Context: an optimization exercise on an open-source flow, tuned for small area, a short achievable clock period and few clock cycles per item. The choices shown serve that exercise and are no tape-out recipe.
At most, simulation tests tie the RTL to the original design; equivalence was not proved.
Not every run is shown, and edits may drop behaviour that the tests do not exercise.
The RTL of runs 5 to 9 was laid out without a check of its function.
Power figures rest on the tool's default switching activity, not on a simulated workload.

File: design/flow/config.mk
export PLATFORM = sky130hd
export DESIGN_NAME = ee457_lab7_P3
export DESIGN_NICKNAME = ee457_lab7_P3
export VERILOG_FILES = /design/flow/design.v
export SDC_FILE = /design/flow/constraint.sdc
export NUM_CORES = 4
export LEC_CHECK = 0
export CAP_MARGIN = 20
export CORE_MARGIN = 2
export CORE_UTILIZATION = 40
export SLEW_MARGIN = 20
File: design/flow/run.sh
#!/bin/bash
# synth_recipe.tcl (not shown) runs the flow's synth.tcl, then flattens the netlist and writes it again
# the make line also repeats each setting of config.mk as NAME=value (left out here)
make -C /OpenROAD-flow-scripts/flow DESIGN_CONFIG=/design/flow/config.mk WORK_HOME=/design/flow/orfs CLKGATE_MAP_FILE= SYNTH_SCRIPT=/design/flow/synth_recipe.tcl finish
File: design/flow/design.v
`timescale 1 ns / 100 ps
module pc (en,clk,rstb,pco);
input en,clk,rstb;
output reg [7:0] pco;
always @ (posedge clk, negedge rstb)
if (rstb == 1'b0)
begin
    pco <= 0;
end 
else if (en)
begin
    pco <= pco + 1;
end
endmodule  
`timescale 1 ns / 100 ps
module pipe_if_id_P3(rstb,clk,en,id_xa,id_ra,add1,add4,sub3,mov,instr_in,instr_out);
    input rstb,clk,en;
    input [31:0]instr_in; output reg [31:0]instr_out;
    output reg [3:0] id_xa,id_ra;
    output reg add1,add4,sub3,mov;
    always @(posedge clk, negedge rstb)
    if (rstb == 1'b0)
    begin
        id_xa<= 4'b0000;
        id_ra<= 4'b0000;
        add1<= 0;add4<= 0;sub3<= 0;mov<= 0;
		instr_out <= 32'h00000000;
    end
    else if (en)
    begin
       id_xa <= instr_in[3:0];
       id_ra <= instr_in[7:4] ;
       add1 <= instr_in[28];  
       add4 <= instr_in[29];  
       sub3 <= instr_in[30];  
	   mov  <= instr_in[31];  
	   instr_out <= {instr_in[31:28],20'h00000,instr_in[7:0]};
    end  
endmodule  
`timescale 1 ns / 100 ps
module register_file (r1a,r2a,r3a,wa,wd,reg_write,r1d,r2d,r3d,clk,rstb);
    input clk,reg_write;
	input [3:0]r1a,r2a,r3a,wa;
	input [15:0] wd;
    output[15:0] r1d,r2d,r3d;
    input rstb;
    reg [15:0] reg_file [0:15] ;
    integer i;
	assign r1d = (reg_write && (wa == r1a)) ? wd : reg_file[r1a];
    assign r2d = (reg_write && (wa == r2a)) ? wd : reg_file[r2a];
    assign r3d = (reg_write && (wa == r3a)) ? wd : reg_file[r3a];
    always @(posedge clk, negedge rstb)
    begin
        if (rstb == 1'b0)
        begin
           for (i = 0; i < 14; i = i + 1)
              reg_file[i] <= 16'h0001 << i;
           reg_file[14] <= 16'hfff8;
           reg_file[15] <= 16'hffff;
        end
        else if (reg_write)
        begin
           reg_file[wa] <= wd;
        end
    end
endmodule  
`timescale 1 ns / 100 ps
module pipe_reg2(rstb,clk,en,
vec16_in1,vec16_in2,vec16_in3,vec16_out1,vec16_out2,vec16_out3,
vec4_in1,vec4_in2,vec4_out1,vec4_out2,
bit_in1,bit_in2,bit_in3,bit_in4,bit_in5,bit_in6,bit_out1,bit_out2,bit_out3,bit_out4,bit_out5,bit_out6,instr_in,instr_out);
input rstb,clk,en;
input [15:0] vec16_in1,vec16_in2,vec16_in3;
input [3:0] vec4_in1,vec4_in2;
input bit_in1,bit_in2,bit_in3,bit_in4,bit_in5,bit_in6;
output reg  [15:0] vec16_out1,vec16_out2,vec16_out3;
output reg [3:0] vec4_out1,vec4_out2;
output reg bit_out1,bit_out2,bit_out3,bit_out4,bit_out5,bit_out6;
input [31:0]instr_in; output reg [31:0]instr_out;
always @ (posedge clk, negedge rstb)
 begin
    if (rstb == 1'b0)
	  begin
		vec16_out1 <= 16'h0000;
		vec16_out2 <= 16'h0000;
		vec16_out3 <= 16'h0000;
		vec4_out1 <= 4'b0000; 
		vec4_out2 <= 4'b0000; 
		bit_out1 <= 1'b0;
		bit_out2 <= 1'b0;
		bit_out3 <= 1'b0;
		bit_out4 <= 1'b0;
		bit_out5 <= 1'b0;
		bit_out6 <= 1'b0;
		instr_out <= 32'h00000000;
      end
    else if (en)
	  begin
		vec16_out1 <= vec16_in1;
		vec16_out2 <= vec16_in2;
		vec16_out3 <= vec16_in3;
		vec4_out1 <= vec4_in1;
		vec4_out2 <= vec4_in2;
		bit_out1 <= bit_in1;
		bit_out2 <= bit_in2;
		bit_out3 <= bit_in3;
		bit_out4 <= bit_in4;
		bit_out5 <= bit_in5;	
		bit_out6 <= bit_in6;
		instr_out <= instr_in;		
	  end
 end
endmodule  
`timescale 1 ns / 100 ps
module comp_station_P3(ex2_ra,ex1_ra,id_xa,xmex2,xmex1);
input [3:0] ex2_ra,ex1_ra,id_xa ;
output reg  xmex2,xmex1;
always @(ex2_ra,ex1_ra,id_xa) 
	begin: combinational_block
		xmex2 <= 1'b0;
		xmex1 <= 1'b0;
		if (ex2_ra == id_xa)	xmex2 <= 1'b1;
		if (ex1_ra == id_xa)	xmex1 <= 1'b1;
	end
endmodule  
`timescale 1 ns / 100 ps
module ee457_lab7_P3 (CLK,RSTB,IMEM_ADDR,IMEM_DATA,WB_WRITE,WB_RA,WB_RD);
input CLK,RSTB;
output [5:0] IMEM_ADDR;
input [31:0] IMEM_DATA;
output WB_WRITE;
output [3:0] WB_RA;
output [15:0] WB_RD;
wire [7:0] PC_OUT;
wire [31:0] IF_INSTR;
wire STALL,STALL_B,ID_MOV,ID_SUB3,ID_ADD4,ID_ADD1,ID_MOV_OUT,ID_SUB3_OUT,ID_ADD4_OUT,ID_ADD1_OUT,ID_XMEX1,ID_XMEX2;
wire [3:0] ID_XA,ID_RA;  
wire [15:0] ID_XD;
wire [31:0] ID_INSTR, ID_INSTR_or_BUBBLE;
wire EX1_MOV,EX1_SUB3,EX1_ADD4,EX1_ADD1,PRIORITY,FORW1,SKIP1,EX1_XMEX1,EX1_XMEX2;
wire [3:0] EX1_RA;  
wire [15:0] EX1_XD,EX1_PRIO_XD,EX1_ADDER_IN,EX1_ADDER_OUT,EX1_XD_OUT;
wire [31:0] EX1_INSTR;
wire EX2_MOV,EX2_SUB3,EX2_ADD4,EX2_ADD1,FORW2,SKIP2,EX2_XMEX1,EX2_WRITE;
wire [3:0] EX2_RA;  
wire [15:0] EX2_XD,EX2_ADDER_IN,EX2_ADDER_OUT,EX2_XD_OUT;
wire [31:0] EX2_INSTR;
wire [31:0] WB_INSTR;
pc PC(.en(STALL_B),.clk(CLK),.rstb(RSTB),.pco(PC_OUT[7:0]));
assign IMEM_ADDR = PC_OUT[5:0];
assign IF_INSTR = IMEM_DATA;
pipe_if_id_P3 IF_ID(.rstb(RSTB),.clk(CLK),.en(STALL_B),.id_xa(ID_XA),.id_ra(ID_RA),
                    .add1(ID_ADD1),.add4(ID_ADD4),.sub3(ID_SUB3),.mov(ID_MOV),.instr_in(IF_INSTR),.instr_out(ID_INSTR));
register_file REG_FILE(.r1a(4'b0000),.r2a(4'b0000),.r3a(ID_XA),.wa(WB_RA),.wd(WB_RD),
                       .reg_write(WB_WRITE),.r1d(),.r2d(),.r3d(ID_XD),.clk(CLK),.rstb(RSTB));
comp_station_P3 COMP_STATION (.ex2_ra(EX2_RA),.ex1_ra(EX1_RA),.id_xa(ID_XA),
                              .xmex2(ID_XMEX2),.xmex1(ID_XMEX1));
assign STALL = ID_XMEX1 & (ID_SUB3 | ID_ADD1) & (EX1_ADD4 | EX1_ADD1);
assign STALL_B = ~ STALL;
assign ID_MOV_OUT  = (STALL_B) & (ID_MOV);
assign ID_SUB3_OUT = (STALL_B) & (ID_SUB3);
assign ID_ADD4_OUT = (STALL_B) & (ID_ADD4);
assign ID_ADD1_OUT = (STALL_B) & (ID_ADD1);
assign ID_INSTR_or_BUBBLE = STALL ? 
		{ID_MOV_OUT,ID_SUB3_OUT,ID_ADD4_OUT,ID_ADD1_OUT,20'hFFFFF,ID_INSTR[7:0]}  
		: 
		{ID_MOV_OUT,ID_SUB3_OUT,ID_ADD4_OUT,ID_ADD1_OUT,ID_INSTR[27:0]};
pipe_reg2 ID_EX1(.rstb(RSTB),.clk(CLK),.en(1'b1),
	.vec16_in1(16'h0000),.vec16_in2(16'h0000),.vec16_in3(ID_XD),.vec16_out1(),.vec16_out2(),.vec16_out3(EX1_XD),
	.vec4_in1(ID_RA),.vec4_in2(4'b0000),.vec4_out1(EX1_RA),.vec4_out2(),
	.bit_in1(ID_MOV_OUT),.bit_in2(ID_SUB3_OUT),.bit_in3(ID_ADD4_OUT),.bit_in4(ID_ADD1_OUT),.bit_in5(ID_XMEX1),.bit_in6(ID_XMEX2),
	.bit_out1(EX1_MOV),.bit_out2(EX1_SUB3),.bit_out3(EX1_ADD4),.bit_out4(EX1_ADD1),.bit_out5(EX1_XMEX1),.bit_out6(EX1_XMEX2),
	.instr_in(ID_INSTR_or_BUBBLE),.instr_out(EX1_INSTR)
	);    
assign PRIORITY =  (EX2_MOV | EX2_SUB3) & EX1_XMEX1;  
assign FORW1 =  (EX1_XMEX2 & WB_WRITE) | PRIORITY;  
assign EX1_PRIO_XD = PRIORITY ? EX2_ADDER_IN : WB_RD;  
assign EX1_ADDER_IN = FORW1 ? EX1_PRIO_XD : EX1_XD;  
assign EX1_ADDER_OUT = EX1_ADDER_IN + (-3);  
assign SKIP1 = EX1_MOV | EX1_ADD4;  
assign EX1_XD_OUT = SKIP1 ? EX1_ADDER_IN : EX1_ADDER_OUT;  
pipe_reg2 EX1_EX2(.rstb(RSTB),.clk(CLK),.en(1'b1),
	.vec16_in1(16'h0000),.vec16_in2(16'h0000),.vec16_in3(EX1_XD_OUT),.vec16_out1(),.vec16_out2(),.vec16_out3(EX2_XD),
	.vec4_in1(EX1_RA),.vec4_in2(4'b0000),.vec4_out1(EX2_RA),.vec4_out2(),
	.bit_in1(EX1_MOV),.bit_in2(EX1_SUB3),.bit_in3(EX1_ADD4),.bit_in4(EX1_ADD1),.bit_in5(EX1_XMEX1),.bit_in6(1'b0),
	.bit_out1(EX2_MOV),.bit_out2(EX2_SUB3),.bit_out3(EX2_ADD4),.bit_out4(EX2_ADD1),.bit_out5(EX2_XMEX1),.bit_out6(),
	.instr_in(EX1_INSTR),.instr_out(EX2_INSTR)
	);    
assign FORW2 = EX2_XMEX1 & WB_WRITE & (EX2_ADD4 | EX2_MOV);   
assign EX2_ADDER_IN = FORW2 ? WB_RD : EX2_XD;   
assign EX2_ADDER_OUT = EX2_ADDER_IN + (+4);      
assign SKIP2 = EX2_SUB3 | EX2_MOV;   
assign EX2_XD_OUT = SKIP2 ? EX2_ADDER_IN : EX2_ADDER_OUT;   
assign EX2_WRITE = EX2_MOV | EX2_SUB3 | EX2_ADD1 | EX2_ADD4;   
pipe_reg2 EX2_WB(.rstb(RSTB),.clk(CLK),.en(1'b1),
	.vec16_in1(16'h0000),.vec16_in2(16'h0000),.vec16_in3(EX2_XD_OUT),.vec16_out1(),.vec16_out2(),.vec16_out3(WB_RD),
	.vec4_in1(EX2_RA),.vec4_in2(4'b0000),.vec4_out1(WB_RA),.vec4_out2(),
	.bit_in1(EX2_WRITE),.bit_in2(1'b0),.bit_in3(1'b0),.bit_in4(1'b0),.bit_in5(1'b0),.bit_in6(1'b0),
	.bit_out1(WB_WRITE),.bit_out2(),.bit_out3(),.bit_out4(),.bit_out5(),.bit_out6(),
	.instr_in(EX2_INSTR),.instr_out(WB_INSTR)
	);    
endmodule  
File: design/flow/constraint.sdc
create_clock -name core_clock -period 3.0 [get_ports {CLK}]
set_input_delay 0.6000 -clock core_clock [delete_from_list [all_inputs] [get_ports {CLK}]]
set_output_delay 0.6000 -clock core_clock [all_outputs]
set_load 0.01 [all_outputs]
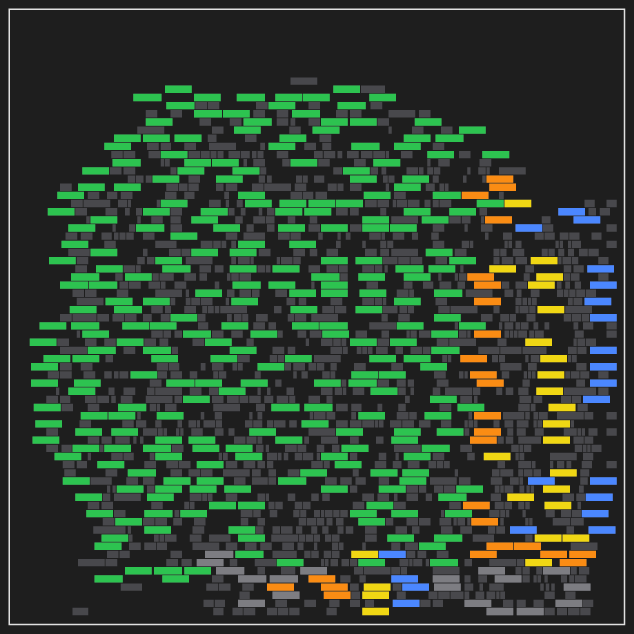
*Hierarchy map of the flops, run 1*
Scale: 3 px per µm. Other sequential cells in the stronger gray, the rest of the logic in the fainter gray.
- blue: `EX2_WB` (sequential cells 21)
- green: `REG_FILE` (sequential cells 256)
- yellow: `EX1_EX2` (sequential cells 25)
- orange: `ID_EX1` (sequential cells 26)

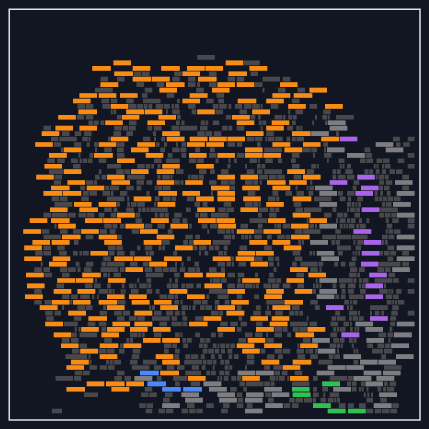
*Where the registers sit, run 1*
Scale: 2 px per µm. Other sequential cells in the stronger gray, the rest of the logic in the fainter gray.
- orange: `REG_FILE.reg_file` (sequential cells 256)
- green: `PC.pco` (sequential cells 6; where bottom right)
- purple: `EX1_EX2.vec16_out3` (sequential cells 16)
- blue: `IF_ID.id_xa` (sequential cells 4)
- not colored: 64

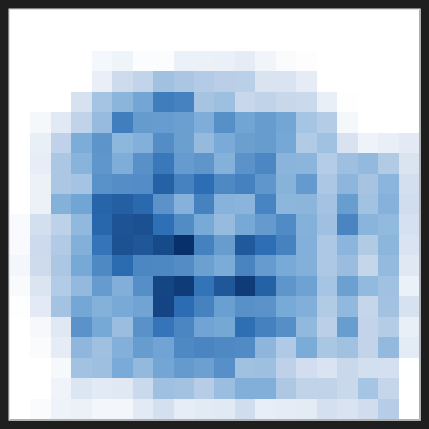
*Wiring heat map, run 1*
Scale: 2 px per µm. 20 x 20 tiles, from white (low) to dark blue (high), scaled to the fullest tile. Values are wire area over tile area, all layers added.
- tiles over half the peak: 28%
- densest ninth of the die: middle
- emptiest ninth of the die: top right

==> metrics.md, run 1 <==
| Metric | Value |
|---|---|
| Final Hold Fails | `0` |
| Synth Area in Simple Gates | `8.25%` |
| Routability cong. | `0.865` |
| Yosys synthesis warning count | `6` |
| Pwr dens | `955 nW/µm²` |
| Crit path kind | `reg -> out` |
| Crit-path cells | `clkdlybuf4s50_1` |
| Unique cell type count in the Yosys netlist | `74` |
| Clk sinks | `346` |
| Inst Count DP | `1847` |
| Syn Inst Count | `1287` |
| CTS Hold Bufs | `0` |
| Yosys top cell area share | `47.1%` |
| Post-Route WL | `45.7 mm` |
| FFs w/ async S/R, synth | `100%` |
| Yosys reg bits | `346` |
| H-tree depth | `2` |
| WP depth | `1` |
| Part of the power in the clock network | `25.5%` |
| Post-CTS sizing | `0` |
| Largest net degree at the start of global routing | `83` |
| Final worst slack | `0.215 ns` |
| Power share of the combinational group | `27.3%` |
| Cell at the root of the clock tree | `clkbuf_16` |
| CP max stage cell | `dfrtp_1` |
| Top cells by count, synth | `303 x dfrtp_1, 287 x mux2_2, 69 x clkbuf_1` |
| Synth Net Count | `1323` |
| Yosys top cell by area | `dfrtp_1` |
| Tot Pwr | `18.0 mW` |
| Area growth syn-to-layout | `17.0%` |
| CTS max path bufs | `3` |
| Setup crit start | `EX2_WB.vec16_out3[3]$_DFF_PN0_` |
| Worst Tran Pin Value | `1.05 ns` |
| Antenna Cells | `0` |
| Tot GR Track Use | `22.3%` |
| Remaining antenna violation count after routing | `0` |
| CP max FO | `23` |
| Post-synth EDFFs | `0` |
| Most common cell in the netlist | `dfrtp_1` |
| Crit path time final | `2.78 ns` |
| FMAX | `359 MHz` |
| P_clk | `4.60 mW` |
| Period utilization | `92.8%` |
| Family with the most delay on the worst path | `flip-flops` |
| WP buf/inv | `1` |
| Comb pwr | `4.90 mW` |
| Met2 usage | `35.9%` |
| Pre-CTS setup slack | `0.258 ns` |
| Leakage power | `8.06 nW` |
| Clock transition at the registers of the reported paths | `0.06 ns` |
| Switching share of power | `31.2%` |
| DRC violations left | `0` |
| Adder-Cell Fraction of Synth Area | `0.155%` |
| Share of layout cells above drive strength 1 | `38.0%` |
| Worst setup path endpoint | `WB_RD[3]` |
| TritonCTS clock tree | `built` |
| Startpoint Class | `register` |
| CTS buffer count | `38` |
| Global-route wire length before repair | `70.1 mm` |
| Status | `timing/DRC/antenna clean` |
| GR Util met3 | `4.04%` |
| Setup Buffers After CTS | `0` |
| Clock skew | `0.0158 ns` |
| Design area | `18800 µm²` |
| Max Slew Vio Count | `0` |
| R2r startpoint | `EX1_EX2.bit_out1$_DFF_PN0_` |
| Reg2reg end | `EX1_EX2.vec16_out3[15]$_DFF_PN0_` |
| Critical Path RT | `2.40 ns` |
Testbench counts for the RTL of run 1, summed over its fixed seeds: cycles 14,296, instrs 11,636.
run 1: cell usage in the layout (no fill, tap or decap), types with 33 or more instances in the layout:
cell,synthesis,routed
buf_4,1,90
clkbuf_16,0,39
clkdlybuf4s50_1,0,39
dfrtp_1,303,299
dfstp_2,43,43
mux2_2,287,287
mux2i_1,33,33
nand2_1,66,66
nor2_1,60,52
xor2_1,33,33
run 1: registers in the layout, summed over array words and instances, names as in the netlist, 4 cells and up:
name	cells
PC.pco	6
EX1_EX2.vec4_out1	4
ID_EX1.vec16_out3	16
EX1_EX2.vec16_out3	16
IF_ID.id_xa	4
EX2_WB.vec16_out3	16
REG_FILE.reg_file	256
EX2_WB.vec4_out1	4
ID_EX1.vec4_out1	4
IF_ID.id_ra	4
run 1: cell type report:
cell class,instances,area [µm²]
fillers,3536,20900
flip-flops and latches,346,8720
multi-input cells,832,6960
repair buffers,139,1260
clock buffers,58,1120
well taps,525,657
clock inverters,10,104
inverters,5,18.8
run 1: layer usage:
| metal | vias up | routed length, µm |
|---|---|---|
| li1 | 4847 | - |
| met1 | 5701 | 20200 |
| met2 | 286 | 21500 |
| met3 | 88 | 2490 |
| met4 | 0 | 1470 |
| met5 | - | 0 |
==> inputs of run 2 (changes only) <==
==> design/flow/design.v (replaced) <==
`timescale 1 ns / 100 ps
module register_file (ra, rd, wa, wd, we, clk, rstb);
  input clk, rstb, we;
  input [3:0] ra, wa;
  input [15:0] wd;
  output [15:0] rd;
  reg [15:0] regs [0:15];
  reg [15:0] written;
  function [15:0] init_val(input [3:0] k);
    init_val = (k == 4'd15) ? 16'hffff : (k == 4'd14) ? 16'hfff8 : (16'h0001 << k);
  endfunction
  integer k;
  always @(posedge clk, negedge rstb)
    if (!rstb) written <= 16'h0000;
    else if (we) written[wa] <= 1'b1;
  always @(posedge clk)
    if (we) regs[wa] <= wd;
  reg [15:0] r;
  always @* begin
    r = 16'h0000;
    for (k = 0; k < 16; k = k + 1)
      if (ra == k[3:0]) r = r | (written[k] ? regs[k] : init_val(k[3:0]));
  end
  assign rd = r;
endmodule
`timescale 1 ns / 100 ps
module ee457_lab7_P3 (CLK,RSTB,IMEM_ADDR,IMEM_DATA,WB_WRITE,WB_RA,WB_RD);
input CLK,RSTB;
output [5:0] IMEM_ADDR;
input [31:0] IMEM_DATA;
output reg WB_WRITE;
output reg [3:0] WB_RA;
output reg [15:0] WB_RD;
reg [5:0] pc;
assign IMEM_ADDR = pc;
always @(posedge CLK, negedge RSTB)
  if (!RSTB) pc <= 6'd0;
  else pc <= pc + 6'd1;
reg id_v;                  
reg id_sub, id_k2, id_k0;  
reg [3:0] id_rd, id_rx;
always @(posedge CLK, negedge RSTB)
  if (!RSTB) id_v <= 1'b0;
  else id_v <= |IMEM_DATA[31:28];
always @(posedge CLK) begin
  id_sub <= IMEM_DATA[30];
  id_k2  <= IMEM_DATA[30] | IMEM_DATA[29];
  id_k0  <= IMEM_DATA[30] | IMEM_DATA[28];
  id_rd  <= IMEM_DATA[7:4];
  id_rx  <= IMEM_DATA[3:0];
end
wire [15:0] rf_rd;
register_file RF (.ra(id_rx), .rd(rf_rd), .wa(WB_RA), .wd(WB_RD), .we(WB_WRITE),
                  .clk(CLK), .rstb(RSTB));
reg ex_v, ex_hz, ex_sub, ex_k2, ex_k0;
reg [3:0] ex_rd;
reg [15:0] ex_a;
always @(posedge CLK, negedge RSTB)
  if (!RSTB) ex_v <= 1'b0;
  else ex_v <= id_v;
always @(posedge CLK) begin
  ex_a   <= (WB_WRITE && WB_RA == id_rx) ? WB_RD : rf_rd;
  ex_hz  <= ex_v && ex_rd == id_rx;    
  ex_sub <= id_sub; ex_k2 <= id_k2; ex_k0 <= id_k0;
  ex_rd  <= id_rd;
end
wire [15:0] ex_x = ex_hz ? WB_RD : ex_a;
wire [15:0] ex_k = {{13{ex_sub}}, ex_k2, 1'b0, ex_k0};
always @(posedge CLK, negedge RSTB)
  if (!RSTB) WB_WRITE <= 1'b0;
  else WB_WRITE <= ex_v;
always @(posedge CLK) begin
  WB_RD <= ex_x + ex_k;
  WB_RA <= ex_rd;
end
endmodule
--- a/design/flow/config.mk
+++ b/design/flow/config.mk
@@ -9,3 +9,4 @@
 export CORE_MARGIN = 2
 export CORE_UTILIZATION = 40
+export SETUP_SLACK_MARGIN = 1.4
 export SLEW_MARGIN = 20
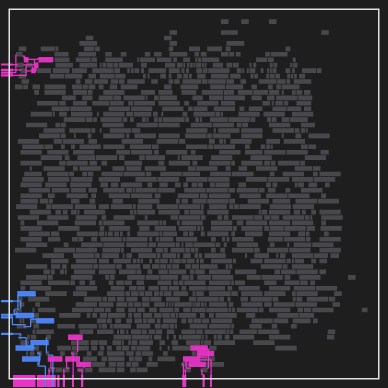
*I/O nets highlighted, run 2*
Scale: 2 px per µm.
- magenta: `IMEM_DATA` (direction input; edge 28 bottom, 4 left; end cells 12; wire 177 µm)
- blue: `IMEM_ADDR` (direction output; edge 4 left, 2 bottom; end cells 6; wire 130 µm)

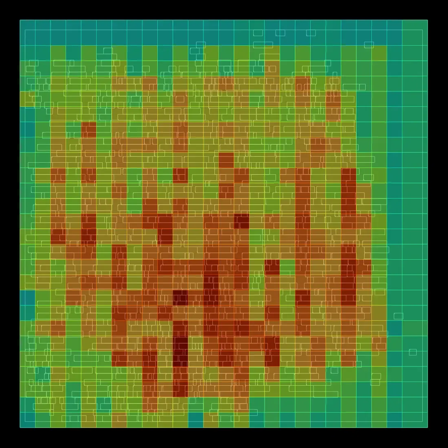
*Routing congestion, run 2*
Tot GR Track Use: 22.3%
met2 usage: 36.5%

==> run 2 against run 1 <==
Effect of this change: still clean on timing, DRC and antenna; utilization increased by 8.4 points; fmax is 28% higher; clock power down 3%; wire length is 17% lower; sequential share of layout area rose by 7.3 points; critical path type is now reg -> reg; critical endpoint is now WB_RD[9]$_DFF_P_.
==> metrics.md, run 2 <==
| Metric | Value |
|---|---|
| DRC violations left | `0 (unchanged)` |
| Top reg by flops | `RF.regs (was REG_FILE.reg_file)` |
| CP max FO | `11 (was 23)` |
| Tot Pwr | `13.4 mW (was 18.0 mW)` |
| Largest net degree at the start of global routing | `33 (was 83)` |
| Synth Net Count | `900 (was 1323)` |
| Multi-input gate area | `4170 µm² (was 6960 µm²)` |
| Pre-CTS setup slack | `0.523 ns (was 0.258 ns)` |
| Sequential cell area share | `53.5% (was 46.3%)` |
| R2r startpoint | `ex_sub$_DFF_P_ (was EX1_EX2.bit_out1$_DFF_PN0_)` |
| CTS Hold Bufs | `0 (unchanged)` |
| Crit path time final | `2.18 ns (was 2.78 ns)` |
| Final worst slack | `0.820 ns (was 0.215 ns)` |
| Most frequent cells in the layout | `256 x edfxtp_1, 93 x buf_4, 64 x buf_6 (was 299 x dfrtp_1, 287 x mux2_2, 90 x buf_4)` |
| Design area | `17700 µm² (was 18800 µm²)` |
| WP depth | `7 (was 1)` |
| Fill cells | `2472 (was 3536)` |
| Share of layout cells above drive strength 1 | `39.6% (was 38.0%)` |
| Commonest non-fill, non-tap cell in the layout | `edfxtp_1 (was dfrtp_1)` |
| Unique cell type count in the Yosys netlist | `53 (was 74)` |
| CTS max path bufs | `3 (unchanged)` |
| Reg2reg end | `WB_RD[9]$_DFF_P_ (was EX1_EX2.vec16_out3[15]$_DFF_PN0_)` |
| Switching share of power | `26.1% (was 31.2%)` |
| WP buf/inv | `1 (unchanged)` |
| P_clk | `4.44 mW (was 4.60 mW)` |
| Routability cong. | `0.818 (was 0.865)` |
| Status | `timing/DRC/antenna clean (unchanged)` |
| Max Slew Vio Count | `0 (unchanged)` |
| Startpoint Class | `register (unchanged)` |
| Clk tree area frac | `6.64% (was 6.48%)` |
| Leakage power | `6.26 nW (was 8.06 nW)` |
| Yosys top cell by area | `edfxtp_1 (was dfrtp_1)` |
| Syn Inst Count | `845 (was 1287)` |
| Largest area class, layout | `registers (unchanged)` |
| Power share of the combinational group | `21.2% (was 27.3%)` |
| Pwr dens | `756 nW/µm² (was 955 nW/µm²)` |
| Yosys synthesis warning count | `2 (was 6)` |
| Clock buffer count | `51 (was 58)` |
| Final Hold Fails | `0 (unchanged)` |
| Non-clock buffer total of the final layout | `215 (was 139)` |
| Yosys top cell area share | `59.3% (was 47.1%)` |
| FFs w/ async S/R, synth | `7.44% (was 100%)` |
| Inst Count DP | `1298 (was 1847)` |
Testbench counts for the RTL of run 2, summed over its fixed seeds: cycles 12,384, instrs 11,636.
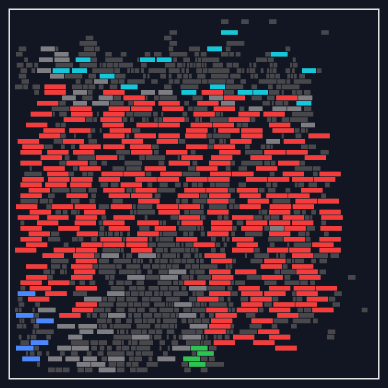
*Where the registers sit, run 2*
Scale: 2 px per µm. Other sequential cells in the stronger gray, the rest of the logic in the fainter gray.
- green: `id_rx` (sequential cells 4; where bottom middle)
- red: `RF.regs` (sequential cells 256)
- cyan: `WB_RD` (sequential cells 16)
- blue: `pc` (sequential cells 6; where bottom left)

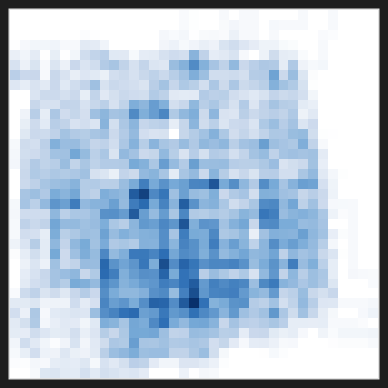
*Wiring heat map, run 2*
Scale: 2 px per µm. 37 x 37 tiles, from white (low) to dark blue (high), scaled to the fullest tile. Values are wire area over tile area, all layers added.
- nearly empty tiles: 21%
- mean over tiles: 0.18
- fullest tile: 0.73
- tiles over half the peak: 12%

## run 2: cell families after synthesis
logic type	synth area share (%)
DFF	72.6
buffers and inverters	2.75
xor gates and xnor gates	1.96
and+or+nand+nor	7.92
adders and majority gates	2.03
muxes	1.45
AOI/OAI and AO/OA	11.2
## run 2: routing by layer
metal	share of wire, %	GRT usage (%)	vias to the layer above
met1	42	30.9	4426
met5	0	0	-
met3	7.5	3.39	79
met2	48	36.5	349
li1	-	-	3748
met4	3.1	6.62	0
## run 2: worst min-delay path by stage
stage | startpoint | to | slack (ns) | depth (start not counted)
3_3_place_gp | id_rd[0]$_DFF_P_ | ex_rd[0]$_DFF_P_ | 0.31 | 0
4_1_cts | id_rd[0]$_DFF_P_ | ex_rd[0]$_DFF_P_ | 0.33 | 0
2_1_floorplan | RSTB | RF.written[0]$_DFFE_PN0P_ | 0.30 | 0
3_5_place_dp | id_rd[0]$_DFF_P_ | ex_rd[0]$_DFF_P_ | 0.31 | 0
6_report | id_rd[1]$_DFF_P_ | ex_rd[1]$_DFF_P_ | 0.32 | 0
5_1_grt | id_k2$_DFF_P_ | ex_k2$_DFF_P_ | 0.33 | 0
==> inputs of run 3 (changes only) <==
--- a/design/flow/config.mk
+++ b/design/flow/config.mk
@@ -9,4 +9,4 @@
 export CORE_MARGIN = 2
 export CORE_UTILIZATION = 40
-export SETUP_SLACK_MARGIN = 1.4
+export SETUP_SLACK_MARGIN = 1.7
 export SLEW_MARGIN = 20
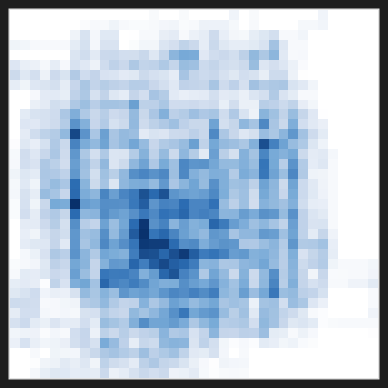
*Wiring heat map, run 3*
Scale: 2 px per µm. 37 x 37 tiles, from white (low) to dark blue (high), scaled to the fullest tile. Values are wire area over tile area, all layers added.
- emptiest ninth of the die: top right
- densest ninth of the die: middle
- mean over tiles: 0.20
- fullest tile: 0.81
- nearly empty tiles: 20%
- tiles over half the peak: 15%

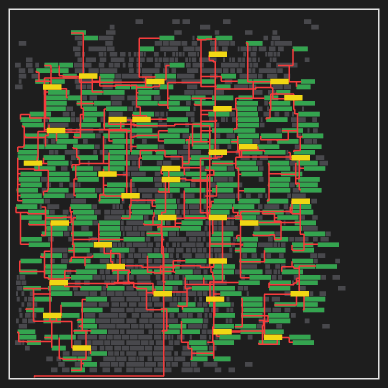
*Clock wires, drivers and flops, run 3*
Scale: 2 px per µm.
- yellow: clock drivers (count 34)
- green: flip-flops (count 336)
- red: clock wires (length 3810 µm)
- routed clock nets: 35
- flops lie: widely spread

==> run 3 against run 2 <==
Effect of this change: still clean on timing, DRC and antenna; non-clock buffer count is 43 higher; utilization is 2.7 points higher; design area is 4.9% higher; via count is 3.3% higher; first-iteration DRC count is 1.3% higher; critical path type unchanged.
==> metrics.md, run 3 <==
| Metric | Value |
|---|---|
| CP max stage cell | `dfxtp_4 (was dfxtp_2)` |
| Share of layout cells above drive strength 1 | `43.5% (was 39.6%)` |
| H-tree depth | `2 (unchanged)` |
| Unique cell type count in the Yosys netlist | `53 (unchanged)` |
| Met2 usage | `39.1% (was 36.5%)` |
| Pwr dens | `724 nW/µm² (was 756 nW/µm²)` |
| Fill cells | `2337 (was 2472)` |
| Routability cong. | `0.810 (was 0.818)` |
| Family with the most delay on the worst path | `flip-flops (was compound AO/OA/AOI/OAI gates)` |
| P_clk | `4.25 mW (was 4.44 mW)` |
| Hold path depth | `0 (unchanged)` |
| Cell at the root of the clock tree | `clkbuf_16 (unchanged)` |
| Most frequent cells in the layout | `256 x edfxtp_1, 109 x buf_4, 69 x buf_6 (was 256 x edfxtp_1, 93 x buf_4, 64 x buf_6)` |
| Most common cell in the netlist | `edfxtp_1 (unchanged)` |
| Crit path time final | `2.10 ns (was 2.18 ns)` |
| Met1 Use GR | `31.0% (was 30.9%)` |
| Crit path kind | `reg -> reg (unchanged)` |
| FMAX | `477 MHz (was 459 MHz)` |
| Leakage power | `6.58 nW (was 6.26 nW)` |
| Global-route wire length before repair | `58.1 mm (was 54.7 mm)` |
| Met1 wire length | `15.3 mm (was 15.8 mm)` |
| Top reg by flops | `RF.regs (unchanged)` |
| GR Util met3 | `5.71% (was 3.39%)` |
| GR peak layer | `met2 (unchanged)` |
| Yosys synthesis warning count | `2 (unchanged)` |
| Post-synth EDFFs | `256 (unchanged)` |
| Wire length on met3 | `4.07 mm (was 2.86 mm)` |
| Status | `timing/DRC/antenna clean (unchanged)` |
| CP Data Arrival Time | `2.54 ns (was 2.57 ns)` |
| Synth Net Count | `900 (unchanged)` |
| Power share of the combinational group | `22.8% (was 21.2%)` |
| Comb pwr | `3.07 mW (was 2.83 mW)` |
| Synth Area in Simple Gates | `7.92% (unchanged)` |
| Synth Area in Compound Gates | `11.2% (unchanged)` |
| Clk sinks | `336 (unchanged)` |
| Relative slew slack | `58.6% (was 60.4%)` |
| Startpoint Class | `register (unchanged)` |
| Yosys top cell area share | `59.3% (unchanged)` |
| Max reg flops | `256 (unchanged)` |
| Area growth syn-to-layout | `43.4% (was 36.7%)` |
| GR Overflow Total | `0 (unchanged)` |
| WL met2 | `19.3 mm (was 18.1 mm)` |
| Worst Tran Pin Value | `0.620 ns (was 0.595 ns)` |
| Worst setup path endpoint | `WB_RD[14]$_DFF_P_ (was WB_RD[9]$_DFF_P_)` |
| Largest net degree at the start of global routing | `26 (was 33)` |
| Remaining antenna violation count after routing | `0 (unchanged)` |
| Largest family of logic cells by synthesized area | `compound AO/OA/AOI/OAI gates (unchanged)` |
| CP max FO | `5 (was 11)` |
| Tot GR Track Use | `23.9% (was 22.3%)` |
| TritonCTS clock tree | `built (unchanged)` |
| Final Hold Fails | `0 (unchanged)` |
| DRC violations left | `0 (unchanged)` |
| Max Slew Vio Count | `0 (unchanged)` |
| WP buf/inv | `1 (unchanged)` |
| HP Start | `id_k2$_DFF_P_ (was id_rd[1]$_DFF_P_)` |
| R2r startpoint | `ex_hz$_DFF_P_ (was ex_sub$_DFF_P_)` |
| Post-Route WL | `40.4 mm (was 38.0 mm)` |
| Period utilization | `69.9% (was 72.7%)` |
| Yosys reg bits | `336 (unchanged)` |
| Commonest non-fill, non-tap cell in the layout | `edfxtp_1 (unchanged)` |
| WP depth | `8 (was 7)` |
| Antenna Cells | `0 (unchanged)` |
| Clock skew | `0.0211 ns (was 0.0150 ns)` |
| Top cells by count, synth | `256 x edfxtp_1, 55 x dfxtp_1, 52 x a22oi_1 (unchanged)` |
| CTS max path bufs | `3 (unchanged)` |
| Adder-Cell Fraction of Synth Area | `2.03% (unchanged)` |
| Syn Inst Count | `845 (unchanged)` |
| FFs w/ async S/R, synth | `7.44% (unchanged)` |
| Setup crit start | `ex_hz$_DFF_P_ (was ex_sub$_DFF_P_)` |
| CTS buffer count | `34 (was 36)` |
| Clock transition at the registers of the reported paths | `0.06 ns (about the same)` |
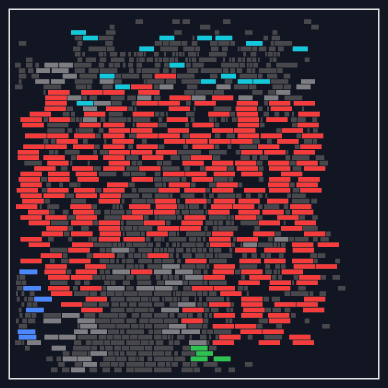
*Where the registers sit, run 3*
Scale: 2 px per µm. Other sequential cells in the stronger gray, the rest of the logic in the fainter gray.
- green: `id_rx` (sequential cells 4; where bottom middle)
- blue: `pc` (sequential cells 6; where bottom left)
- red: `RF.regs` (sequential cells 256)
- cyan: `WB_RD` (sequential cells 16)

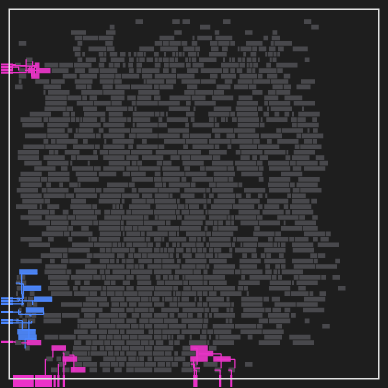
*I/O nets highlighted, run 3*
Scale: 2 px per µm.
- magenta: `IMEM_DATA` (direction input; edge 27 bottom, 5 left; end cells 12; wire 189 µm)
- blue: `IMEM_ADDR` (direction output; edge left; end cells 6; wire 153 µm)

run 3: timing repair:
| item | CTS | global route |
|---|---|---|
| setup endpoints to repair | 330 | 331 |
| buffers inserted | 140 | 26 |
| hold buffers | 0 | 0 |
| gates cloned | 9 | 2 |
| resized for setup | 316 | 95 |
| pin swaps | 95 | 68 |
run 3: logic make-up (layout without fill, tap and decap cells):
group,Yosys count,count (layout)
flip-flops,336,336
AO/OA/AOI/OAI,202,202
AND/OR/NAND/NOR,180,184
buffers and inverters,60,334
XOR/XNOR,29,29
adder cells (fa/ha/maj),21,21
multiplexers,17,17
run 3: through the flow:
step,cell area [µm²],setup WS [ns],std cells,hold slack (ns)
2_1_floorplan,13600,0.949,845,0.304
3_3_place_gp,14400,0.539,1287,0.311
3_5_place_dp,14400,0.548,1287,0.312
4_1_cts,17900,0.856,1497,0.325
5_1_grt,18600,0.827,1525,0.328
6_report,18600,0.904,1525,0.324
run 3: layout make-up:
class	instances	area, µm²	share of cell area, %
clock buffers	51	987	5.31
flip-flops and latches	336	9480	51.0
clock inverters	10	128	0.687
well taps	402	503	2.71
inverters	15	75.1	0.404
repair buffers	258	2980	16.0
multi-input cells	453	4430	23.8
==> inputs of run 4 (changes only) <==
--- a/design/flow/config.mk
+++ b/design/flow/config.mk
@@ -9,4 +9,3 @@
 export CORE_MARGIN = 2
 export CORE_UTILIZATION = 40
-export SETUP_SLACK_MARGIN = 1.7
 export SLEW_MARGIN = 20
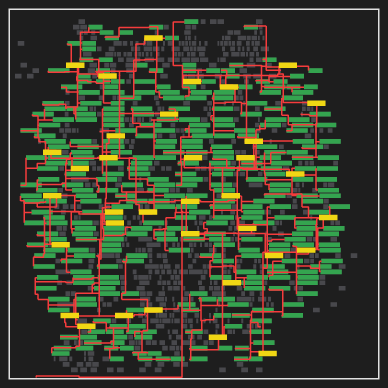
*Clock wires, drivers and flops, run 4*
Scale: 2 px per µm.
- red: clock wires (length 3860 µm)
- green: flip-flops (count 336)
- yellow: clock drivers (count 35)
- flops lie: widely spread

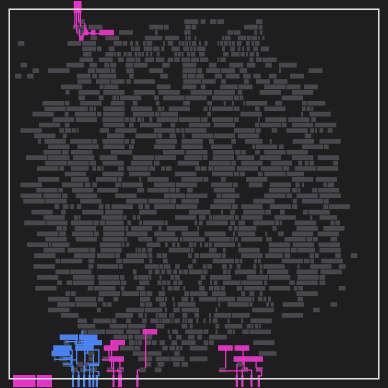
*I/O nets highlighted, run 4*
Scale: 2 px per µm.
- magenta: `IMEM_DATA` (direction input; edge 28 bottom, 4 top; end cells 12; wire 223 µm)
- blue: `IMEM_ADDR` (direction output; edge bottom; end cells 6; wire 170 µm)

==> run 4 against run 3 <==
Effect of this change: still clean on timing, DRC and antenna; clock power fell by 2%; sequential cell count stayed put; critical path depth did not move; combinational power fell by 38%; via count fell by 13%; synthesized cell count unchanged; sequential power hardly changed; worst setup slack worse by 0.54 ns; total power fell by 9.0%; utilization down 10 points; critical path type unchanged.
==> metrics.md, run 4 <==
| Metric | Value |
|---|---|
| Commonest non-fill, non-tap cell in the layout | `edfxtp_1 (unchanged)` |
| Syn Inst Count | `845 (unchanged)` |
| Met2 usage | `33.0% (was 39.1%)` |
| WL met2 | `15.9 mm (was 19.3 mm)` |
| Yosys top cell area share | `59.3% (unchanged)` |
| GR Overflow Total | `0 (unchanged)` |
| Fraction of area in multi-input gates | `21.1% (was 23.8%)` |
| Reg2reg end | `WB_RD[15]$_DFF_P_ (was WB_RD[14]$_DFF_P_)` |
| Reg area | `9410 µm² (was 9480 µm²)` |
| Family with the most delay on the worst path | `compound AO/OA/AOI/OAI gates (was flip-flops)` |
| WP buf/inv | `1 (unchanged)` |
| Global-route wire length before repair | `49.4 mm (was 58.1 mm)` |
| Final net count | `994 (was 1153)` |
| Max Slew Vio Count | `0 (unchanged)` |
| Most common cell in the netlist | `edfxtp_1 (unchanged)` |
| Wire length on met3 | `2.20 mm (was 4.07 mm)` |
| Status | `timing/DRC/antenna clean (unchanged)` |
| Most frequent cells in the layout | `256 x edfxtp_1, 55 x dfxtp_1, 54 x buf_4 (was 256 x edfxtp_1, 109 x buf_4, 69 x buf_6)` |
| Clk tree area frac | `7.27% (was 6.00%)` |
| FMAX | `380 MHz (was 477 MHz)` |
| Highest routed layer | `met4 (unchanged)` |
| Worst setup path endpoint | `WB_RD[15]$_DFF_P_ (was WB_RD[14]$_DFF_P_)` |
| Pwr dens | `801 nW/µm² (was 724 nW/µm²)` |
| R2r startpoint | `ex_hz$_DFF_P_ (unchanged)` |
| Largest net degree at the start of global routing | `33 (was 26)` |
| Pre-CTS setup slack | `0.421 ns (was 0.548 ns)` |
| Clock transition at the registers of the reported paths | `0.07 ns (was 0.06 ns)` |
| Yosys reg bits | `336 (unchanged)` |
| Pre-antenna DRT Iters | `5 (unchanged)` |
| Sequential cell area share | `61.6% (was 51.0%)` |
| # Taps | `402 (unchanged)` |
| Switching share of power | `25.8% (was 26.5%)` |
| Setup crit start | `ex_hz$_DFF_P_ (unchanged)` |
| Inverters | `15 (unchanged)` |
| Hold path depth | `0 (unchanged)` |
| Post-synth EDFFs | `256 (unchanged)` |
| Max reg flops | `256 (unchanged)` |
| Critical Path RT | `3.41 ns (was 3.44 ns)` |
| Clk sinks | `336 (unchanged)` |
| Remaining antenna violation count after routing | `0 (unchanged)` |
| CTS max path bufs | `3 (unchanged)` |
| TritonCTS clock tree | `built (unchanged)` |
| Setup Buffers After CTS | `0 (was 140)` |
| Hold slack | `0.326 ns (was 0.324 ns)` |
| Crit path kind | `reg -> reg (unchanged)` |
| Non-clock buffer total of the final layout | `102 (was 258)` |
| CTS buffer count | `35 (was 34)` |
| Power share of the combinational group | `15.6% (was 22.8%)` |
| Cell at the root of the clock tree | `clkbuf_16 (unchanged)` |
| Period utilization | `87.7% (was 69.9%)` |
| Final Hold Fails | `0 (unchanged)` |
| H-tree depth | `2 (unchanged)` |
| Startpoint Class | `register (unchanged)` |
| CP Data Arrival Time | `3.04 ns (was 2.54 ns)` |
| Met1 wire length | `14.2 mm (was 15.3 mm)` |
| Unique cell type count in the Yosys netlist | `53 (unchanged)` |
| DRC violations left | `0 (unchanged)` |
| Routability cong. | `0.785 (was 0.810)` |
| Antenna Cells | `0 (unchanged)` |
| Tot GR Track Use | `20.0% (was 23.9%)` |
| Relative slew slack | `42.4% (was 58.6%)` |
| Data buffer area share | `6.32% (was 16.0%)` |
| Part of the power in the clock network | `34.1% (was 31.6%)` |
| Top reg by flops | `RF.regs (unchanged)` |
| FFs w/ async S/R, synth | `7.44% (unchanged)` |
| Area growth syn-to-layout | `17.9% (was 43.4%)` |
| Post-synthesis sequential area ratio | `72.6% (unchanged)` |
| Clock skew | `0.0191 ns (was 0.0211 ns)` |
| CP max FO | `14 (was 5)` |
| WP depth | `8 (unchanged)` |
| CTS Hold Bufs | `0 (unchanged)` |
| Clock buffer count | `55 (was 51)` |
| Largest area class, layout | `registers (unchanged)` |
| Leakage power | `5.27 nW (was 6.58 nW)` |
| Share of layout cells above drive strength 1 | `15.8% (was 43.5%)` |
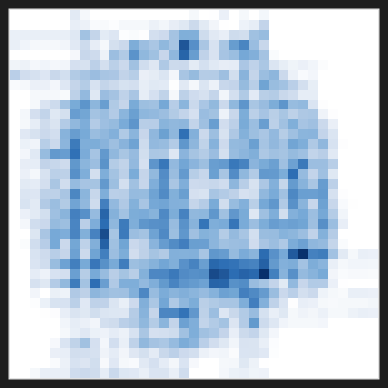
*Wiring heat map, run 4*
Scale: 2 px per µm. 37 x 37 tiles, from white (low) to dark blue (high), scaled to the fullest tile. Values are wire area over tile area, all layers added.
- emptiest ninth of the die: top right
- tiles over half the peak: 13%
- fullest tile: 0.61

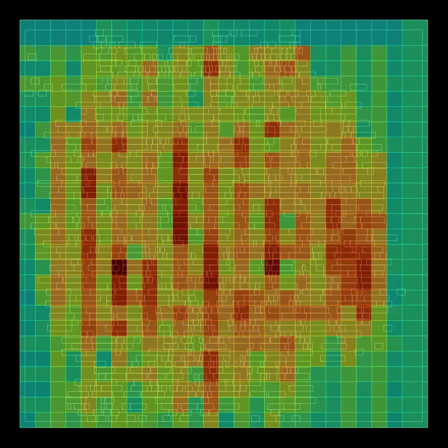
*Routing congestion, run 4*
met1 Use GR: 27.7%
GR Util met3: 3.21%

-- run 4: through the flow --
step / cell area [µm²] / util [%] / std cells / power (mW)
floorplan: 13000 / - / 845 / 7.16
global placement: 14200 / 44.7 / 1304 / 8.15
detailed placement: 14200 / 44.7 / 1304 / 8.18
CTS: 15300 / 48.2 / 1366 / 12.3
global route: 15300 / 48.2 / 1366 / 12.7
finish: 15300 / 48.2 / 1366 / 12.2
-- run 4: power by group through the flow --
stage | clock network (mW) | registers [mW] | logic [mW]
6_report | 4.17 | 6.16 | 1.91
5_1_grt | 4.43 | 6.21 | 2.10
4_1_cts | 4.24 | 6.17 | 1.93
3_5_place_dp | 0 | 6.26 | 1.92
3_3_place_gp | 0 | 6.25 | 1.90
2_1_floorplan | 0 | 6.42 | 0.742
-- run 4: cell families after synthesis --
group | after synthesis | share of synthesized area [%]
DFF | 336 | 72.6
AOI/OAI and AO/OA | 202 | 11.2
and+or+nand+nor | 180 | 7.92
buffers and inverters | 60 | 2.75
xor gates and xnor gates | 29 | 1.96
adders and majority gates | 21 | 2.03
muxes | 17 | 1.45
==> inputs of run 5 (changes only) <==
==> design/flow/design.v (replaced) <==
`timescale 1 ns / 100 ps
module register_file (ra, rd, wa, wd, we, clk, rstb);
  input clk, rstb, we;
  input [3:0] ra, wa;
  input [15:0] wd;
  output [15:0] rd;
  reg [15:0] regs [0:15];
  reg [15:0] written;
  always @(posedge clk, negedge rstb)
    if (!rstb) written <= 16'h0000;
    else if (we) written[wa] <= 1'b1;
  always @(posedge clk)
    if (we) regs[wa] <= wd;
  function [15:0] init_val(input integer k);
    init_val = (k == 15) ? 16'hffff : (k == 14) ? 16'hfff8 : (16'h0001 << k);
  endfunction
  wire [15:0] sel = 16'h0001 << ra;
  reg [15:0] r;
  integer k;
  always @* begin
    r = 16'h0000;
    for (k = 0; k < 16; k = k + 1)
      r = r | ({16{sel[k] & written[k]}} & regs[k])
            | ({16{sel[k] & ~written[k]}} & init_val(k));
  end
  assign rd = r;
endmodule
module addk (x, add1, add4, sub3, y);
  input [15:0] x;
  input add1, add4, sub3;
  output [15:0] y;
  wire a01 = x[1] & x[0];
  wire lo = add1 | sub3;             
  assign y[0] = x[0] ^ lo;
  assign y[1] = x[1] ^ (lo & x[0]);
  wire up = (add1 & a01) | add4;     
  wire dn = sub3 & ~a01;             
  genvar i;
  generate for (i = 2; i < 16; i = i + 1) begin : g
    wire p, z;
    if (i == 2) begin
      assign p = 1'b1; assign z = 1'b1;
    end else begin
      assign p = &x[i-1:2];
      assign z = ~|x[i-1:2];
    end
    assign y[i] = x[i] ^ ((up & p) | (dn & z));
  end endgenerate
endmodule
`timescale 1 ns / 100 ps
module ee457_lab7_P3 (CLK,RSTB,IMEM_ADDR,IMEM_DATA,WB_WRITE,WB_RA,WB_RD);
input CLK,RSTB;
output [5:0] IMEM_ADDR;
input [31:0] IMEM_DATA;
output reg WB_WRITE;
output reg [3:0] WB_RA;
output reg [15:0] WB_RD;
reg [5:0] pc;
assign IMEM_ADDR = pc;
always @(posedge CLK, negedge RSTB)
  if (!RSTB) pc <= 6'd0;
  else pc <= pc + 6'd1;
wire [3:0] rx = IMEM_DATA[3:0];
wire [15:0] rf_rd;
register_file RF (.ra(rx), .rd(rf_rd), .wa(WB_RA), .wd(WB_RD), .we(WB_WRITE),
                  .clk(CLK), .rstb(RSTB));
reg ex_v, ex_add1, ex_add4, ex_sub3;
reg [3:0] ex_rd;
reg [15:0] ex_a;
wire [15:0] ex_y;
wire hz  = ex_v && ex_rd == rx;        
wire byp = WB_WRITE && WB_RA == rx;    
always @(posedge CLK, negedge RSTB)
  if (!RSTB) ex_v <= 1'b0;
  else ex_v <= |IMEM_DATA[31:28];
always @(posedge CLK) begin
  ex_a    <= hz ? ex_y : byp ? WB_RD : rf_rd;
  ex_add1 <= IMEM_DATA[28];
  ex_add4 <= IMEM_DATA[29];
  ex_sub3 <= IMEM_DATA[30];
  ex_rd   <= IMEM_DATA[7:4];
end
addk AK (.x(ex_a), .add1(ex_add1), .add4(ex_add4), .sub3(ex_sub3), .y(ex_y));
always @(posedge CLK, negedge RSTB)
  if (!RSTB) WB_WRITE <= 1'b0;
  else WB_WRITE <= ex_v;
always @(posedge CLK) begin
  WB_RD <= ex_y;
  WB_RA <= ex_rd;
end
endmodule
--- a/design/flow/config.mk
+++ b/design/flow/config.mk
@@ -6,6 +6,8 @@
 export NUM_CORES = 4
 export LEC_CHECK = 0
+export ABC_CLOCK_PERIOD_IN_PS = 1500
 export CAP_MARGIN = 20
 export CORE_MARGIN = 2
 export CORE_UTILIZATION = 40
+export SETUP_SLACK_MARGIN = 1.4
 export SLEW_MARGIN = 20
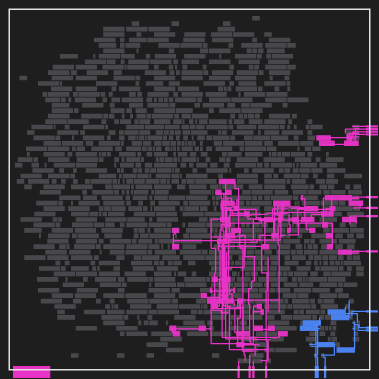
*I/O nets highlighted, run 5*
Scale: 2 px per µm.
- blue: `IMEM_ADDR` (direction output; edge 3 bottom, 3 right; end cells 6; wire 134 µm)
- magenta: `IMEM_DATA` (direction input; edge 24 bottom, 8 right; end cells 65; wire 2080 µm)

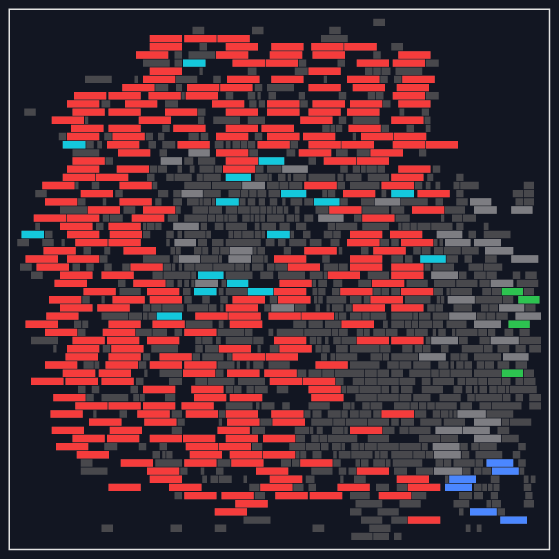
*Where the registers sit, run 5*
Scale: 3 px per µm. Other sequential cells in the stronger gray, the rest of the logic in the fainter gray.
- cyan: `WB_RD` (sequential cells 16)
- green: `ex_rd` (sequential cells 4; where right middle)
- red: `RF.regs` (sequential cells 256)
- blue: `pc` (sequential cells 6; where bottom right)
- not colored: 41

==> run 5 against run 4 <==
Effect of this change: still clean; sequential cell count down 13; combinational power up 16%; synthesized cell count down 4.4%; critical path type is now in -> reg; largest power group unchanged.
==> metrics.md, run 5 <==
| Metric | Value |
|---|---|
| Final TNS setup | `0 ns (unchanged)` |
| CTS Hold Bufs | `0 (unchanged)` |
| Routability cong. | `0.880 (was 0.785)` |
| Wire length on met3 | `4.78 mm (was 2.20 mm)` |
| DRT iter0 DRCs | `907 (was 760)` |
| Top cells by area, synth | `edfxtp_1 62%, dfxtp_1 7.0%, a22oi_1 5.3% (was edfxtp_1 59%, dfxtp_1 8.5%, dfrtp_1 4.8%)` |
| Hold path depth | `0 (unchanged)` |
| Avg WL per Cell | `28.4 µm (was 24.2 µm)` |
| Remaining antenna violation count after routing | `0 (unchanged)` |
| Final Hold Fails | `0 (unchanged)` |
| GR Overflow Total | `0 (unchanged)` |
| Status | `timing/DRC/antenna clean (unchanged)` |
| Top reg by flops | `RF.regs (unchanged)` |
| Met1 wire length | `16.5 mm (was 14.2 mm)` |
| Pwr dens | `678 nW/µm² (was 801 nW/µm²)` |
| FMAX | `513 MHz (was 380 MHz)` |
| Pre-antenna DRT Iters | `7 (was 5)` |
| Design area | `18000 µm² (was 15300 µm²)` |
| Max reg flops | `256 (unchanged)` |
| VDD IR-drop max | `0.472 mV (was 0.367 mV)` |
| Top cells by count, synth | `256 x edfxtp_1, 87 x a22oi_1, 43 x dfxtp_1 (was 256 x edfxtp_1, 55 x dfxtp_1, 52 x a22oi_1)` |
| Unique cell type count in the Yosys netlist | `66 (was 53)` |
| Met1 Use GR | `34.2% (was 27.7%)` |
| Post-synth EDFFs | `256 (unchanged)` |
| Yosys top cell by area | `edfxtp_1 (unchanged)` |
| R2r startpoint | `WB_RA[1]$_DFF_P_ (was ex_hz$_DFF_P_)` |
| Critical Path RT | `3.40 ns (was 3.41 ns)` |
| Startpoint Class | `input pin (was register)` |
| Vias per cell | `5.94 (was 5.64)` |
| Fill cells | `2225 (was 2729)` |
| CTS max path bufs | `3 (unchanged)` |
| Initial Utilization | `40.5% (was 40.9%)` |
| CP max FO | `5 (was 14)` |
| Max Slew Vio Count | `0 (unchanged)` |
| H-tree depth | `2 (unchanged)` |
| Final net count | `1125 (was 994)` |
| Share of layout cells above drive strength 1 | `45.5% (was 15.8%)` |
| FFs w/ async S/R, synth | `7.43% (was 7.44%)` |
| Worst Tran Pin Value | `0.689 ns (was 0.864 ns)` |
| Final worst slack | `1.05 ns (was 0.368 ns)` |
| Clock transition at the registers of the reported paths | `0.07 ns (about the same)` |
| DRC violations left | `0 (unchanged)` |
| Commonest non-fill, non-tap cell in the layout | `edfxtp_1 (unchanged)` |
| WP buf/inv | `4 (was 1)` |
| Met2 usage | `38.6% (was 33.0%)` |
| Crit-path cells | `buf_12, buf_12, and3b_4, and3b_2, buf_12, a22oi_2, nand4_1, nor4_2, buf_4, o2bb2ai_1 (was buf_4, mux2_2, ha_1, a211oi_1, o211ai_1, a21oi_1, o211ai_1, and3b_1)` |
| Reg2reg end | `ex_a[0]$_DFF_P_ (was WB_RD[15]$_DFF_P_)` |
| Syn Inst Count | `808 (was 845)` |
| Global-route wire length before repair | `58.1 mm (was 49.4 mm)` |
| Tot GR Track Use | `24.7% (was 20.0%)` |
| Relative slew slack | `52.9% (was 42.4%)` |
| Core area | `30400 µm² (was 31700 µm²)` |
| Crit path time final | `1.95 ns (was 2.63 ns)` |
| Final HPWL DP | `22.2 mm (was 20.9 mm)` |
| Later-pin clock latency in the skew report | `0.55 ns (was 0.51 ns)` |
| Syn avg cell area | `15.3 µm² (about the same)` |
| Hold slack | `0.359 ns (was 0.326 ns)` |
| Highest routed layer | `met4 (unchanged)` |
| WP depth | `10 (was 8)` |
| Clock skew | `0.0294 ns (was 0.0191 ns)` |
| HP Start | `ex_rd[0]$_DFF_P_ (was id_k0$_DFF_P_)` |
| Family with the most delay on the worst path | `simple AND/OR/NAND/NOR gates (was compound AO/OA/AOI/OAI gates)` |
| Area growth syn-to-layout | `45.6% (was 17.9%)` |
| Yosys reg bits | `323 (was 336)` |
| Endpoint, Worst Hold | `WB_RA[0]$_DFF_P_ (was ex_k0$_DFF_P_)` |
| CP Data Arrival Time | `2.35 ns (was 3.04 ns)` |
| CP max stage cell | `nor4_2 (was a21oi_1)` |
| Final Setup Violations | `0 (unchanged)` |
| Placed inst area | `14000 µm² (was 14200 µm²)` |
| Most common cell in the netlist | `edfxtp_1 (unchanged)` |
| Crit path kind | `in -> reg (was reg -> reg)` |
| Period utilization | `65.0% (was 87.7%)` |
| GR Util met3 | `5.31% (was 3.21%)` |
| Yosys top cell area share | `62.4% (was 59.3%)` |
| TritonCTS clock tree | `built (unchanged)` |
| Setup crit start | `IMEM_DATA[2] (was ex_hz$_DFF_P_)` |
| Antenna Cells | `0 (unchanged)` |
| CTS buffer count | `35 (unchanged)` |
| Yosys synthesis warning count | `2 (unchanged)` |
| Clk sinks | `323 (was 336)` |
| Largest net degree at the start of global routing | `25 (was 33)` |
| RSZ-0062 raised after global routing | `yes (was no)` |
| Synth Net Count | `849 (was 900)` |
| Cell mode on critical path | `buf_12 (was o211ai_1)` |
| Pre-CTS setup slack | `0.0121 ns (was 0.421 ns)` |
| Ys flop type | `edfxtp_1 (unchanged)` |
| Post-Route WL | `42.8 mm (was 33.0 mm)` |
| Tot Pwr | `12.2 mW (about the same)` |
| Most frequent cells in the layout | `256 x edfxtp_1, 135 x buf_4, 64 x a22oi_1 (was 256 x edfxtp_1, 55 x dfxtp_1, 54 x buf_4)` |
| Non-filler cells in the finished layout | `1507 (was 1366)` |
| WL met2 | `19.8 mm (was 15.9 mm)` |
| Post-Syn Area | `12300 µm² (was 13000 µm²)` |
| I/O Pins | `61 (unchanged)` |
| Leakage power | `6.47 nW (was 5.27 nW)` |
| Worst setup path endpoint | `ex_a[13]$_DFF_P_ (was WB_RD[15]$_DFF_P_)` |
| GR peak layer | `met2 (unchanged)` |
| Post-synthesis sequential area ratio | `74.2% (was 72.6%)` |
| Cell at the root of the clock tree | `clkbuf_16 (unchanged)` |
| Inst Count DP | `1283 (was 1304)` |
| Initial antenna violation count | `0 (unchanged)` |
| Max incr delay on CP | `0.34 ns (was 0.43 ns)` |
| Core Util, Final | `59.0% (was 48.2%)` |
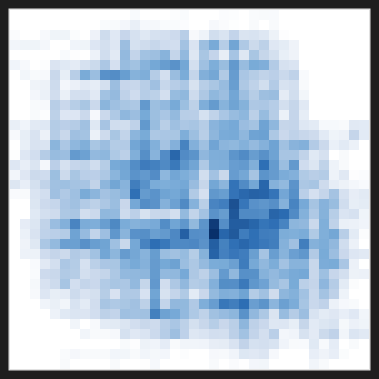
*Wiring heat map, run 5*
Scale: 2 px per µm. 36 x 36 tiles, from white (low) to dark blue (high), scaled to the fullest tile. Values are wire area over tile area, all layers added.
- mean over tiles: 0.23
- nearly empty tiles: 19%
- emptiest ninth of the die: top right

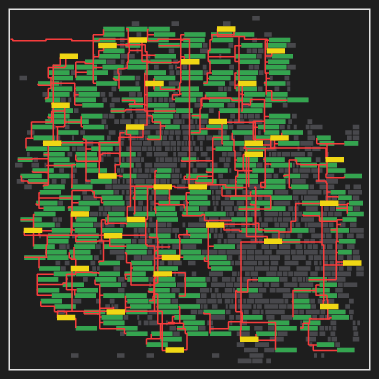
*Clock wires, drivers and flops, run 5*
Scale: 2 px per µm.
- yellow: clock drivers (count 35)
- green: flip-flops (count 323)
- red: clock wires (length 3830 µm)
- flops lie: widely spread
- routed clock nets: 36

[run 5: cell types whose count changed in the layout (fill, tap and decap cells not counted), sizes merged, moves of 14 or more]
cell and delta:
nor3 +17, o21ai -19, a31oi -17, clkdlybuf4s50 -31, and3 -16, nand4 +24
a22o -20, ha -14, mux2 -14, buf +202, a22oi +36
[run 5: cell type report]
class	count	area (µm²)	share of cell area, %
clock inverter	8	83.8	0.467
inverter	17	73.8	0.411
tap	396	495	2.76
clock buffer	56	998	5.56
timing repair buffer	279	3200	17.8
multi-input combinational	428	3870	21.5
sequential	323	9240	51.4
[run 5: power breakdown]
part	internal [mW]	leakage (nW)	switching (mW)
Sequential	5.58	2.95	0.279
Clock	2.32	0.530	1.78
Combinational	0.977	2.99	1.23
[run 5: timing repair]
action                                  in CTS  in global routing
buffers inserted                           102                 46
resized for setup                          351                100
pin swaps                                   73                 54
gates cloned                                 7                  5
endpoints found under the setup margin     318                219
[run 5: kinds of logic after synthesis]
kind of cell,Yosys count,synth area share (%)
buffers and inverters,57,2.35
multiplexers,3,0.244
XOR/XNOR,31,2.26
flip-flops,323,74.2
AND/OR/NAND/NOR,196,8.77
adder cells (fa/ha/maj),7,0.710
AO/OA/AOI/OAI,191,11.4
==> inputs of run 6 (changes only) <==
--- a/design/flow/config.mk
+++ b/design/flow/config.mk
@@ -6,8 +6,8 @@
 export NUM_CORES = 4
 export LEC_CHECK = 0
-export ABC_CLOCK_PERIOD_IN_PS = 1500
+export ABC_CLOCK_PERIOD_IN_PS = 1200
 export CAP_MARGIN = 20
 export CORE_MARGIN = 2
 export CORE_UTILIZATION = 40
-export SETUP_SLACK_MARGIN = 1.4
+export SETUP_SLACK_MARGIN = 1.5
 export SLEW_MARGIN = 20
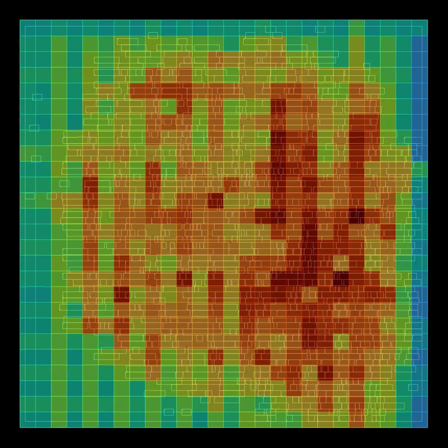
*Routing congestion, run 6*
GR Util met3: 3.77%
met2 usage: 38.8%

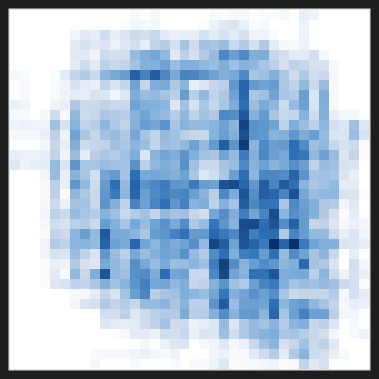
*Wiring heat map, run 6*
Scale: 2 px per µm. 36 x 36 tiles, from white (low) to dark blue (high), scaled to the fullest tile. Values are wire area over tile area, all layers added.
- nearly empty tiles: 20%
- densest ninth of the die: middle
- mean over tiles: 0.21

==> run 6 against run 5 <==
Effect of this change: global-route usage is 0.56 points lower; largest power group unchanged; via count is 2.7% lower; design area is 1.3% lower; clock-buffer cell count is 7 lower; fmax is 2.0% lower; sequential cell count stayed put; wire length is 3.4% lower; clock skew is 0.021 ns lower; register-to-register slack better by 0.05 ns; highest routed layer unchanged; sequential power is 0.9% lower; total power is 1.5% higher; synthesized area stayed put.
==> metrics.md, run 6 <==
| Metric | Value |
|---|---|
| Status | `timing/DRC/antenna clean (unchanged)` |
| Yosys top cell area share | `62.4% (unchanged)` |
| CTS Hold Bufs | `0 (unchanged)` |
| NetSw | `3.16 mW (was 3.29 mW)` |
| Power share of the combinational group | `17.5% (was 18.1%)` |
| CTS max path bufs | `3 (unchanged)` |
| Part of the power in the clock network | `35.5% (was 33.8%)` |
| Seq. pwr | `5.80 mW (was 5.85 mW)` |
| Comb pwr | `2.16 mW (was 2.21 mW)` |
| CP Data Arrival Time | `2.41 ns (was 2.35 ns)` |
| Adder-Cell Fraction of Synth Area | `0.711% (unchanged)` |
| Crit-path cells | `buf_8, buf_6, buf_6, nand3b_1, buf_4, nor3b_4, buf_4, buf_12, a22o_1, or4_4, a22o_1 (was buf_12, buf_12, and3b_4, and3b_2, buf_12, a22oi_2, nand4_1, nor4_2, buf_4, o2bb2ai_1)` |
| Clock skew | `0.00867 ns (was 0.0294 ns)` |
| Antenna Cells | `0 (unchanged)` |
| Multi-input gate area | `3800 µm² (was 3870 µm²)` |
| Max reg flops | `256 (unchanged)` |
| Most common cell in the netlist | `edfxtp_1 (unchanged)` |
| Period utilization | `66.4% (was 65.0%)` |
| DRT iter0 DRCs | `1087 (was 907)` |
| Non-clock buffer total of the final layout | `262 (was 279)` |
| Initial antenna violation count | `0 (unchanged)` |
| VDD IR-drop max | `0.365 mV (was 0.472 mV)` |
| Top cells by count, synth | `256 x edfxtp_1, 87 x a22oi_1, 43 x dfxtp_1 (unchanged)` |
| # Taps | `396 (unchanged)` |
| Setup crit start | `IMEM_DATA[3] (was IMEM_DATA[2])` |
| Post-synth EDFFs | `256 (unchanged)` |
| R2r startpoint | `RF.written[1]$_DFFE_PN0P_ (was WB_RA[1]$_DFF_P_)` |
| Core Util, Final | `58.2% (was 59.0%)` |
| Syn Inst Count | `808 (unchanged)` |
| Tot Pwr | `12.3 mW (was 12.2 mW)` |
| Yosys synthesis warning count | `2 (unchanged)` |
| FFs w/ async S/R, synth | `7.43% (unchanged)` |
| FFs & Latches | `323 (unchanged)` |
| Post-Route WL | `41.3 mm (was 42.8 mm)` |
| I/O Pins | `61 (unchanged)` |
| Synth Area in Simple Gates | `8.77% (unchanged)` |
| Mux cell area share after synthesis | `0.244% (unchanged)` |
| Final net count | `1109 (was 1125)` |
| Vias per cell | `5.84 (was 5.94)` |
| Final HPWL DP | `22.5 mm (was 22.2 mm)` |
| P_clk | `4.38 mW (was 4.11 mW)` |
| Max incr delay on CP | `0.47 ns (was 0.34 ns)` |
| Tot GR Track Use | `24.2% (was 24.7%)` |
| Yosys top cell by area | `edfxtp_1 (unchanged)` |
| Avg WL per Cell | `27.7 µm (was 28.4 µm)` |
| Max Slew Vio Count | `0 (unchanged)` |
| Final TNS setup | `0 ns (unchanged)` |
| Unique cell type count in the Yosys netlist | `66 (unchanged)` |
| Inverters | `17 (unchanged)` |
| Largest net degree at the start of global routing | `25 (unchanged)` |
| Placed inst area | `14000 µm² (about the same)` |
| CTS buffer count | `35 (unchanged)` |
| Reg2reg end | `ex_a[0]$_DFF_P_ (unchanged)` |
| Cell at the root of the clock tree | `clkbuf_16 (unchanged)` |
| DRC violations left | `0 (unchanged)` |
| Share of layout cells above drive strength 1 | `43.7% (was 45.5%)` |
| WP buf/inv | `6 (was 4)` |
| Final Setup Violations | `0 (unchanged)` |
| Clk tree area frac | `6.65% (was 6.03%)` |
| Pre-antenna DRT Iters | `5 (was 7)` |
| Top cells by area, synth | `edfxtp_1 62%, dfxtp_1 7.0%, a22oi_1 5.3% (unchanged)` |
| Post-Syn Area | `12300 µm² (unchanged)` |
| Remaining antenna violation count after routing | `0 (unchanged)` |
| Core area | `30400 µm² (unchanged)` |
| TritonCTS clock tree | `built (unchanged)` |
| Post-synthesis sequential area ratio | `74.2% (unchanged)` |
| Hold path depth | `0 (unchanged)` |
| Later-pin clock latency in the skew report | `0.52 ns (was 0.55 ns)` |
| Final Hold Fails | `0 (unchanged)` |
| Synth Area in Compound Gates | `11.4% (unchanged)` |
| XOR/XNOR share of the synthesized area | `2.26% (unchanged)` |
| Clock buffer count | `49 (was 56)` |
| Post-CTS sizing | `316 (was 351)` |
| Area growth syn-to-layout | `43.7% (was 45.6%)` |
| Data buffer area share | `16.6% (was 17.8%)` |
| Top reg by flops | `RF.regs (unchanged)` |
| Most frequent cells in the layout | `256 x edfxtp_1, 123 x buf_4, 73 x a22oi_1 (was 256 x edfxtp_1, 135 x buf_4, 64 x a22oi_1)` |
| Non-filler cells in the finished layout | `1491 (was 1507)` |
| Hold slack | `0.369 ns (was 0.359 ns)` |
| Sequential Power Share | `47.0% (was 48.1%)` |
| CP max stage cell | `or4_4 (was nor4_2)` |
| Ys flop type | `edfxtp_1 (unchanged)` |
| Reg area | `9210 µm² (was 9240 µm²)` |
| Final worst slack | `1.01 ns (was 1.05 ns)` |
| Design area | `17700 µm² (was 18000 µm²)` |
| Family with the most delay on the worst path | `buffers and inverters (was simple AND/OR/NAND/NOR gates)` |
| Endpoint, Worst Hold | `WB_RA[0]$_DFF_P_ (unchanged)` |
| Leakage power | `6.38 nW (was 6.47 nW)` |
| Pwr dens | `697 nW/µm² (was 678 nW/µm²)` |
| Comb_multi_in | `429 (was 428)` |
| Crit path kind | `in -> reg (unchanged)` |
| Sequential cell area share | `52.0% (was 51.4%)` |
| RSZ-0062 raised after global routing | `yes (unchanged)` |
| Clk sinks | `323 (unchanged)` |
| Clock transition at the registers of the reported paths | `0.06 ns (was 0.07 ns)` |
| H-tree depth | `2 (unchanged)` |
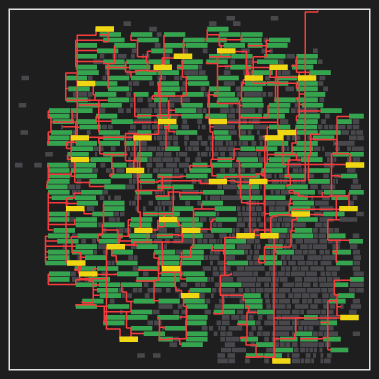
*Clock wires, drivers and flops, run 6*
Scale: 2 px per µm.
- green: flip-flops (count 323)
- red: clock wires (length 3670 µm)
- yellow: clock drivers (count 35)
- routed clock nets: 36
- flops lie: widely spread

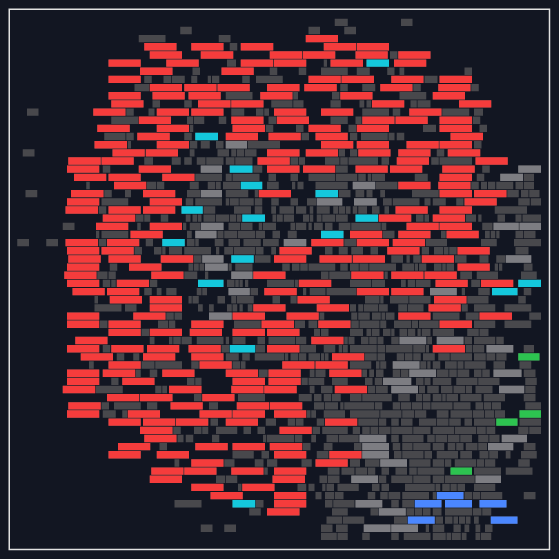
*Where the registers sit, run 6*
Scale: 3 px per µm. Other sequential cells in the stronger gray, the rest of the logic in the fainter gray.
- red: `RF.regs` (sequential cells 256; where widely spread)
- green: `ex_rd` (sequential cells 4; where bottom right)
- cyan: `WB_RD` (sequential cells 16)
- blue: `pc` (sequential cells 6; where bottom right)
- not colored: 41

-- run 6: changes by cell type in the layout (fill, tap and decap cells not counted), moves of 6 or more --
| cell | delta |
|---|---|
| a22oi_1 | +9 |
| dfxtp_4 | -7 |
| a22oi_2 | -9 |
| buf_12 | -9 |
| clkbuf_1 | -6 |
| buf_6 | +7 |
| buf_4 | -12 |
-- run 6: worst max path at each step --
| stage | cells after the start | end |
|---|---|---|
| finish | 11 | ex_a[0]$_DFF_P_ |
| global route | 11 | ex_a[0]$_DFF_P_ |
| CTS | 7 | ex_a[0]$_DFF_P_ |
| detailed placement | 10 | ex_a[15]$_DFF_P_ |
| global placement | 10 | ex_a[15]$_DFF_P_ |
| floorplan | 8 | ex_a[0]$_DFF_P_ |
-- run 6: logic make-up after synthesis --
group	after synthesis
AO/OA/AOI/OAI	191
XOR/XNOR	31
adder cells (fa/ha/maj)	7
buffers and inverters	57
flip-flops	323
multiplexers	3
AND/OR/NAND/NOR	196
-- run 6: metal layers --
layer	vias to the layer above	routed length (µm)	GRT usage (%)
li1	3719	-	-
met4	0	1620	8.72
met5	-	0	0
met2	482	19600	38.8
met3	94	3740	3.77
met1	4413	16400	33.6
==> inputs of run 7 (changes only) <==
==> design/flow/design.v (replaced) <==
`timescale 1 ns / 100 ps
module register_file (wa, wd, we, regs_flat, written, clk, rstb);
  input clk, rstb, we;
  input [3:0] wa;
  input [15:0] wd;
  output [255:0] regs_flat;
  output reg [15:0] written;
  reg [15:0] regs [0:15];
  always @(posedge clk, negedge rstb)
    if (!rstb) written <= 16'h0000;
    else if (we) written[wa] <= 1'b1;
  always @(posedge clk)
    if (we) regs[wa] <= wd;
  genvar k;
  generate for (k = 0; k < 16; k = k + 1) begin : g
    assign regs_flat[16*k +: 16] = regs[k];
  end endgenerate
endmodule
module rf_read (sel, use_reg, regs_flat, rd);
  input [15:0] sel;
  input use_reg;
  input [255:0] regs_flat;
  output [15:0] rd;
  function [15:0] init_val(input integer k);
    init_val = (k == 15) ? 16'hffff : (k == 14) ? 16'hfff8 : (16'h0001 << k);
  endfunction
  reg [15:0] r, iv;
  integer k;
  always @* begin
    r = 16'h0000; iv = 16'h0000;
    for (k = 0; k < 16; k = k + 1) begin
      r  = r  | ({16{sel[k]}} & regs_flat[16*k +: 16]);
      iv = iv | ({16{sel[k]}} & init_val(k));
    end
  end
  assign rd = use_reg ? r : iv;
endmodule
module addk (x, add1, add4, sub3, y);
  input [15:0] x;
  input add1, add4, sub3;
  output [15:0] y;
  wire a01 = x[1] & x[0];
  wire lo = add1 | sub3;             
  assign y[0] = x[0] ^ lo;
  assign y[1] = x[1] ^ (lo & x[0]);
  wire up = (add1 & a01) | add4;     
  wire dn = sub3 & ~a01;             
  genvar i;
  generate for (i = 2; i < 16; i = i + 1) begin : g
    wire p, z;
    if (i == 2) begin
      assign p = 1'b1; assign z = 1'b1;
    end else begin
      assign p = &x[i-1:2];
      assign z = ~|x[i-1:2];
    end
    assign y[i] = x[i] ^ ((up & p) | (dn & z));
  end endgenerate
endmodule
`timescale 1 ns / 100 ps
module ee457_lab7_P3 (CLK,RSTB,IMEM_ADDR,IMEM_DATA,WB_WRITE,WB_RA,WB_RD);
input CLK,RSTB;
output [5:0] IMEM_ADDR;
input [31:0] IMEM_DATA;
output reg WB_WRITE;
output reg [3:0] WB_RA;
output reg [15:0] WB_RD;
wire [255:0] regs_flat;
wire [15:0] written;
register_file RF (.wa(WB_RA), .wd(WB_RD), .we(WB_WRITE), .regs_flat(regs_flat),
                  .written(written), .clk(CLK), .rstb(RSTB));
reg [5:0] pc;
assign IMEM_ADDR = pc;
always @(posedge CLK, negedge RSTB)
  if (!RSTB) pc <= 6'd0;
  else pc <= pc + 6'd1;
wire [3:0] if_rx = IMEM_DATA[3:0];
wire [15:0] if_sel = 16'h0001 << if_rx;
wire [15:0] wb_dec = WB_WRITE ? (16'h0001 << WB_RA) : 16'h0000;
wire [15:0] written_nx = written | wb_dec;
reg id_v, ex_v;
reg [3:0] id_rd, ex_rd;
reg id_add1, id_add4, id_sub3;
reg [15:0] id_sel;
reg id_use, id_byp, id_hz;
always @(posedge CLK, negedge RSTB)
  if (!RSTB) id_v <= 1'b0;
  else id_v <= |IMEM_DATA[31:28];
always @(posedge CLK) begin
  id_add1 <= IMEM_DATA[28];
  id_add4 <= IMEM_DATA[29];
  id_sub3 <= IMEM_DATA[30];
  id_rd   <= IMEM_DATA[7:4];
  id_sel  <= if_sel;
  id_use  <= |(if_sel & written_nx);
  id_byp  <= ex_v && ex_rd == if_rx;    
  id_hz   <= id_v && id_rd == if_rx;    
end
wire [15:0] rf_rd;
rf_read RR (.sel(id_sel), .use_reg(id_use), .regs_flat(regs_flat), .rd(rf_rd));
reg ex_add1, ex_add4, ex_sub3, ex_hz;
reg [15:0] ex_a;
always @(posedge CLK, negedge RSTB)
  if (!RSTB) ex_v <= 1'b0;
  else ex_v <= id_v;
always @(posedge CLK) begin
  ex_a    <= id_byp ? WB_RD : rf_rd;
  ex_hz   <= id_hz;
  ex_add1 <= id_add1; ex_add4 <= id_add4; ex_sub3 <= id_sub3;
  ex_rd   <= id_rd;
end
wire [15:0] ex_x = ex_hz ? WB_RD : ex_a;
wire [15:0] ex_y;
addk AK (.x(ex_x), .add1(ex_add1), .add4(ex_add4), .sub3(ex_sub3), .y(ex_y));
always @(posedge CLK, negedge RSTB)
  if (!RSTB) WB_WRITE <= 1'b0;
  else WB_WRITE <= ex_v;
always @(posedge CLK) begin
  WB_RD <= ex_y;
  WB_RA <= ex_rd;
end
endmodule
--- a/design/flow/config.mk
+++ b/design/flow/config.mk
@@ -6,8 +6,6 @@
 export NUM_CORES = 4
 export LEC_CHECK = 0
-export ABC_CLOCK_PERIOD_IN_PS = 1200
 export CAP_MARGIN = 20
 export CORE_MARGIN = 2
 export CORE_UTILIZATION = 40
-export SETUP_SLACK_MARGIN = 1.5
 export SLEW_MARGIN = 20
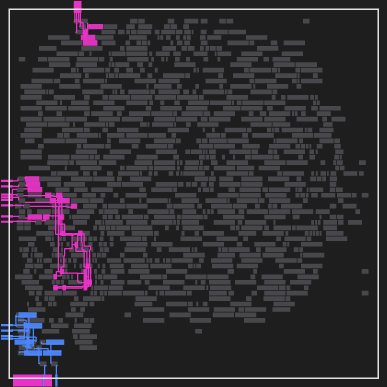
*I/O nets highlighted, run 7*
Scale: 2 px per µm.
- blue: `IMEM_ADDR` (direction output; edge 4 left, 2 bottom; end cells 6; wire 211 µm)
- magenta: `IMEM_DATA` (direction input; edge 20 bottom, 8 left, 4 top; end cells 29; wire 544 µm)

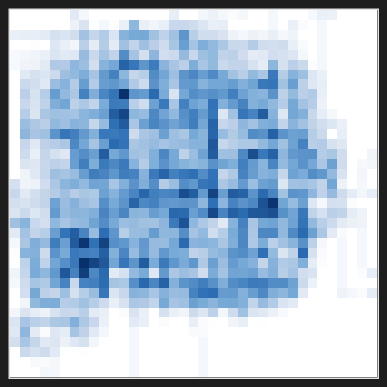
*Wiring heat map, run 7*
Scale: 2 px per µm. 37 x 37 tiles, from white (low) to dark blue (high), scaled to the fullest tile. Values are wire area over tile area, all layers added.
- emptiest ninth of the die: bottom right
- fullest tile: 0.56
- tiles over half the peak: 25%
- densest ninth of the die: middle
- nearly empty tiles: 25%

==> run 7 against run 6 <==
Effect of this change: still clean; global-route usage shrank 3.6 points; first-iteration DRC count shrank 30%; sequential cell count grew 28; clock power shrank 2%; wire length shrank 16%; total power shrank 0.94%; combinational power shrank 29%; utilization shrank 10 points; hold slack lost 0.042 ns; synthesized cell count grew 4.5%; fmax shrank 23%; critical endpoint is now WB_RD[7]; highest routed layer unchanged.
==> metrics.md, run 7 <==
| Metric | Value |
|---|---|
| Status | `timing/DRC/antenna clean (unchanged)` |
| Clock transition at the registers of the reported paths | `0.06 ns (about the same)` |
| TritonCTS clock tree | `built (unchanged)` |
| Cell at the root of the clock tree | `clkbuf_16 (unchanged)` |
| Yosys reg bits | `351 (was 323)` |
| Setup crit start | `WB_RD[7]$_DFF_P_ (was IMEM_DATA[3])` |
| Fill cells | `2754 (was 2230)` |
| DRT iter0 DRCs | `759 (was 1087)` |
| Remaining antenna violation count after routing | `0 (unchanged)` |
| Yosys top cell area share | `59.5% (was 62.4%)` |
| Final Setup Violations | `0 (unchanged)` |
| Post-synth EDFFs | `256 (unchanged)` |
| HP Start | `id_add1$_DFF_P_ (was ex_rd[0]$_DFF_P_)` |
| Synth Area in Simple Gates | `7.44% (was 8.77%)` |
| Pwr dens | `803 nW/µm² (was 697 nW/µm²)` |
| FFs w/ async S/R, synth | `7.12% (was 7.43%)` |
| CTS Hold Bufs | `0 (unchanged)` |
| Worst setup path endpoint | `WB_RD[7] (was ex_a[0]$_DFF_P_)` |
| Largest net degree at the start of global routing | `33 (was 25)` |
| Max reg flops | `256 (unchanged)` |
| Synth Area in Compound Gates | `11.4% (about the same)` |
| Final TNS setup | `0 ns (unchanged)` |
| Family with the most delay on the worst path | `flip-flops (was buffers and inverters)` |
| Final worst slack | `0.424 ns (was 1.01 ns)` |
| Pre-antenna DRT Iters | `8 (was 5)` |
| Worst Tran Pin Value | `1.15 ns (was 0.673 ns)` |
| Inst Count DP | `1291 (was 1279)` |
| Leakage power | `5.13 nW (was 6.38 nW)` |
| CP max FO | `21 (was 7)` |
| XOR/XNOR share of the synthesized area | `1.97% (was 2.26%)` |
| Yosys top cell by area | `edfxtp_1 (unchanged)` |
| Share of layout cells above drive strength 1 | `14.3% (was 43.7%)` |
| Endpoint, Worst Hold | `ex_add1$_DFF_P_ (was WB_RA[0]$_DFF_P_)` |
| H-tree depth | `2 (unchanged)` |
| Syn Inst Count | `844 (was 808)` |
| Initial Utilization | `40.7% (was 40.5%)` |
| Period utilization | `85.9% (was 66.4%)` |
| Final net count | `970 (was 1109)` |
| Tot Pwr | `12.2 mW (was 12.3 mW)` |
| Max incr delay on CP | `0.75 ns (was 0.47 ns)` |
| Reg2reg end | `WB_RD[12]$_DFF_P_ (was ex_a[0]$_DFF_P_)` |
| CP max stage cell | `dfxtp_1 (was or4_4)` |
| Startpoint Class | `register (was input pin)` |
| Critical Path RT | `2.40 ns (was 3.42 ns)` |
| Syn avg cell area | `15.3 µm² (about the same)` |
| Ys flop type | `edfxtp_1 (unchanged)` |
| WP depth | `1 (was 11)` |
| Final Hold Fails | `0 (unchanged)` |
| Post-Syn Area | `12900 µm² (was 12300 µm²)` |
| Post-Route WL | `34.6 mm (was 41.3 mm)` |
| Unique cell type count in the Yosys netlist | `55 (was 66)` |
| Most common cell in the netlist | `edfxtp_1 (unchanged)` |
| Design area | `15200 µm² (was 17700 µm²)` |
| Non-filler cells in the finished layout | `1357 (was 1491)` |
| Vias per cell | `5.86 (was 5.84)` |
| Antenna Cells | `0 (unchanged)` |
| Post-CTS sizing | `0 (was 316)` |
| Core area | `31700 µm² (was 30400 µm²)` |
| Synth Net Count | `887 (was 849)` |
| GR Overflow Total | `0 (unchanged)` |
| Adder-Cell Fraction of Synth Area | `0.871% (was 0.711%)` |
| Max Slew Vio Count | `0 (unchanged)` |
| Pre-CTS setup slack | `0.445 ns (was -0.117 ns)` |
| Avg WL per Cell | `25.5 µm (was 27.7 µm)` |
| Clock skew | `0.0147 ns (was 0.00867 ns)` |
| Most frequent cells in the layout | `256 x edfxtp_1, 70 x dfxtp_1, 69 x a22oi_1 (was 256 x edfxtp_1, 123 x buf_4, 73 x a22oi_1)` |
| DRC violations left | `0 (unchanged)` |
| Top cells by count, synth | `256 x edfxtp_1, 70 x dfxtp_1, 69 x a22oi_1 (was 256 x edfxtp_1, 87 x a22oi_1, 43 x dfxtp_1)` |
| Top reg by flops | `RF.regs (unchanged)` |
| Later-pin clock latency in the skew report | `0.53 ns (was 0.52 ns)` |
| R2r startpoint | `ex_hz$_DFF_P_ (was RF.written[1]$_DFFE_PN0P_)` |
| Largest family of logic cells by synthesized area | `compound AO/OA/AOI/OAI gates (unchanged)` |
| VDD IR-drop max | `0.460 mV (was 0.365 mV)` |
| Area growth syn-to-layout | `17.9% (was 43.7%)` |
| Final HPWL DP | `20.8 mm (was 22.5 mm)` |
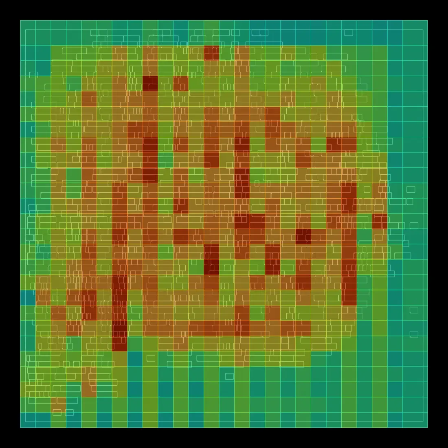
*Routing congestion, run 7*
GR Util met3: 3.35%
Core Util, Final: 48.0%
Tot GR Track Use: 20.6%
met1 Use GR: 28.3%

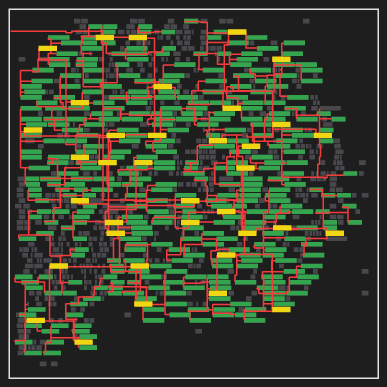
*Clock wires, drivers and flops, run 7*
Scale: 2 px per µm.
- green: flip-flops (count 351)
- red: clock wires (length 3960 µm)
- yellow: clock drivers (count 36)
- flops lie: widely spread
- routed clock nets: 37

-- run 7: cell types whose count changed in the layout (fill, tap and decap cells not counted), moves of 29 or more --
cell / previous run / this run
o21ai_0: 7 / 37
buf_4: 123 / 50
dfxtp_1: 14 / 70
clkdlybuf4s50_1: 9 / 40
buf_12: 39 / 4
nand2_1: 26 / 55
buf_6: 66 / 0
-- run 7: power by group --
group,internal (mW),leakage [nW],switching (mW)
sequential,6.04,3.17,0.358
combinational,0.594,1.42,0.943
clock,2.51,0.544,1.79
-- run 7: metal layers --
layer  global-route usage (%)  wire, µm  vias to the layer above
met2                     33.7     16400                      345
met3                     3.35      2510                       63
met4                     6.72       884                        0
li1                         -         -                     3501
met1                     28.3     14700                     4046
met5                        0         0                        -
-- run 7: layout make-up --
class	count	area, µm²	area share (%)
timing repair buffer	94	856	5.62
tap	402	503	3.30
sequential	351	9710	63.7
clock inverter	12	115	0.755
multi-input combinational	439	3020	19.8
clock buffer	54	1010	6.63
inverter	5	18.8	0.123
==> inputs of run 8 (changes only) <==
--- a/design/flow/config.mk
+++ b/design/flow/config.mk
@@ -6,6 +6,8 @@
 export NUM_CORES = 4
 export LEC_CHECK = 0
+export ABC_CLOCK_PERIOD_IN_PS = 1500
 export CAP_MARGIN = 20
 export CORE_MARGIN = 2
 export CORE_UTILIZATION = 40
+export SETUP_SLACK_MARGIN = 1.3
 export SLEW_MARGIN = 20
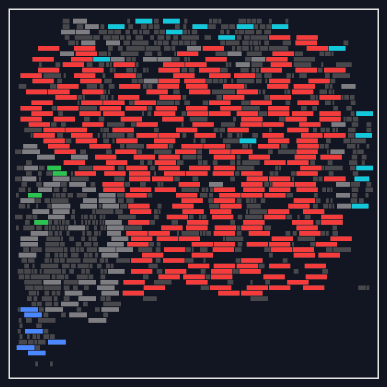
*Where the registers sit, run 8*
Scale: 2 px per µm. Other sequential cells in the stronger gray, the rest of the logic in the fainter gray.
- blue: `pc` (sequential cells 6; where bottom left)
- green: `ex_rd` (sequential cells 4; where left middle)
- red: `RF.regs` (sequential cells 256)
- cyan: `WB_RD` (sequential cells 16)
- not colored: 69

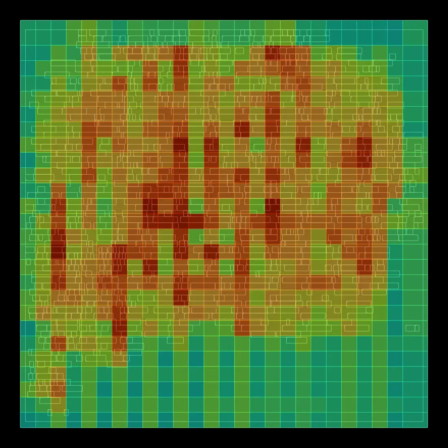
*Routing congestion, run 8*
Avg WL per Cell: 26.0 µm
Core Util, Final: 51.4%
GR Util met3: 4.00%
met2 usage: 35.3%

==> run 8 against run 7 <==
Effect of this change: critical endpoint is now WB_RD[15]$_DFF_P_; synthesized cell count unchanged; hold slack got worse by 0.0017 ns; sequential share of layout area shrank 3.4 points; still clean on timing, DRC and antenna; via count increased by 4.9%; fmax up 34%; first-iteration DRC count up 16%.
==> metrics.md, run 8 <==
| Metric | Value |
|---|---|
| Setup Buffers After CTS | `67 (was 0)` |
| Max reg flops | `256 (unchanged)` |
| CP Data Arrival Time | `2.32 ns (was 1.98 ns)` |
| CTS buffer count | `37 (was 36)` |
| Synth Net Count | `887 (unchanged)` |
| Worst setup path endpoint | `WB_RD[15]$_DFF_P_ (was WB_RD[7])` |
| Final HPWL DP | `19.6 mm (was 20.8 mm)` |
| Yosys top cell by area | `edfxtp_1 (unchanged)` |
| HP Start | `id_sub3$_DFF_P_ (was id_add1$_DFF_P_)` |
| Clock skew | `0.0282 ns (was 0.0147 ns)` |
| Later-pin clock latency in the skew report | `0.54 ns (was 0.53 ns)` |
| Startpoint Class | `register (unchanged)` |
| Max Slew Vio Count | `0 (unchanged)` |
| Hold path depth | `0 (unchanged)` |
| Share of layout cells above drive strength 1 | `31.3% (was 14.3%)` |
| Inst Count DP | `1273 (was 1291)` |
| H-tree depth | `2 (unchanged)` |
| Crit-path cells | `buf_12, mux2i_4, and4_2, and3_1, a22oi_2, xor2_1 (was clkdlybuf4s50_1)` |
| Wire length on met3 | `2.89 mm (was 2.51 mm)` |
| Routability cong. | `0.826 (was 0.835)` |
| Met1 wire length | `15.7 mm (was 14.7 mm)` |
| Area growth syn-to-layout | `26.2% (was 17.9%)` |
| Ys flop type | `edfxtp_1 (unchanged)` |
| Most common cell in the netlist | `edfxtp_1 (unchanged)` |
| Yosys reg bits | `351 (unchanged)` |
| FFs w/ async S/R, synth | `7.12% (unchanged)` |
| Cell at the root of the clock tree | `clkbuf_16 (unchanged)` |
| Critical path endpoint category | `register (was output pin)` |
| Most frequent cells in the layout | `256 x edfxtp_1, 83 x buf_4, 59 x a22oi_1 (was 256 x edfxtp_1, 70 x dfxtp_1, 69 x a22oi_1)` |
| WL met2 | `17.4 mm (was 16.4 mm)` |
| Design area | `16300 µm² (was 15200 µm²)` |
| Placed inst area | `14100 µm² (about the same)` |
| I/O Pins | `61 (unchanged)` |
| Critical Path RT | `3.39 ns (was 2.40 ns)` |
| Initial antenna violation count | `0 (unchanged)` |
| Reg2reg end | `WB_RD[15]$_DFF_P_ (was WB_RD[12]$_DFF_P_)` |
| CP max stage cell | `mux2i_4 (was dfxtp_1)` |
| Pwr dens | `779 nW/µm² (was 803 nW/µm²)` |
| Final TNS setup | `0 ns (unchanged)` |
| Non-filler cells in the finished layout | `1417 (was 1357)` |
| Post-Syn Area | `12900 µm² (unchanged)` |
| Tot Pwr | `12.7 mW (was 12.2 mW)` |
| Post-CTS sizing | `203 (was 0)` |
| Highest routed layer | `met4 (unchanged)` |
| Unique cell type count in the Yosys netlist | `55 (unchanged)` |
| Final net count | `1029 (was 970)` |
| Initial Utilization | `40.7% (unchanged)` |
| Global-route wire length before repair | `53.5 mm (was 50.4 mm)` |
| Vias per cell | `5.89 (was 5.86)` |
| Top reg by flops | `RF.regs (unchanged)` |
| Crit path time final | `1.93 ns (was 2.58 ns)` |
| CTS Hold Bufs | `0 (unchanged)` |
| RSZ-0062 raised after global routing | `yes (was no)` |
| Syn avg cell area | `15.3 µm² (unchanged)` |
| Yosys top cell area share | `59.5% (unchanged)` |
| Final Hold Fails | `0 (unchanged)` |
| Top cells by area, synth | `edfxtp_1 59%, dfxtp_1 11%, dfrtp_1 4.8% (unchanged)` |
| GR peak layer | `met2 (unchanged)` |
| Syn Inst Count | `844 (unchanged)` |
| CTS max path bufs | `3 (unchanged)` |
| Pre-antenna DRT Iters | `5 (was 8)` |
| Final worst slack | `1.07 ns (was 0.424 ns)` |
| Clk sinks | `351 (unchanged)` |
| Remaining antenna violation count after routing | `0 (unchanged)` |
| Max incr delay on CP | `0.45 ns (was 0.75 ns)` |
| Antenna Cells | `0 (unchanged)` |
| Hold slack | `0.325 ns (was 0.327 ns)` |
| Crit path kind | `reg -> reg (was reg -> out)` |
| CP max FO | `14 (was 21)` |
| Post-Route WL | `36.9 mm (was 34.6 mm)` |
| Largest net degree at the start of global routing | `20 (was 33)` |
| Relative slew slack | `44.0% (was 23.4%)` |
| Endpoint, Worst Hold | `ex_sub3$_DFF_P_ (was ex_add1$_DFF_P_)` |
| GR Overflow Total | `0 (unchanged)` |
| Final Setup Violations | `0 (unchanged)` |
| Period utilization | `64.2% (was 85.9%)` |
| R2r startpoint | `ex_hz$_DFF_P_ (unchanged)` |
| TritonCTS clock tree | `built (unchanged)` |
| Top cells by count, synth | `256 x edfxtp_1, 70 x dfxtp_1, 69 x a22oi_1 (unchanged)` |
| Setup crit start | `ex_hz$_DFF_P_ (was WB_RD[7]$_DFF_P_)` |
| Worst Tran Pin Value | `0.839 ns (was 1.15 ns)` |
| VDD IR-drop max | `0.506 mV (was 0.460 mV)` |
| Met1 Use GR | `30.8% (was 28.3%)` |
| Status | `timing/DRC/antenna clean (unchanged)` |
| Clock transition at the registers of the reported paths | `0.06 ns (about the same)` |
| Post-synth EDFFs | `256 (unchanged)` |
| Leakage power | `5.55 nW (was 5.13 nW)` |
| DRT iter0 DRCs | `884 (was 759)` |
| DRC violations left | `0 (unchanged)` |
| FMAX | `519 MHz (was 388 MHz)` |
| Pre-CTS setup slack | `0.528 ns (was 0.445 ns)` |
| Yosys synthesis warning count | `3 (unchanged)` |
| Tot GR Track Use | `22.0% (was 20.6%)` |
| Core area | `31700 µm² (unchanged)` |
| Commonest non-fill, non-tap cell in the layout | `edfxtp_1 (unchanged)` |
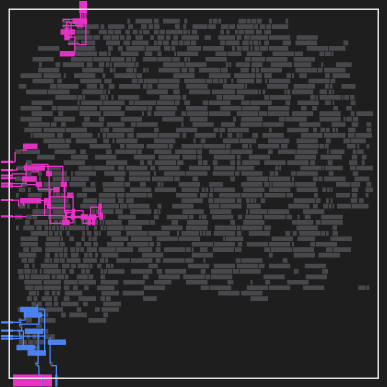
*I/O nets highlighted, run 8*
Scale: 2 px per µm.
- magenta: `IMEM_DATA` (direction input; edge 20 bottom, 8 left, 4 top; end cells 29; wire 492 µm)
- blue: `IMEM_ADDR` (direction output; edge 4 left, 2 bottom; end cells 6; wire 169 µm)

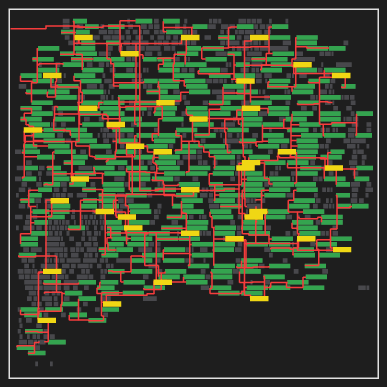
*Clock wires, drivers and flops, run 8*
Scale: 2 px per µm.
- red: clock wires (length 3940 µm)
- green: flip-flops (count 351)
- yellow: clock drivers (count 37)
- routed clock nets: 38

[run 8: area by class of cell]
type | count | area, µm²
Fill cell | 2583 | 15400
Sequential cell | 351 | 9850
Multi-Input combinational cell | 439 | 3430
Timing Repair Buffer | 152 | 1380
Clock buffer | 46 | 970
Tap cell | 402 | 503
Clock inverter | 22 | 163
Inverter | 5 | 21.3
[run 8: critical path: cells and delay by family, from the launching register on]
family	cells	cell delay, ns
AO/OA/AOI/OAI	1	0.06
AND/OR/NAND/NOR	2	0.52
buffers and inverters	1	0.18
multiplexers	1	0.45
XOR/XNOR	1	0.15
flip-flops	1	0.39
[run 8: logic make-up (layout without fill, tap and decap cells)]
logic type      Yosys count  after routing  share of synthesized area [%]
compound gates          200            200                           11.4
xor+xnor                 29             29                           1.97
fa+ha+maj                 9              9                          0.871
buf+inv                  54            225                           1.83
flops                   351            351                           75.2
mux                      17             17                           1.37
simple gates            184            184                           7.44
[run 8: power breakdown]
part	switching, mW	total [mW]	internal, mW
clock network	1.89	4.30	2.41
registers	0.259	6.33	6.08
logic	1.26	2.07	0.804
==> inputs of run 9 (changes only) <==
--- a/design/flow/design.v
+++ b/design/flow/design.v
@@ -16,23 +16,4 @@
     assign regs_flat[16*k +: 16] = regs[k];
   end endgenerate
-endmodule
-module rf_read (sel, use_reg, regs_flat, rd);
-  input [15:0] sel;
-  input use_reg;
-  input [255:0] regs_flat;
-  output [15:0] rd;
-  function [15:0] init_val(input integer k);
-    init_val = (k == 15) ? 16'hffff : (k == 14) ? 16'hfff8 : (16'h0001 << k);
-  endfunction
-  reg [15:0] r, iv;
-  integer k;
-  always @* begin
-    r = 16'h0000; iv = 16'h0000;
-    for (k = 0; k < 16; k = k + 1) begin
-      r  = r  | ({16{sel[k]}} & regs_flat[16*k +: 16]);
-      iv = iv | ({16{sel[k]}} & init_val(k));
-    end
-  end
-  assign rd = use_reg ? r : iv;
 endmodule
 module addk (x, add1, add4, sub3, y);
@@ -70,4 +51,7 @@
 register_file RF (.wa(WB_RA), .wd(WB_RD), .we(WB_WRITE), .regs_flat(regs_flat),
                   .written(written), .clk(CLK), .rstb(RSTB));
+function [15:0] init_val(input integer k);
+  init_val = (k == 15) ? 16'hffff : (k == 14) ? 16'hfff8 : (16'h0001 << k);
+endfunction
 reg [5:0] pc;
 assign IMEM_ADDR = pc;
@@ -75,13 +59,17 @@
   if (!RSTB) pc <= 6'd0;
   else pc <= pc + 6'd1;
+reg id_v, ex_v;
+reg [3:0] id_rd, ex_rd;
 wire [3:0] if_rx = IMEM_DATA[3:0];
 wire [15:0] if_sel = 16'h0001 << if_rx;
-wire [15:0] wb_dec = WB_WRITE ? (16'h0001 << WB_RA) : 16'h0000;
-wire [15:0] written_nx = written | wb_dec;
-reg id_v, ex_v;
-reg [3:0] id_rd, ex_rd;
+wire [15:0] written_nx = written | (WB_WRITE ? (16'h0001 << WB_RA) : 16'h0000);
+wire if_hz  = id_v && id_rd == if_rx;             
+wire if_byp = ex_v && ex_rd == if_rx && !if_hz;   
+wire if_use = written_nx[if_rx];
+wire if_rf  = !if_hz && !if_byp;
 reg id_add1, id_add4, id_sub3;
-reg [15:0] id_sel;
-reg id_use, id_byp, id_hz;
+reg id_hz, id_byp, id_init;
+reg [15:0] id_sel;    
+reg [3:0] id_rx;
 always @(posedge CLK, negedge RSTB)
   if (!RSTB) id_v <= 1'b0;
@@ -92,12 +80,21 @@
   id_sub3 <= IMEM_DATA[30];
   id_rd   <= IMEM_DATA[7:4];
-  id_sel  <= if_sel;
-  id_use  <= |(if_sel & written_nx);
-  id_byp  <= ex_v && ex_rd == if_rx;    
-  id_hz   <= id_v && id_rd == if_rx;    
+  id_rx   <= if_rx;
+  id_hz   <= if_hz;
+  id_byp  <= if_byp;
+  id_init <= if_rf && !if_use;
+  id_sel  <= (if_rf && if_use) ? if_sel : 16'h0000;
 end
-wire [15:0] rf_rd;
-rf_read RR (.sel(id_sel), .use_reg(id_use), .regs_flat(regs_flat), .rd(rf_rd));
-reg ex_add1, ex_add4, ex_sub3, ex_hz;
+reg [15:0] rd_val;
+integer k;
+always @* begin
+  rd_val = 16'h0000;
+  for (k = 0; k < 16; k = k + 1)
+    rd_val = rd_val | ({16{id_sel[k]}} & regs_flat[16*k +: 16]);
+end
+wire [15:0] ex_y;
+wire [15:0] id_x = ({16{id_hz}} & ex_y) | ({16{id_byp}} & WB_RD) | rd_val
+                 | ({16{id_init}} & init_val(id_rx));
+reg ex_add1, ex_add4, ex_sub3;
 reg [15:0] ex_a;
 always @(posedge CLK, negedge RSTB)
@@ -105,12 +102,9 @@
   else ex_v <= id_v;
 always @(posedge CLK) begin
-  ex_a    <= id_byp ? WB_RD : rf_rd;
-  ex_hz   <= id_hz;
+  ex_a    <= id_x;
   ex_add1 <= id_add1; ex_add4 <= id_add4; ex_sub3 <= id_sub3;
   ex_rd   <= id_rd;
 end
-wire [15:0] ex_x = ex_hz ? WB_RD : ex_a;
-wire [15:0] ex_y;
-addk AK (.x(ex_x), .add1(ex_add1), .add4(ex_add4), .sub3(ex_sub3), .y(ex_y));
+addk AK (.x(ex_a), .add1(ex_add1), .add4(ex_add4), .sub3(ex_sub3), .y(ex_y));
 always @(posedge CLK, negedge RSTB)
   if (!RSTB) WB_WRITE <= 1'b0;
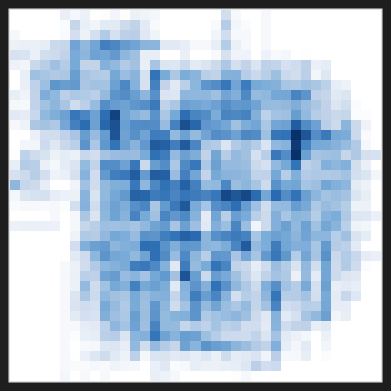
*Wiring heat map, run 9*
Scale: 2 px per µm. 37 x 37 tiles, from white (low) to dark blue (high), scaled to the fullest tile. Values are wire area over tile area, all layers added.
- tiles over half the peak: 22%
- densest ninth of the die: middle
- emptiest ninth of the die: bottom left
- nearly empty tiles: 22%
- fullest tile: 0.65

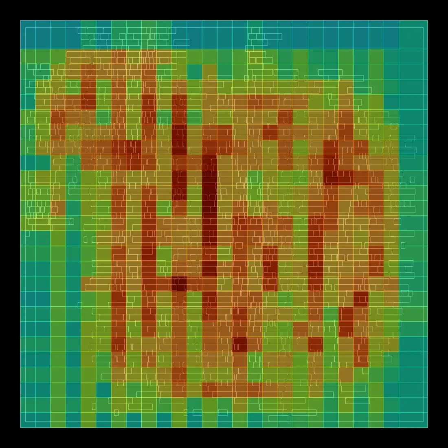
*Routing congestion, run 9*
met1 Use GR: 31.1%
Core Util, Final: 51.5%
Tot GR Track Use: 22.5%
met2 usage: 36.9%
GR Util met3: 3.33%

==> run 9 against run 8 <==
Effect of this change: utilization is 0.095 points higher; global-route usage grew 0.49 points; clock skew down 0.0071 ns; non-clock buffer count grew 2; hold slack better by 0.00071 ns; total power fell by 2.9%; register-to-register slack worse by 0.07 ns; design area increased by 2.8%; die area grew 2.0%; wire length increased by 6.4%; via count rose by 2.4%; critical path type unchanged; critical endpoint is now id_init$_DFF_P_.
==> metrics.md, run 9 <==
| Metric | Value |
|---|---|
| Most frequent cells in the layout | `256 x edfxtp_1, 77 x buf_4, 64 x a22oi_1 (was 256 x edfxtp_1, 83 x buf_4, 59 x a22oi_1)` |
| Most common cell in the netlist | `edfxtp_1 (unchanged)` |
| GR Overflow Total | `0 (unchanged)` |
| CP Data Arrival Time | `2.45 ns (was 2.32 ns)` |
| RSZ-0062 raised after global routing | `yes (unchanged)` |
| Status | `timing/DRC/antenna clean (unchanged)` |
| Max Slew Vio Count | `0 (unchanged)` |
| Worst Tran Pin Value | `0.998 ns (was 0.839 ns)` |
| Reg2reg end | `id_init$_DFF_P_ (was WB_RD[15]$_DFF_P_)` |
| H-tree depth | `2 (unchanged)` |
| WP depth | `8 (was 6)` |
| Later-pin clock latency in the skew report | `0.53 ns (was 0.54 ns)` |
| Unique cell type count in the Yosys netlist | `74 (was 55)` |
| Setup crit start | `WB_WRITE$_DFF_PN0_ (was ex_hz$_DFF_P_)` |
| Ys flop type | `edfxtp_1 (unchanged)` |
| VDD IR-drop max | `0.396 mV (was 0.506 mV)` |
| Worst setup path endpoint | `id_init$_DFF_P_ (was WB_RD[15]$_DFF_P_)` |
| Wire length on met3 | `3.18 mm (was 2.89 mm)` |
| GR peak layer | `met2 (unchanged)` |
| Synth Area in Compound Gates | `13.7% (was 11.4%)` |
| Crit path kind | `reg -> reg (unchanged)` |
| R2r startpoint | `WB_WRITE$_DFF_PN0_ (was ex_hz$_DFF_P_)` |
| Top cells by area, synth | `edfxtp_1 58%, dfxtp_1 11%, dfrtp_1 4.7% (was edfxtp_1 59%, dfxtp_1 11%, dfrtp_1 4.8%)` |
| Met1 wire length | `16.0 mm (was 15.7 mm)` |
| FMAX | `502 MHz (was 519 MHz)` |
| Final worst slack | `1.01 ns (was 1.07 ns)` |
| Largest family of logic cells by synthesized area | `compound AO/OA/AOI/OAI gates (unchanged)` |
| Final TNS setup | `0 ns (unchanged)` |
| Yosys top cell area share | `58.3% (was 59.5%)` |
| Largest net degree at the start of global routing | `26 (was 20)` |
| Antenna Cells | `0 (unchanged)` |
| Adder-Cell Fraction of Synth Area | `0.854% (was 0.871%)` |
| DRC violations left | `0 (unchanged)` |
| Remaining antenna violation count after routing | `0 (unchanged)` |
| Synth Net Count | `868 (was 887)` |
| CP max FO | `7 (was 14)` |
| I/O Pins | `61 (unchanged)` |
| Pre-antenna DRT Iters | `6 (was 5)` |
| CTS buffer count | `37 (unchanged)` |
| Global-route wire length before repair | `55.3 mm (was 53.5 mm)` |
| Post-synth EDFFs | `256 (unchanged)` |
| Final HPWL DP | `20.8 mm (was 19.6 mm)` |
| Design area | `16800 µm² (was 16300 µm²)` |
| Mux cell area share after synthesis | `0.0759% (was 1.37%)` |
| Tot Pwr | `12.3 mW (was 12.7 mW)` |
| Crit path time final | `1.99 ns (was 1.93 ns)` |
| Critical Path RT | `3.46 ns (was 3.39 ns)` |
| Share of layout cells above drive strength 1 | `35.0% (was 31.3%)` |
| Yosys reg bits | `354 (was 351)` |
| Area growth syn-to-layout | `27.2% (was 26.2%)` |
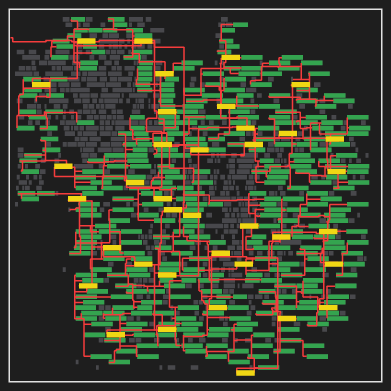
*Clock wires, drivers and flops, run 9*
Scale: 2 px per µm.
- yellow: clock drivers (count 37)
- green: flip-flops (count 354)
- red: clock wires (length 4050 µm)
- routed clock nets: 38
- flops lie: widely spread

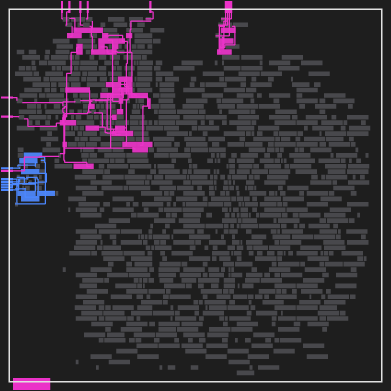
*I/O nets highlighted, run 9*
Scale: 2 px per µm.
- blue: `IMEM_ADDR` (direction output; edge left; end cells 6; wire 185 µm)
- magenta: `IMEM_DATA` (direction input; edge 20 bottom, 9 top, 3 left; end cells 45; wire 825 µm)

run 9: area by class of cell:
cell class                      count  area (µm²)  area share (%)
Tap cell                          442         553            3.30
Inverter                           15        72.6           0.433
Clock inverter                     14         108           0.642
Timing Repair Buffer              154        1420            8.45
Multi-Input combinational cell    402        3640            21.7
Sequential cell                   354        9910            59.1
Clock buffer                       53        1060            6.31
run 9: where the power goes:
| part | switching, mW | total [mW] | internal, mW |
|---|---|---|---|
| sequential | 0.333 | 6.35 | 6.01 |
| clock | 1.85 | 4.40 | 2.55 |
| combinational | 0.937 | 1.59 | 0.654 |
| total | 3.12 | 12.3 | 9.22 |
run 9: worst min-delay path by stage:
stage	to	start	depth (start not counted)	slack (ns)
after floorplan	RF.written[0]$_DFFE_PN0P_	RSTB	0	0.30
after global placement	ex_sub3$_DFF_P_	id_sub3$_DFF_P_	0	0.32
after detailed placement	ex_add4$_DFF_P_	id_add4$_DFF_P_	0	0.31
after CTS	ex_add4$_DFF_P_	id_add4$_DFF_P_	0	0.33
after global routing	ex_add4$_DFF_P_	id_add4$_DFF_P_	0	0.33
final	ex_add4$_DFF_P_	id_add4$_DFF_P_	0	0.33
==> inputs of run 10 (changes only) <==
--- a/design/flow/design.v
+++ b/design/flow/design.v
@@ -1,15 +1,13 @@
 `timescale 1 ns / 100 ps
-module register_file (wa, wd, we, regs_flat, written, clk, rstb);
-  input clk, rstb, we;
-  input [3:0] wa;
+module register_file (we, wd, regs_flat, clk);
+  input clk;
+  input [15:0] we;
   input [15:0] wd;
   output [255:0] regs_flat;
-  output reg [15:0] written;
   reg [15:0] regs [0:15];
-  always @(posedge clk, negedge rstb)
-    if (!rstb) written <= 16'h0000;
-    else if (we) written[wa] <= 1'b1;
+  integer j;
   always @(posedge clk)
-    if (we) regs[wa] <= wd;
+    for (j = 0; j < 16; j = j + 1)
+      if (we[j]) regs[j] <= wd;
   genvar k;
   generate for (k = 0; k < 16; k = k + 1) begin : g
@@ -47,8 +45,7 @@
 output reg [3:0] WB_RA;
 output reg [15:0] WB_RD;
+reg [15:0] wb_we;
 wire [255:0] regs_flat;
-wire [15:0] written;
-register_file RF (.wa(WB_RA), .wd(WB_RD), .we(WB_WRITE), .regs_flat(regs_flat),
-                  .written(written), .clk(CLK), .rstb(RSTB));
+register_file RF (.we(wb_we), .wd(WB_RD), .regs_flat(regs_flat), .clk(CLK));
 function [15:0] init_val(input integer k);
   init_val = (k == 15) ? 16'hffff : (k == 14) ? 16'hfff8 : (16'h0001 << k);
@@ -63,8 +60,12 @@
 wire [3:0] if_rx = IMEM_DATA[3:0];
 wire [15:0] if_sel = 16'h0001 << if_rx;
-wire [15:0] written_nx = written | (WB_WRITE ? (16'h0001 << WB_RA) : 16'h0000);
+reg [15:0] written;
+wire [15:0] ex_dec = ex_v ? (16'h0001 << ex_rd) : 16'h0000;
+always @(posedge CLK, negedge RSTB)
+  if (!RSTB) written <= 16'h0000;
+  else written <= written | ex_dec;
 wire if_hz  = id_v && id_rd == if_rx;             
 wire if_byp = ex_v && ex_rd == if_rx && !if_hz;   
-wire if_use = written_nx[if_rx];
+wire if_use = written[if_rx];
 wire if_rf  = !if_hz && !if_byp;
 reg id_add1, id_add4, id_sub3;
@@ -84,5 +85,5 @@
   id_byp  <= if_byp;
   id_init <= if_rf && !if_use;
-  id_sel  <= (if_rf && if_use) ? if_sel : 16'h0000;
+  id_sel  <= if_sel & written & {16{if_rf}};
 end
 reg [15:0] rd_val;
@@ -113,4 +114,5 @@
   WB_RD <= ex_y;
   WB_RA <= ex_rd;
+  wb_we <= ex_dec;    
 end
 endmodule
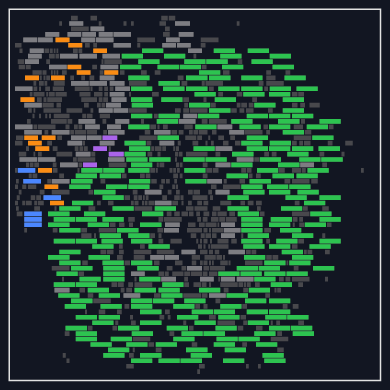
*Where the registers sit, run 10*
Scale: 2 px per µm. Other sequential cells in the stronger gray, the rest of the logic in the fainter gray.
- purple: `id_rx` (sequential cells 4)
- blue: `pc` (sequential cells 6; where left middle)
- green: `RF.regs` (sequential cells 256)
- orange: `wb_we` (sequential cells 16; where top left)

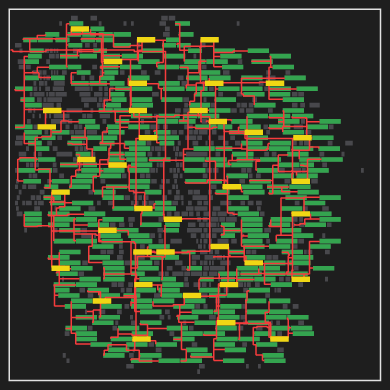
*Clock wires, drivers and flops, run 10*
Scale: 2 px per µm.
- yellow: clock drivers (count 37)
- red: clock wires (length 3870 µm)
- green: flip-flops (count 370)
- routed clock nets: 38
- flops lie: widely spread

==> run 10 against run 9 <==
Effect of this change: hold slack better by 0.0019 ns; synthesized area down 0.69%; critical endpoint is now ex_a[10]$_DFF_P_; highest routed layer unchanged; register-to-register slack better by 0.12 ns; final cell count down 5.5%; clock skew down 0.0020 ns.
==> metrics.md, run 10 <==
| Metric | Value |
|---|---|
| Part of the power in the clock network | `35.5% (was 35.7%)` |
| Setup Buffers After CTS | `29 (was 51)` |
| Remaining antenna violation count after routing | `0 (unchanged)` |
| RSZ-0062 raised after global routing | `yes (unchanged)` |
| Cell at the root of the clock tree | `clkbuf_16 (unchanged)` |
| Worst setup path endpoint | `ex_a[10]$_DFF_P_ (was id_init$_DFF_P_)` |
| Met1 wire length | `15.1 mm (was 16.0 mm)` |
| Non-filler cells in the finished layout | `1355 (was 1434)` |
| Clock transition at the registers of the reported paths | `0.06 ns (about the same)` |
| Status | `timing/DRC/antenna clean (unchanged)` |
| Critical Path RT | `3.40 ns (was 3.46 ns)` |
| CP Data Arrival Time | `2.28 ns (was 2.45 ns)` |
| Share of layout cells above drive strength 1 | `27.5% (was 35.0%)` |
| Post-Route WL | `35.3 mm (was 39.3 mm)` |
| Crit-path cells | `or4_4, nor3_4, buf_6, a32oi_2, xnor2_2, a211o_1 (was buf_6, buf_6, buf_4, buf_12, a311o_1, o311a_1, a211o_1, a21oi_2)` |
| Wire length on met3 | `2.41 mm (was 3.18 mm)` |
| Seq. pwr | `6.57 mW (was 6.35 mW)` |
| CTS Hold Bufs | `0 (unchanged)` |
| Post-Syn Area | `13100 µm² (was 13200 µm²)` |
| Post-synthesis sequential area ratio | `77.1% (was 74.1%)` |
| Period utilization | `62.5% (was 66.4%)` |
| Crit path time final | `1.88 ns (was 1.99 ns)` |
| Routability cong. | `0.804 (was 0.861)` |
| R2r startpoint | `ex_a[5]$_DFF_P_ (was WB_WRITE$_DFF_PN0_)` |
| VDD IR-drop max | `0.445 mV (was 0.396 mV)` |
| Hold path depth | `0 (unchanged)` |
| Vias per cell | `5.67 (was 5.96)` |
| Tot GR Track Use | `21.0% (was 22.5%)` |
| Max reg flops | `256 (unchanged)` |
| Relative slew slack | `23.4% (was 33.4%)` |
| Yosys top cell area share | `58.7% (was 58.3%)` |
| DRC violations left | `0 (unchanged)` |
| Top cells by count, synth | `256 x edfxtp_1, 89 x dfxtp_1, 69 x a22oi_1 (was 256 x edfxtp_1, 73 x dfxtp_1, 64 x a22oi_1)` |
| Post-synth EDFFs | `256 (unchanged)` |
| Worst Tran Pin Value | `1.15 ns (was 0.998 ns)` |
| Final Hold Fails | `0 (unchanged)` |
| Sequential Power Share | `53.6% (was 51.4%)` |
| Fill cells | `2809 (was 2662)` |
| FFs w/ async S/R, synth | `6.76% (was 7.06%)` |
| Family with the most delay on the worst path | `simple AND/OR/NAND/NOR gates (was compound AO/OA/AOI/OAI gates)` |
| I/O Pins | `61 (unchanged)` |
| Hold slack | `0.328 ns (was 0.326 ns)` |
Testbench counts for the RTL of run 10, summed over its fixed seeds: cycles 12,384, instrs 11,636.
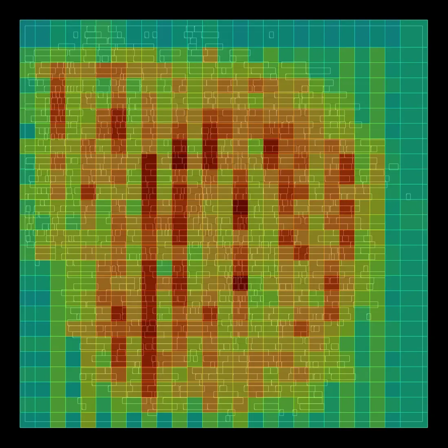
*Routing congestion, run 10*
met1 Use GR: 29.3%
met2 usage: 33.2%
GR Util met3: 3.56%
Core Util, Final: 48.3%

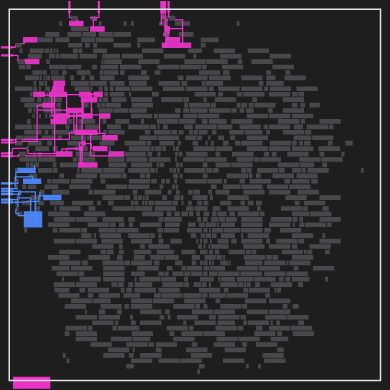
*I/O nets highlighted, run 10*
Scale: 2 px per µm.
- magenta: `IMEM_DATA` (direction input; edge 20 bottom, 6 left, 6 top; end cells 33; wire 570 µm)
- blue: `IMEM_ADDR` (direction output; edge left; end cells 6; wire 159 µm)

run 10: changes by cell type after synthesis, moves of 6 or more:
cell and delta:
nand4_1 +6, or2_2 +18, nor2_1 +7, ha_1 -7, nor3_1 -17, a21o_1 -9
inv_1 -9, dfxtp_1 +16, and3_1 +11, and4_1 -6
run 10: metrics by stage:
| stage | total power [mW] | utilization (%) |
|---|---|---|
| after floorplan | 7.17 | - |
| after global placement | 7.75 | 43.5 |
| after detailed placement | 7.79 | 43.5 |
| after CTS | 12.3 | 47.9 |
| after global routing | 12.7 | 48.3 |
| final | 12.3 | 48.3 |
run 10: logic make-up after synthesis:
kind of cell	Yosys count	share of synthesized area, %
adder cells (fa/ha/maj)	2	0.191
XOR/XNOR	26	1.85
multiplexers	7	1.01
buffers and inverters	57	2.03
AO/OA/AOI/OAI	169	10.4
AND/OR/NAND/NOR	163	7.38
flip-flops	370	77.1
run 10: area by class of cell:
class                      instances  area, µm²  area share [%]
clock buffer                      56       1040            6.66
clock inverter                    12        111           0.713
inverter                           6       22.5           0.144
multi-input combinational        367       2950            18.9
sequential                       370      10200            65.2
tap                              442        553            3.54
timing repair buffer             102        764            4.89
==> inputs of run 11 (changes only) <==
--- a/design/flow/config.mk
+++ b/design/flow/config.mk
@@ -6,8 +6,8 @@
 export NUM_CORES = 4
 export LEC_CHECK = 0
-export ABC_CLOCK_PERIOD_IN_PS = 1500
+export ABC_CLOCK_PERIOD_IN_PS = 1000
 export CAP_MARGIN = 20
 export CORE_MARGIN = 2
-export CORE_UTILIZATION = 40
-export SETUP_SLACK_MARGIN = 1.3
+export CORE_UTILIZATION = 65
+export SETUP_SLACK_MARGIN = 1.4
 export SLEW_MARGIN = 20
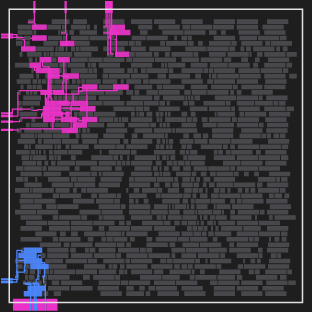
*I/O nets highlighted, run 11*
Scale: 2 px per µm.
- magenta: `IMEM_DATA` (direction input; edge 20 bottom, 6 left, 6 top; end cells 33; wire 566 µm)
- blue: `IMEM_ADDR` (direction output; edge 4 bottom, 2 left; end cells 6; wire 154 µm)

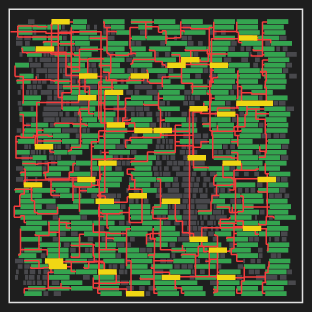
*Clock wires, drivers and flops, run 11*
Scale: 2 px per µm.
- green: flip-flops (count 370)
- yellow: clock drivers (count 36)
- red: clock wires (length 3720 µm)
- routed clock nets: 37
- flops lie: widely spread

==> run 11 against run 10 <==
Effect of this change: still clean on timing, DRC and antenna; total power up 3.3%; sequential cell count did not move; clock skew fell by 0.0047 ns; design area is essentially flat; sequential power grew 0.6%.
==> metrics.md, run 11 <==
| Metric | Value |
|---|---|
| Status | `timing/DRC/antenna clean (unchanged)` |
| Antenna Cells | `0 (unchanged)` |
| Reg area | `10200 µm² (about the same)` |
| Critical Path RT | `3.41 ns (was 3.40 ns)` |
| WP depth | `6 (unchanged)` |
| Clk tree area frac | `7.56% (was 7.37%)` |
| CTS buffer count | `36 (was 37)` |
| Pint | `9.58 mW (was 9.25 mW)` |
| RSZ-0062 raised after global routing | `yes (unchanged)` |
| FFs & Latches | `370 (unchanged)` |
| Top cells by area, synth | `edfxtp_1 59%, dfxtp_1 14%, dfrtp_1 4.8% (unchanged)` |
| Power share of the combinational group | `12.0% (was 10.9%)` |
| Post-Route WL | `35.1 mm (was 35.3 mm)` |
| Critical path endpoint category | `register (unchanged)` |
| Highest routed layer | `met4 (unchanged)` |
| CP max FO | `4 (unchanged)` |
| Core Util, Final | `79.8% (was 48.3%)` |
| Remaining antenna violation count after routing | `0 (unchanged)` |
| Yosys top cell area share | `58.7% (unchanged)` |
| Global-route wire length before repair | `50.8 mm (was 51.3 mm)` |
| Tot GR Track Use | `33.0% (was 21.0%)` |
| Core area | `19600 µm² (was 32400 µm²)` |
| Comb_multi_in | `367 (unchanged)` |
| Routability cong. | `0.900 (was 0.804)` |
| Final TNS setup | `0 ns (unchanged)` |
| Non-clock buffer total of the final layout | `100 (was 102)` |
| FMAX | `529 MHz (was 533 MHz)` |
| Hold slack | `0.330 ns (was 0.328 ns)` |
| Largest power group | `sequential cells (unchanged)` |
| Cell at the root of the clock tree | `clkbuf_16 (unchanged)` |
| Fill cells | `1091 (was 2809)` |
| TritonCTS clock tree | `built (unchanged)` |
| P_clk | `4.53 mW (was 4.35 mW)` |
| Post-synthesis sequential area ratio | `77.1% (unchanged)` |
| FFs w/ async S/R, synth | `6.76% (unchanged)` |
| Inverters | `6 (unchanged)` |
| Syn avg cell area | `16.5 µm² (unchanged)` |
| Ys flop type | `edfxtp_1 (unchanged)` |
| Relative slew slack | `26.3% (was 23.4%)` |
| Max reg flops | `256 (unchanged)` |
| CP max stage cell | `or4_4 (unchanged)` |
| Top reg by flops | `RF.regs (unchanged)` |
| Most frequent cells in the layout | `256 x edfxtp_1, 67 x a22oi_1, 48 x buf_4 (was 256 x edfxtp_1, 68 x a22oi_1, 56 x buf_4)` |
| Crit path time final | `1.89 ns (was 1.88 ns)` |
| Share of layout cells above drive strength 1 | `28.9% (was 27.5%)` |
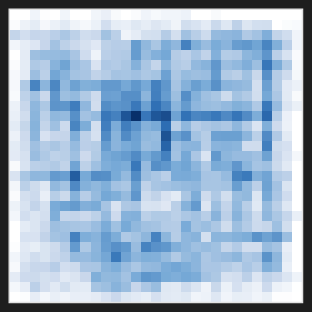
*Wiring heat map, run 11*
Scale: 2 px per µm. 29 x 29 tiles, from white (low) to dark blue (high), scaled to the fullest tile. Values are wire area over tile area, all layers added.
- nearly empty tiles: 5.0%
- mean over tiles: 0.28
- tiles over half the peak: 17%

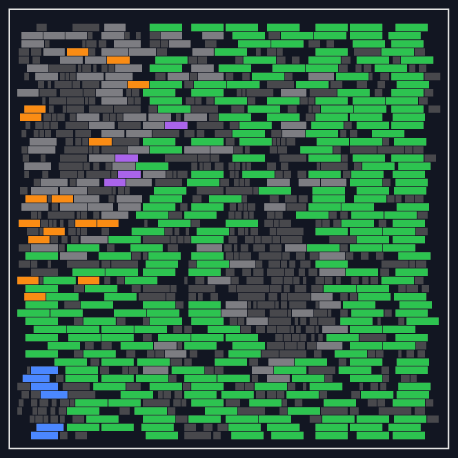
*Where the registers sit, run 11*
Scale: 3 px per µm. Other sequential cells in the stronger gray, the rest of the logic in the fainter gray.
- blue: `pc` (sequential cells 6; where bottom left)
- orange: `wb_we` (sequential cells 16)
- green: `RF.regs` (sequential cells 256; where widely spread)
- purple: `id_rx` (sequential cells 4)
- not colored: 88

-- run 11: cell counts after synthesis --
Identical to the previous run, type by type.
-- run 11: cells by family after synthesis --
kind of cell | Yosys count | synth area share (%)
flops | 370 | 77.1
fa+ha+maj | 2 | 0.191
compound gates | 169 | 10.4
simple gates | 163 | 7.38
mux | 7 | 1.01
buf+inv | 57 | 2.03
xor+xnor | 26 | 1.85
-- run 11: worst paths after layout --
| kind | startpoint | to | slack [ns] |
|---|---|---|---|
| hold reg to reg | id_add1$_DFF_P_ | ex_add1$_DFF_P_ | 0.33 |
| setup / recovery | ex_a[5]$_DFF_P_ | ex_a[13]$_DFF_P_ | 1.11 |
| hold / removal | id_add1$_DFF_P_ | ex_add1$_DFF_P_ | 0.33 |
| max in group asynchronous | RSTB | pc[4]$_DFF_PN0_ | 2.29 |
| min in group asynchronous | RSTB | written[2]$_DFF_PN0_ | 0.45 |
| setup reg to reg | ex_a[5]$_DFF_P_ | ex_a[13]$_DFF_P_ | 1.11 |
-- run 11: what timing repair did --
action                     CTS  global route
resized for setup          201            58
pin swaps                   15            27
setup buffers               34             9
setup endpoints to repair   72            64

==> screenshots <==
Routing congestion.
panel A
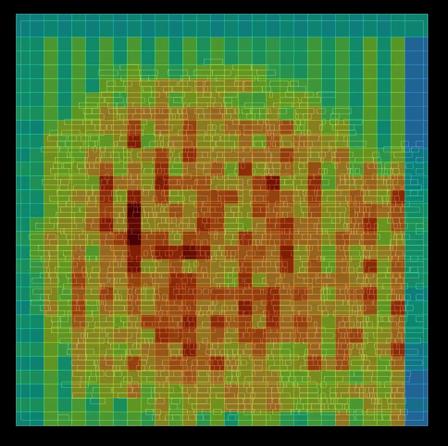
panel B
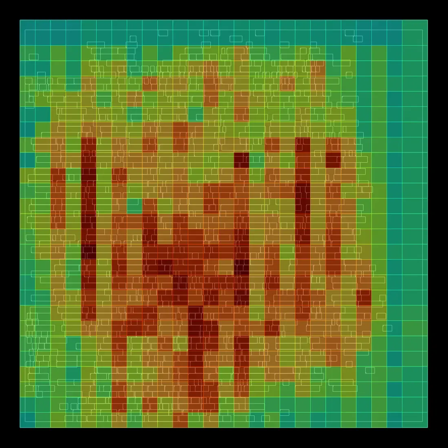
panel C
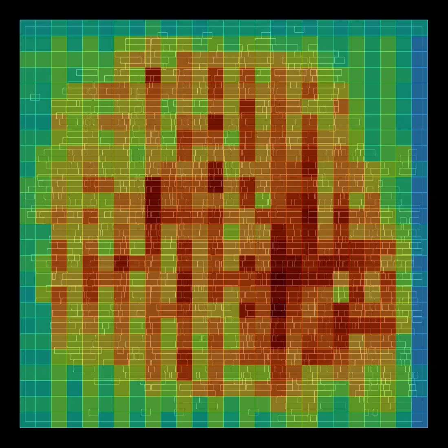
panel D
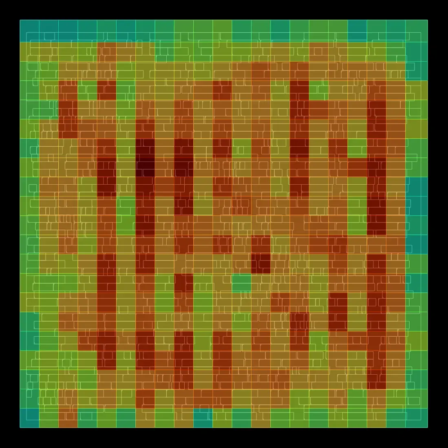
For run 5, see panel C.
For run 11, see panel D.
For run 1, see panel A.
For run 3, see panel B.

[static timing again, ports no longer ideal]
Ports are ideal in the flow. The routed layouts listed here were re-timed in OpenROAD. Step 1 sets driving cells, clkbuf_16 on the clock port and buf_2 on the other inputs (assumed; they add their load-dependent delay and slew). Step 2 moves the port delays by t, midway between the first and last clock arrival at a register: inputs arrive t later, outputs are due t later. That takes back most of the time a late clock gives input paths. a / b / c = no drivers / after step 1 / after step 2; a / b = the first two.
| run | t (ns) | setup slack, ns | worst setup path after step 2 | slew at the worst register clock pin (ns) | cell pins on the clock port's net |
|---|---|---|---|---|---|
| run 1 | 0.577 | 0.215 / 0.165 / 0.239 | register to register | 0.06 / 0.06 | 1 |
| run 2 | 0.555 | 0.820 / 0.820 / 0.820 | register to register | 0.06 / 0.06 | 1 |
| run 3 | 0.564 | 0.904 / 0.904 / 0.904 | register to register | 0.07 / 0.07 | 1 |
| run 4 | 0.550 | 0.368 / 0.356 / 0.368 | register to register | 0.07 / 0.07 | 1 |
| run 5 | 0.581 | 1.050 / 1.054 / 0.473 | input to register | 0.07 / 0.07 | 1 |
| run 6 | 0.564 | 1.009 / 1.019 / 0.455 | input to register | 0.06 / 0.06 | 1 |
| run 7 | 0.569 | 0.424 / 0.373 / 0.422 | input to register | 0.06 / 0.06 | 1 |
| run 8 | 0.576 | 1.074 / 1.074 / 0.761 | input to register | 0.06 / 0.06 | 1 |
| run 9 | 0.571 | 1.007 / 1.007 / 0.631 | input to register | 0.07 / 0.07 | 1 |
| run 10 | 0.573 | 1.125 / 1.125 / 0.878 | input to register | 0.06 / 0.06 | 1 |
| run 11 | 0.559 | 1.111 / 1.111 / 0.930 | input to register | 0.07 / 0.07 | 1 |
After both steps setup and hold are still met in every run listed. The setup slack of run 5, which loses most, moves by +0.004 ns with the drivers and by -0.577 ns with both steps.
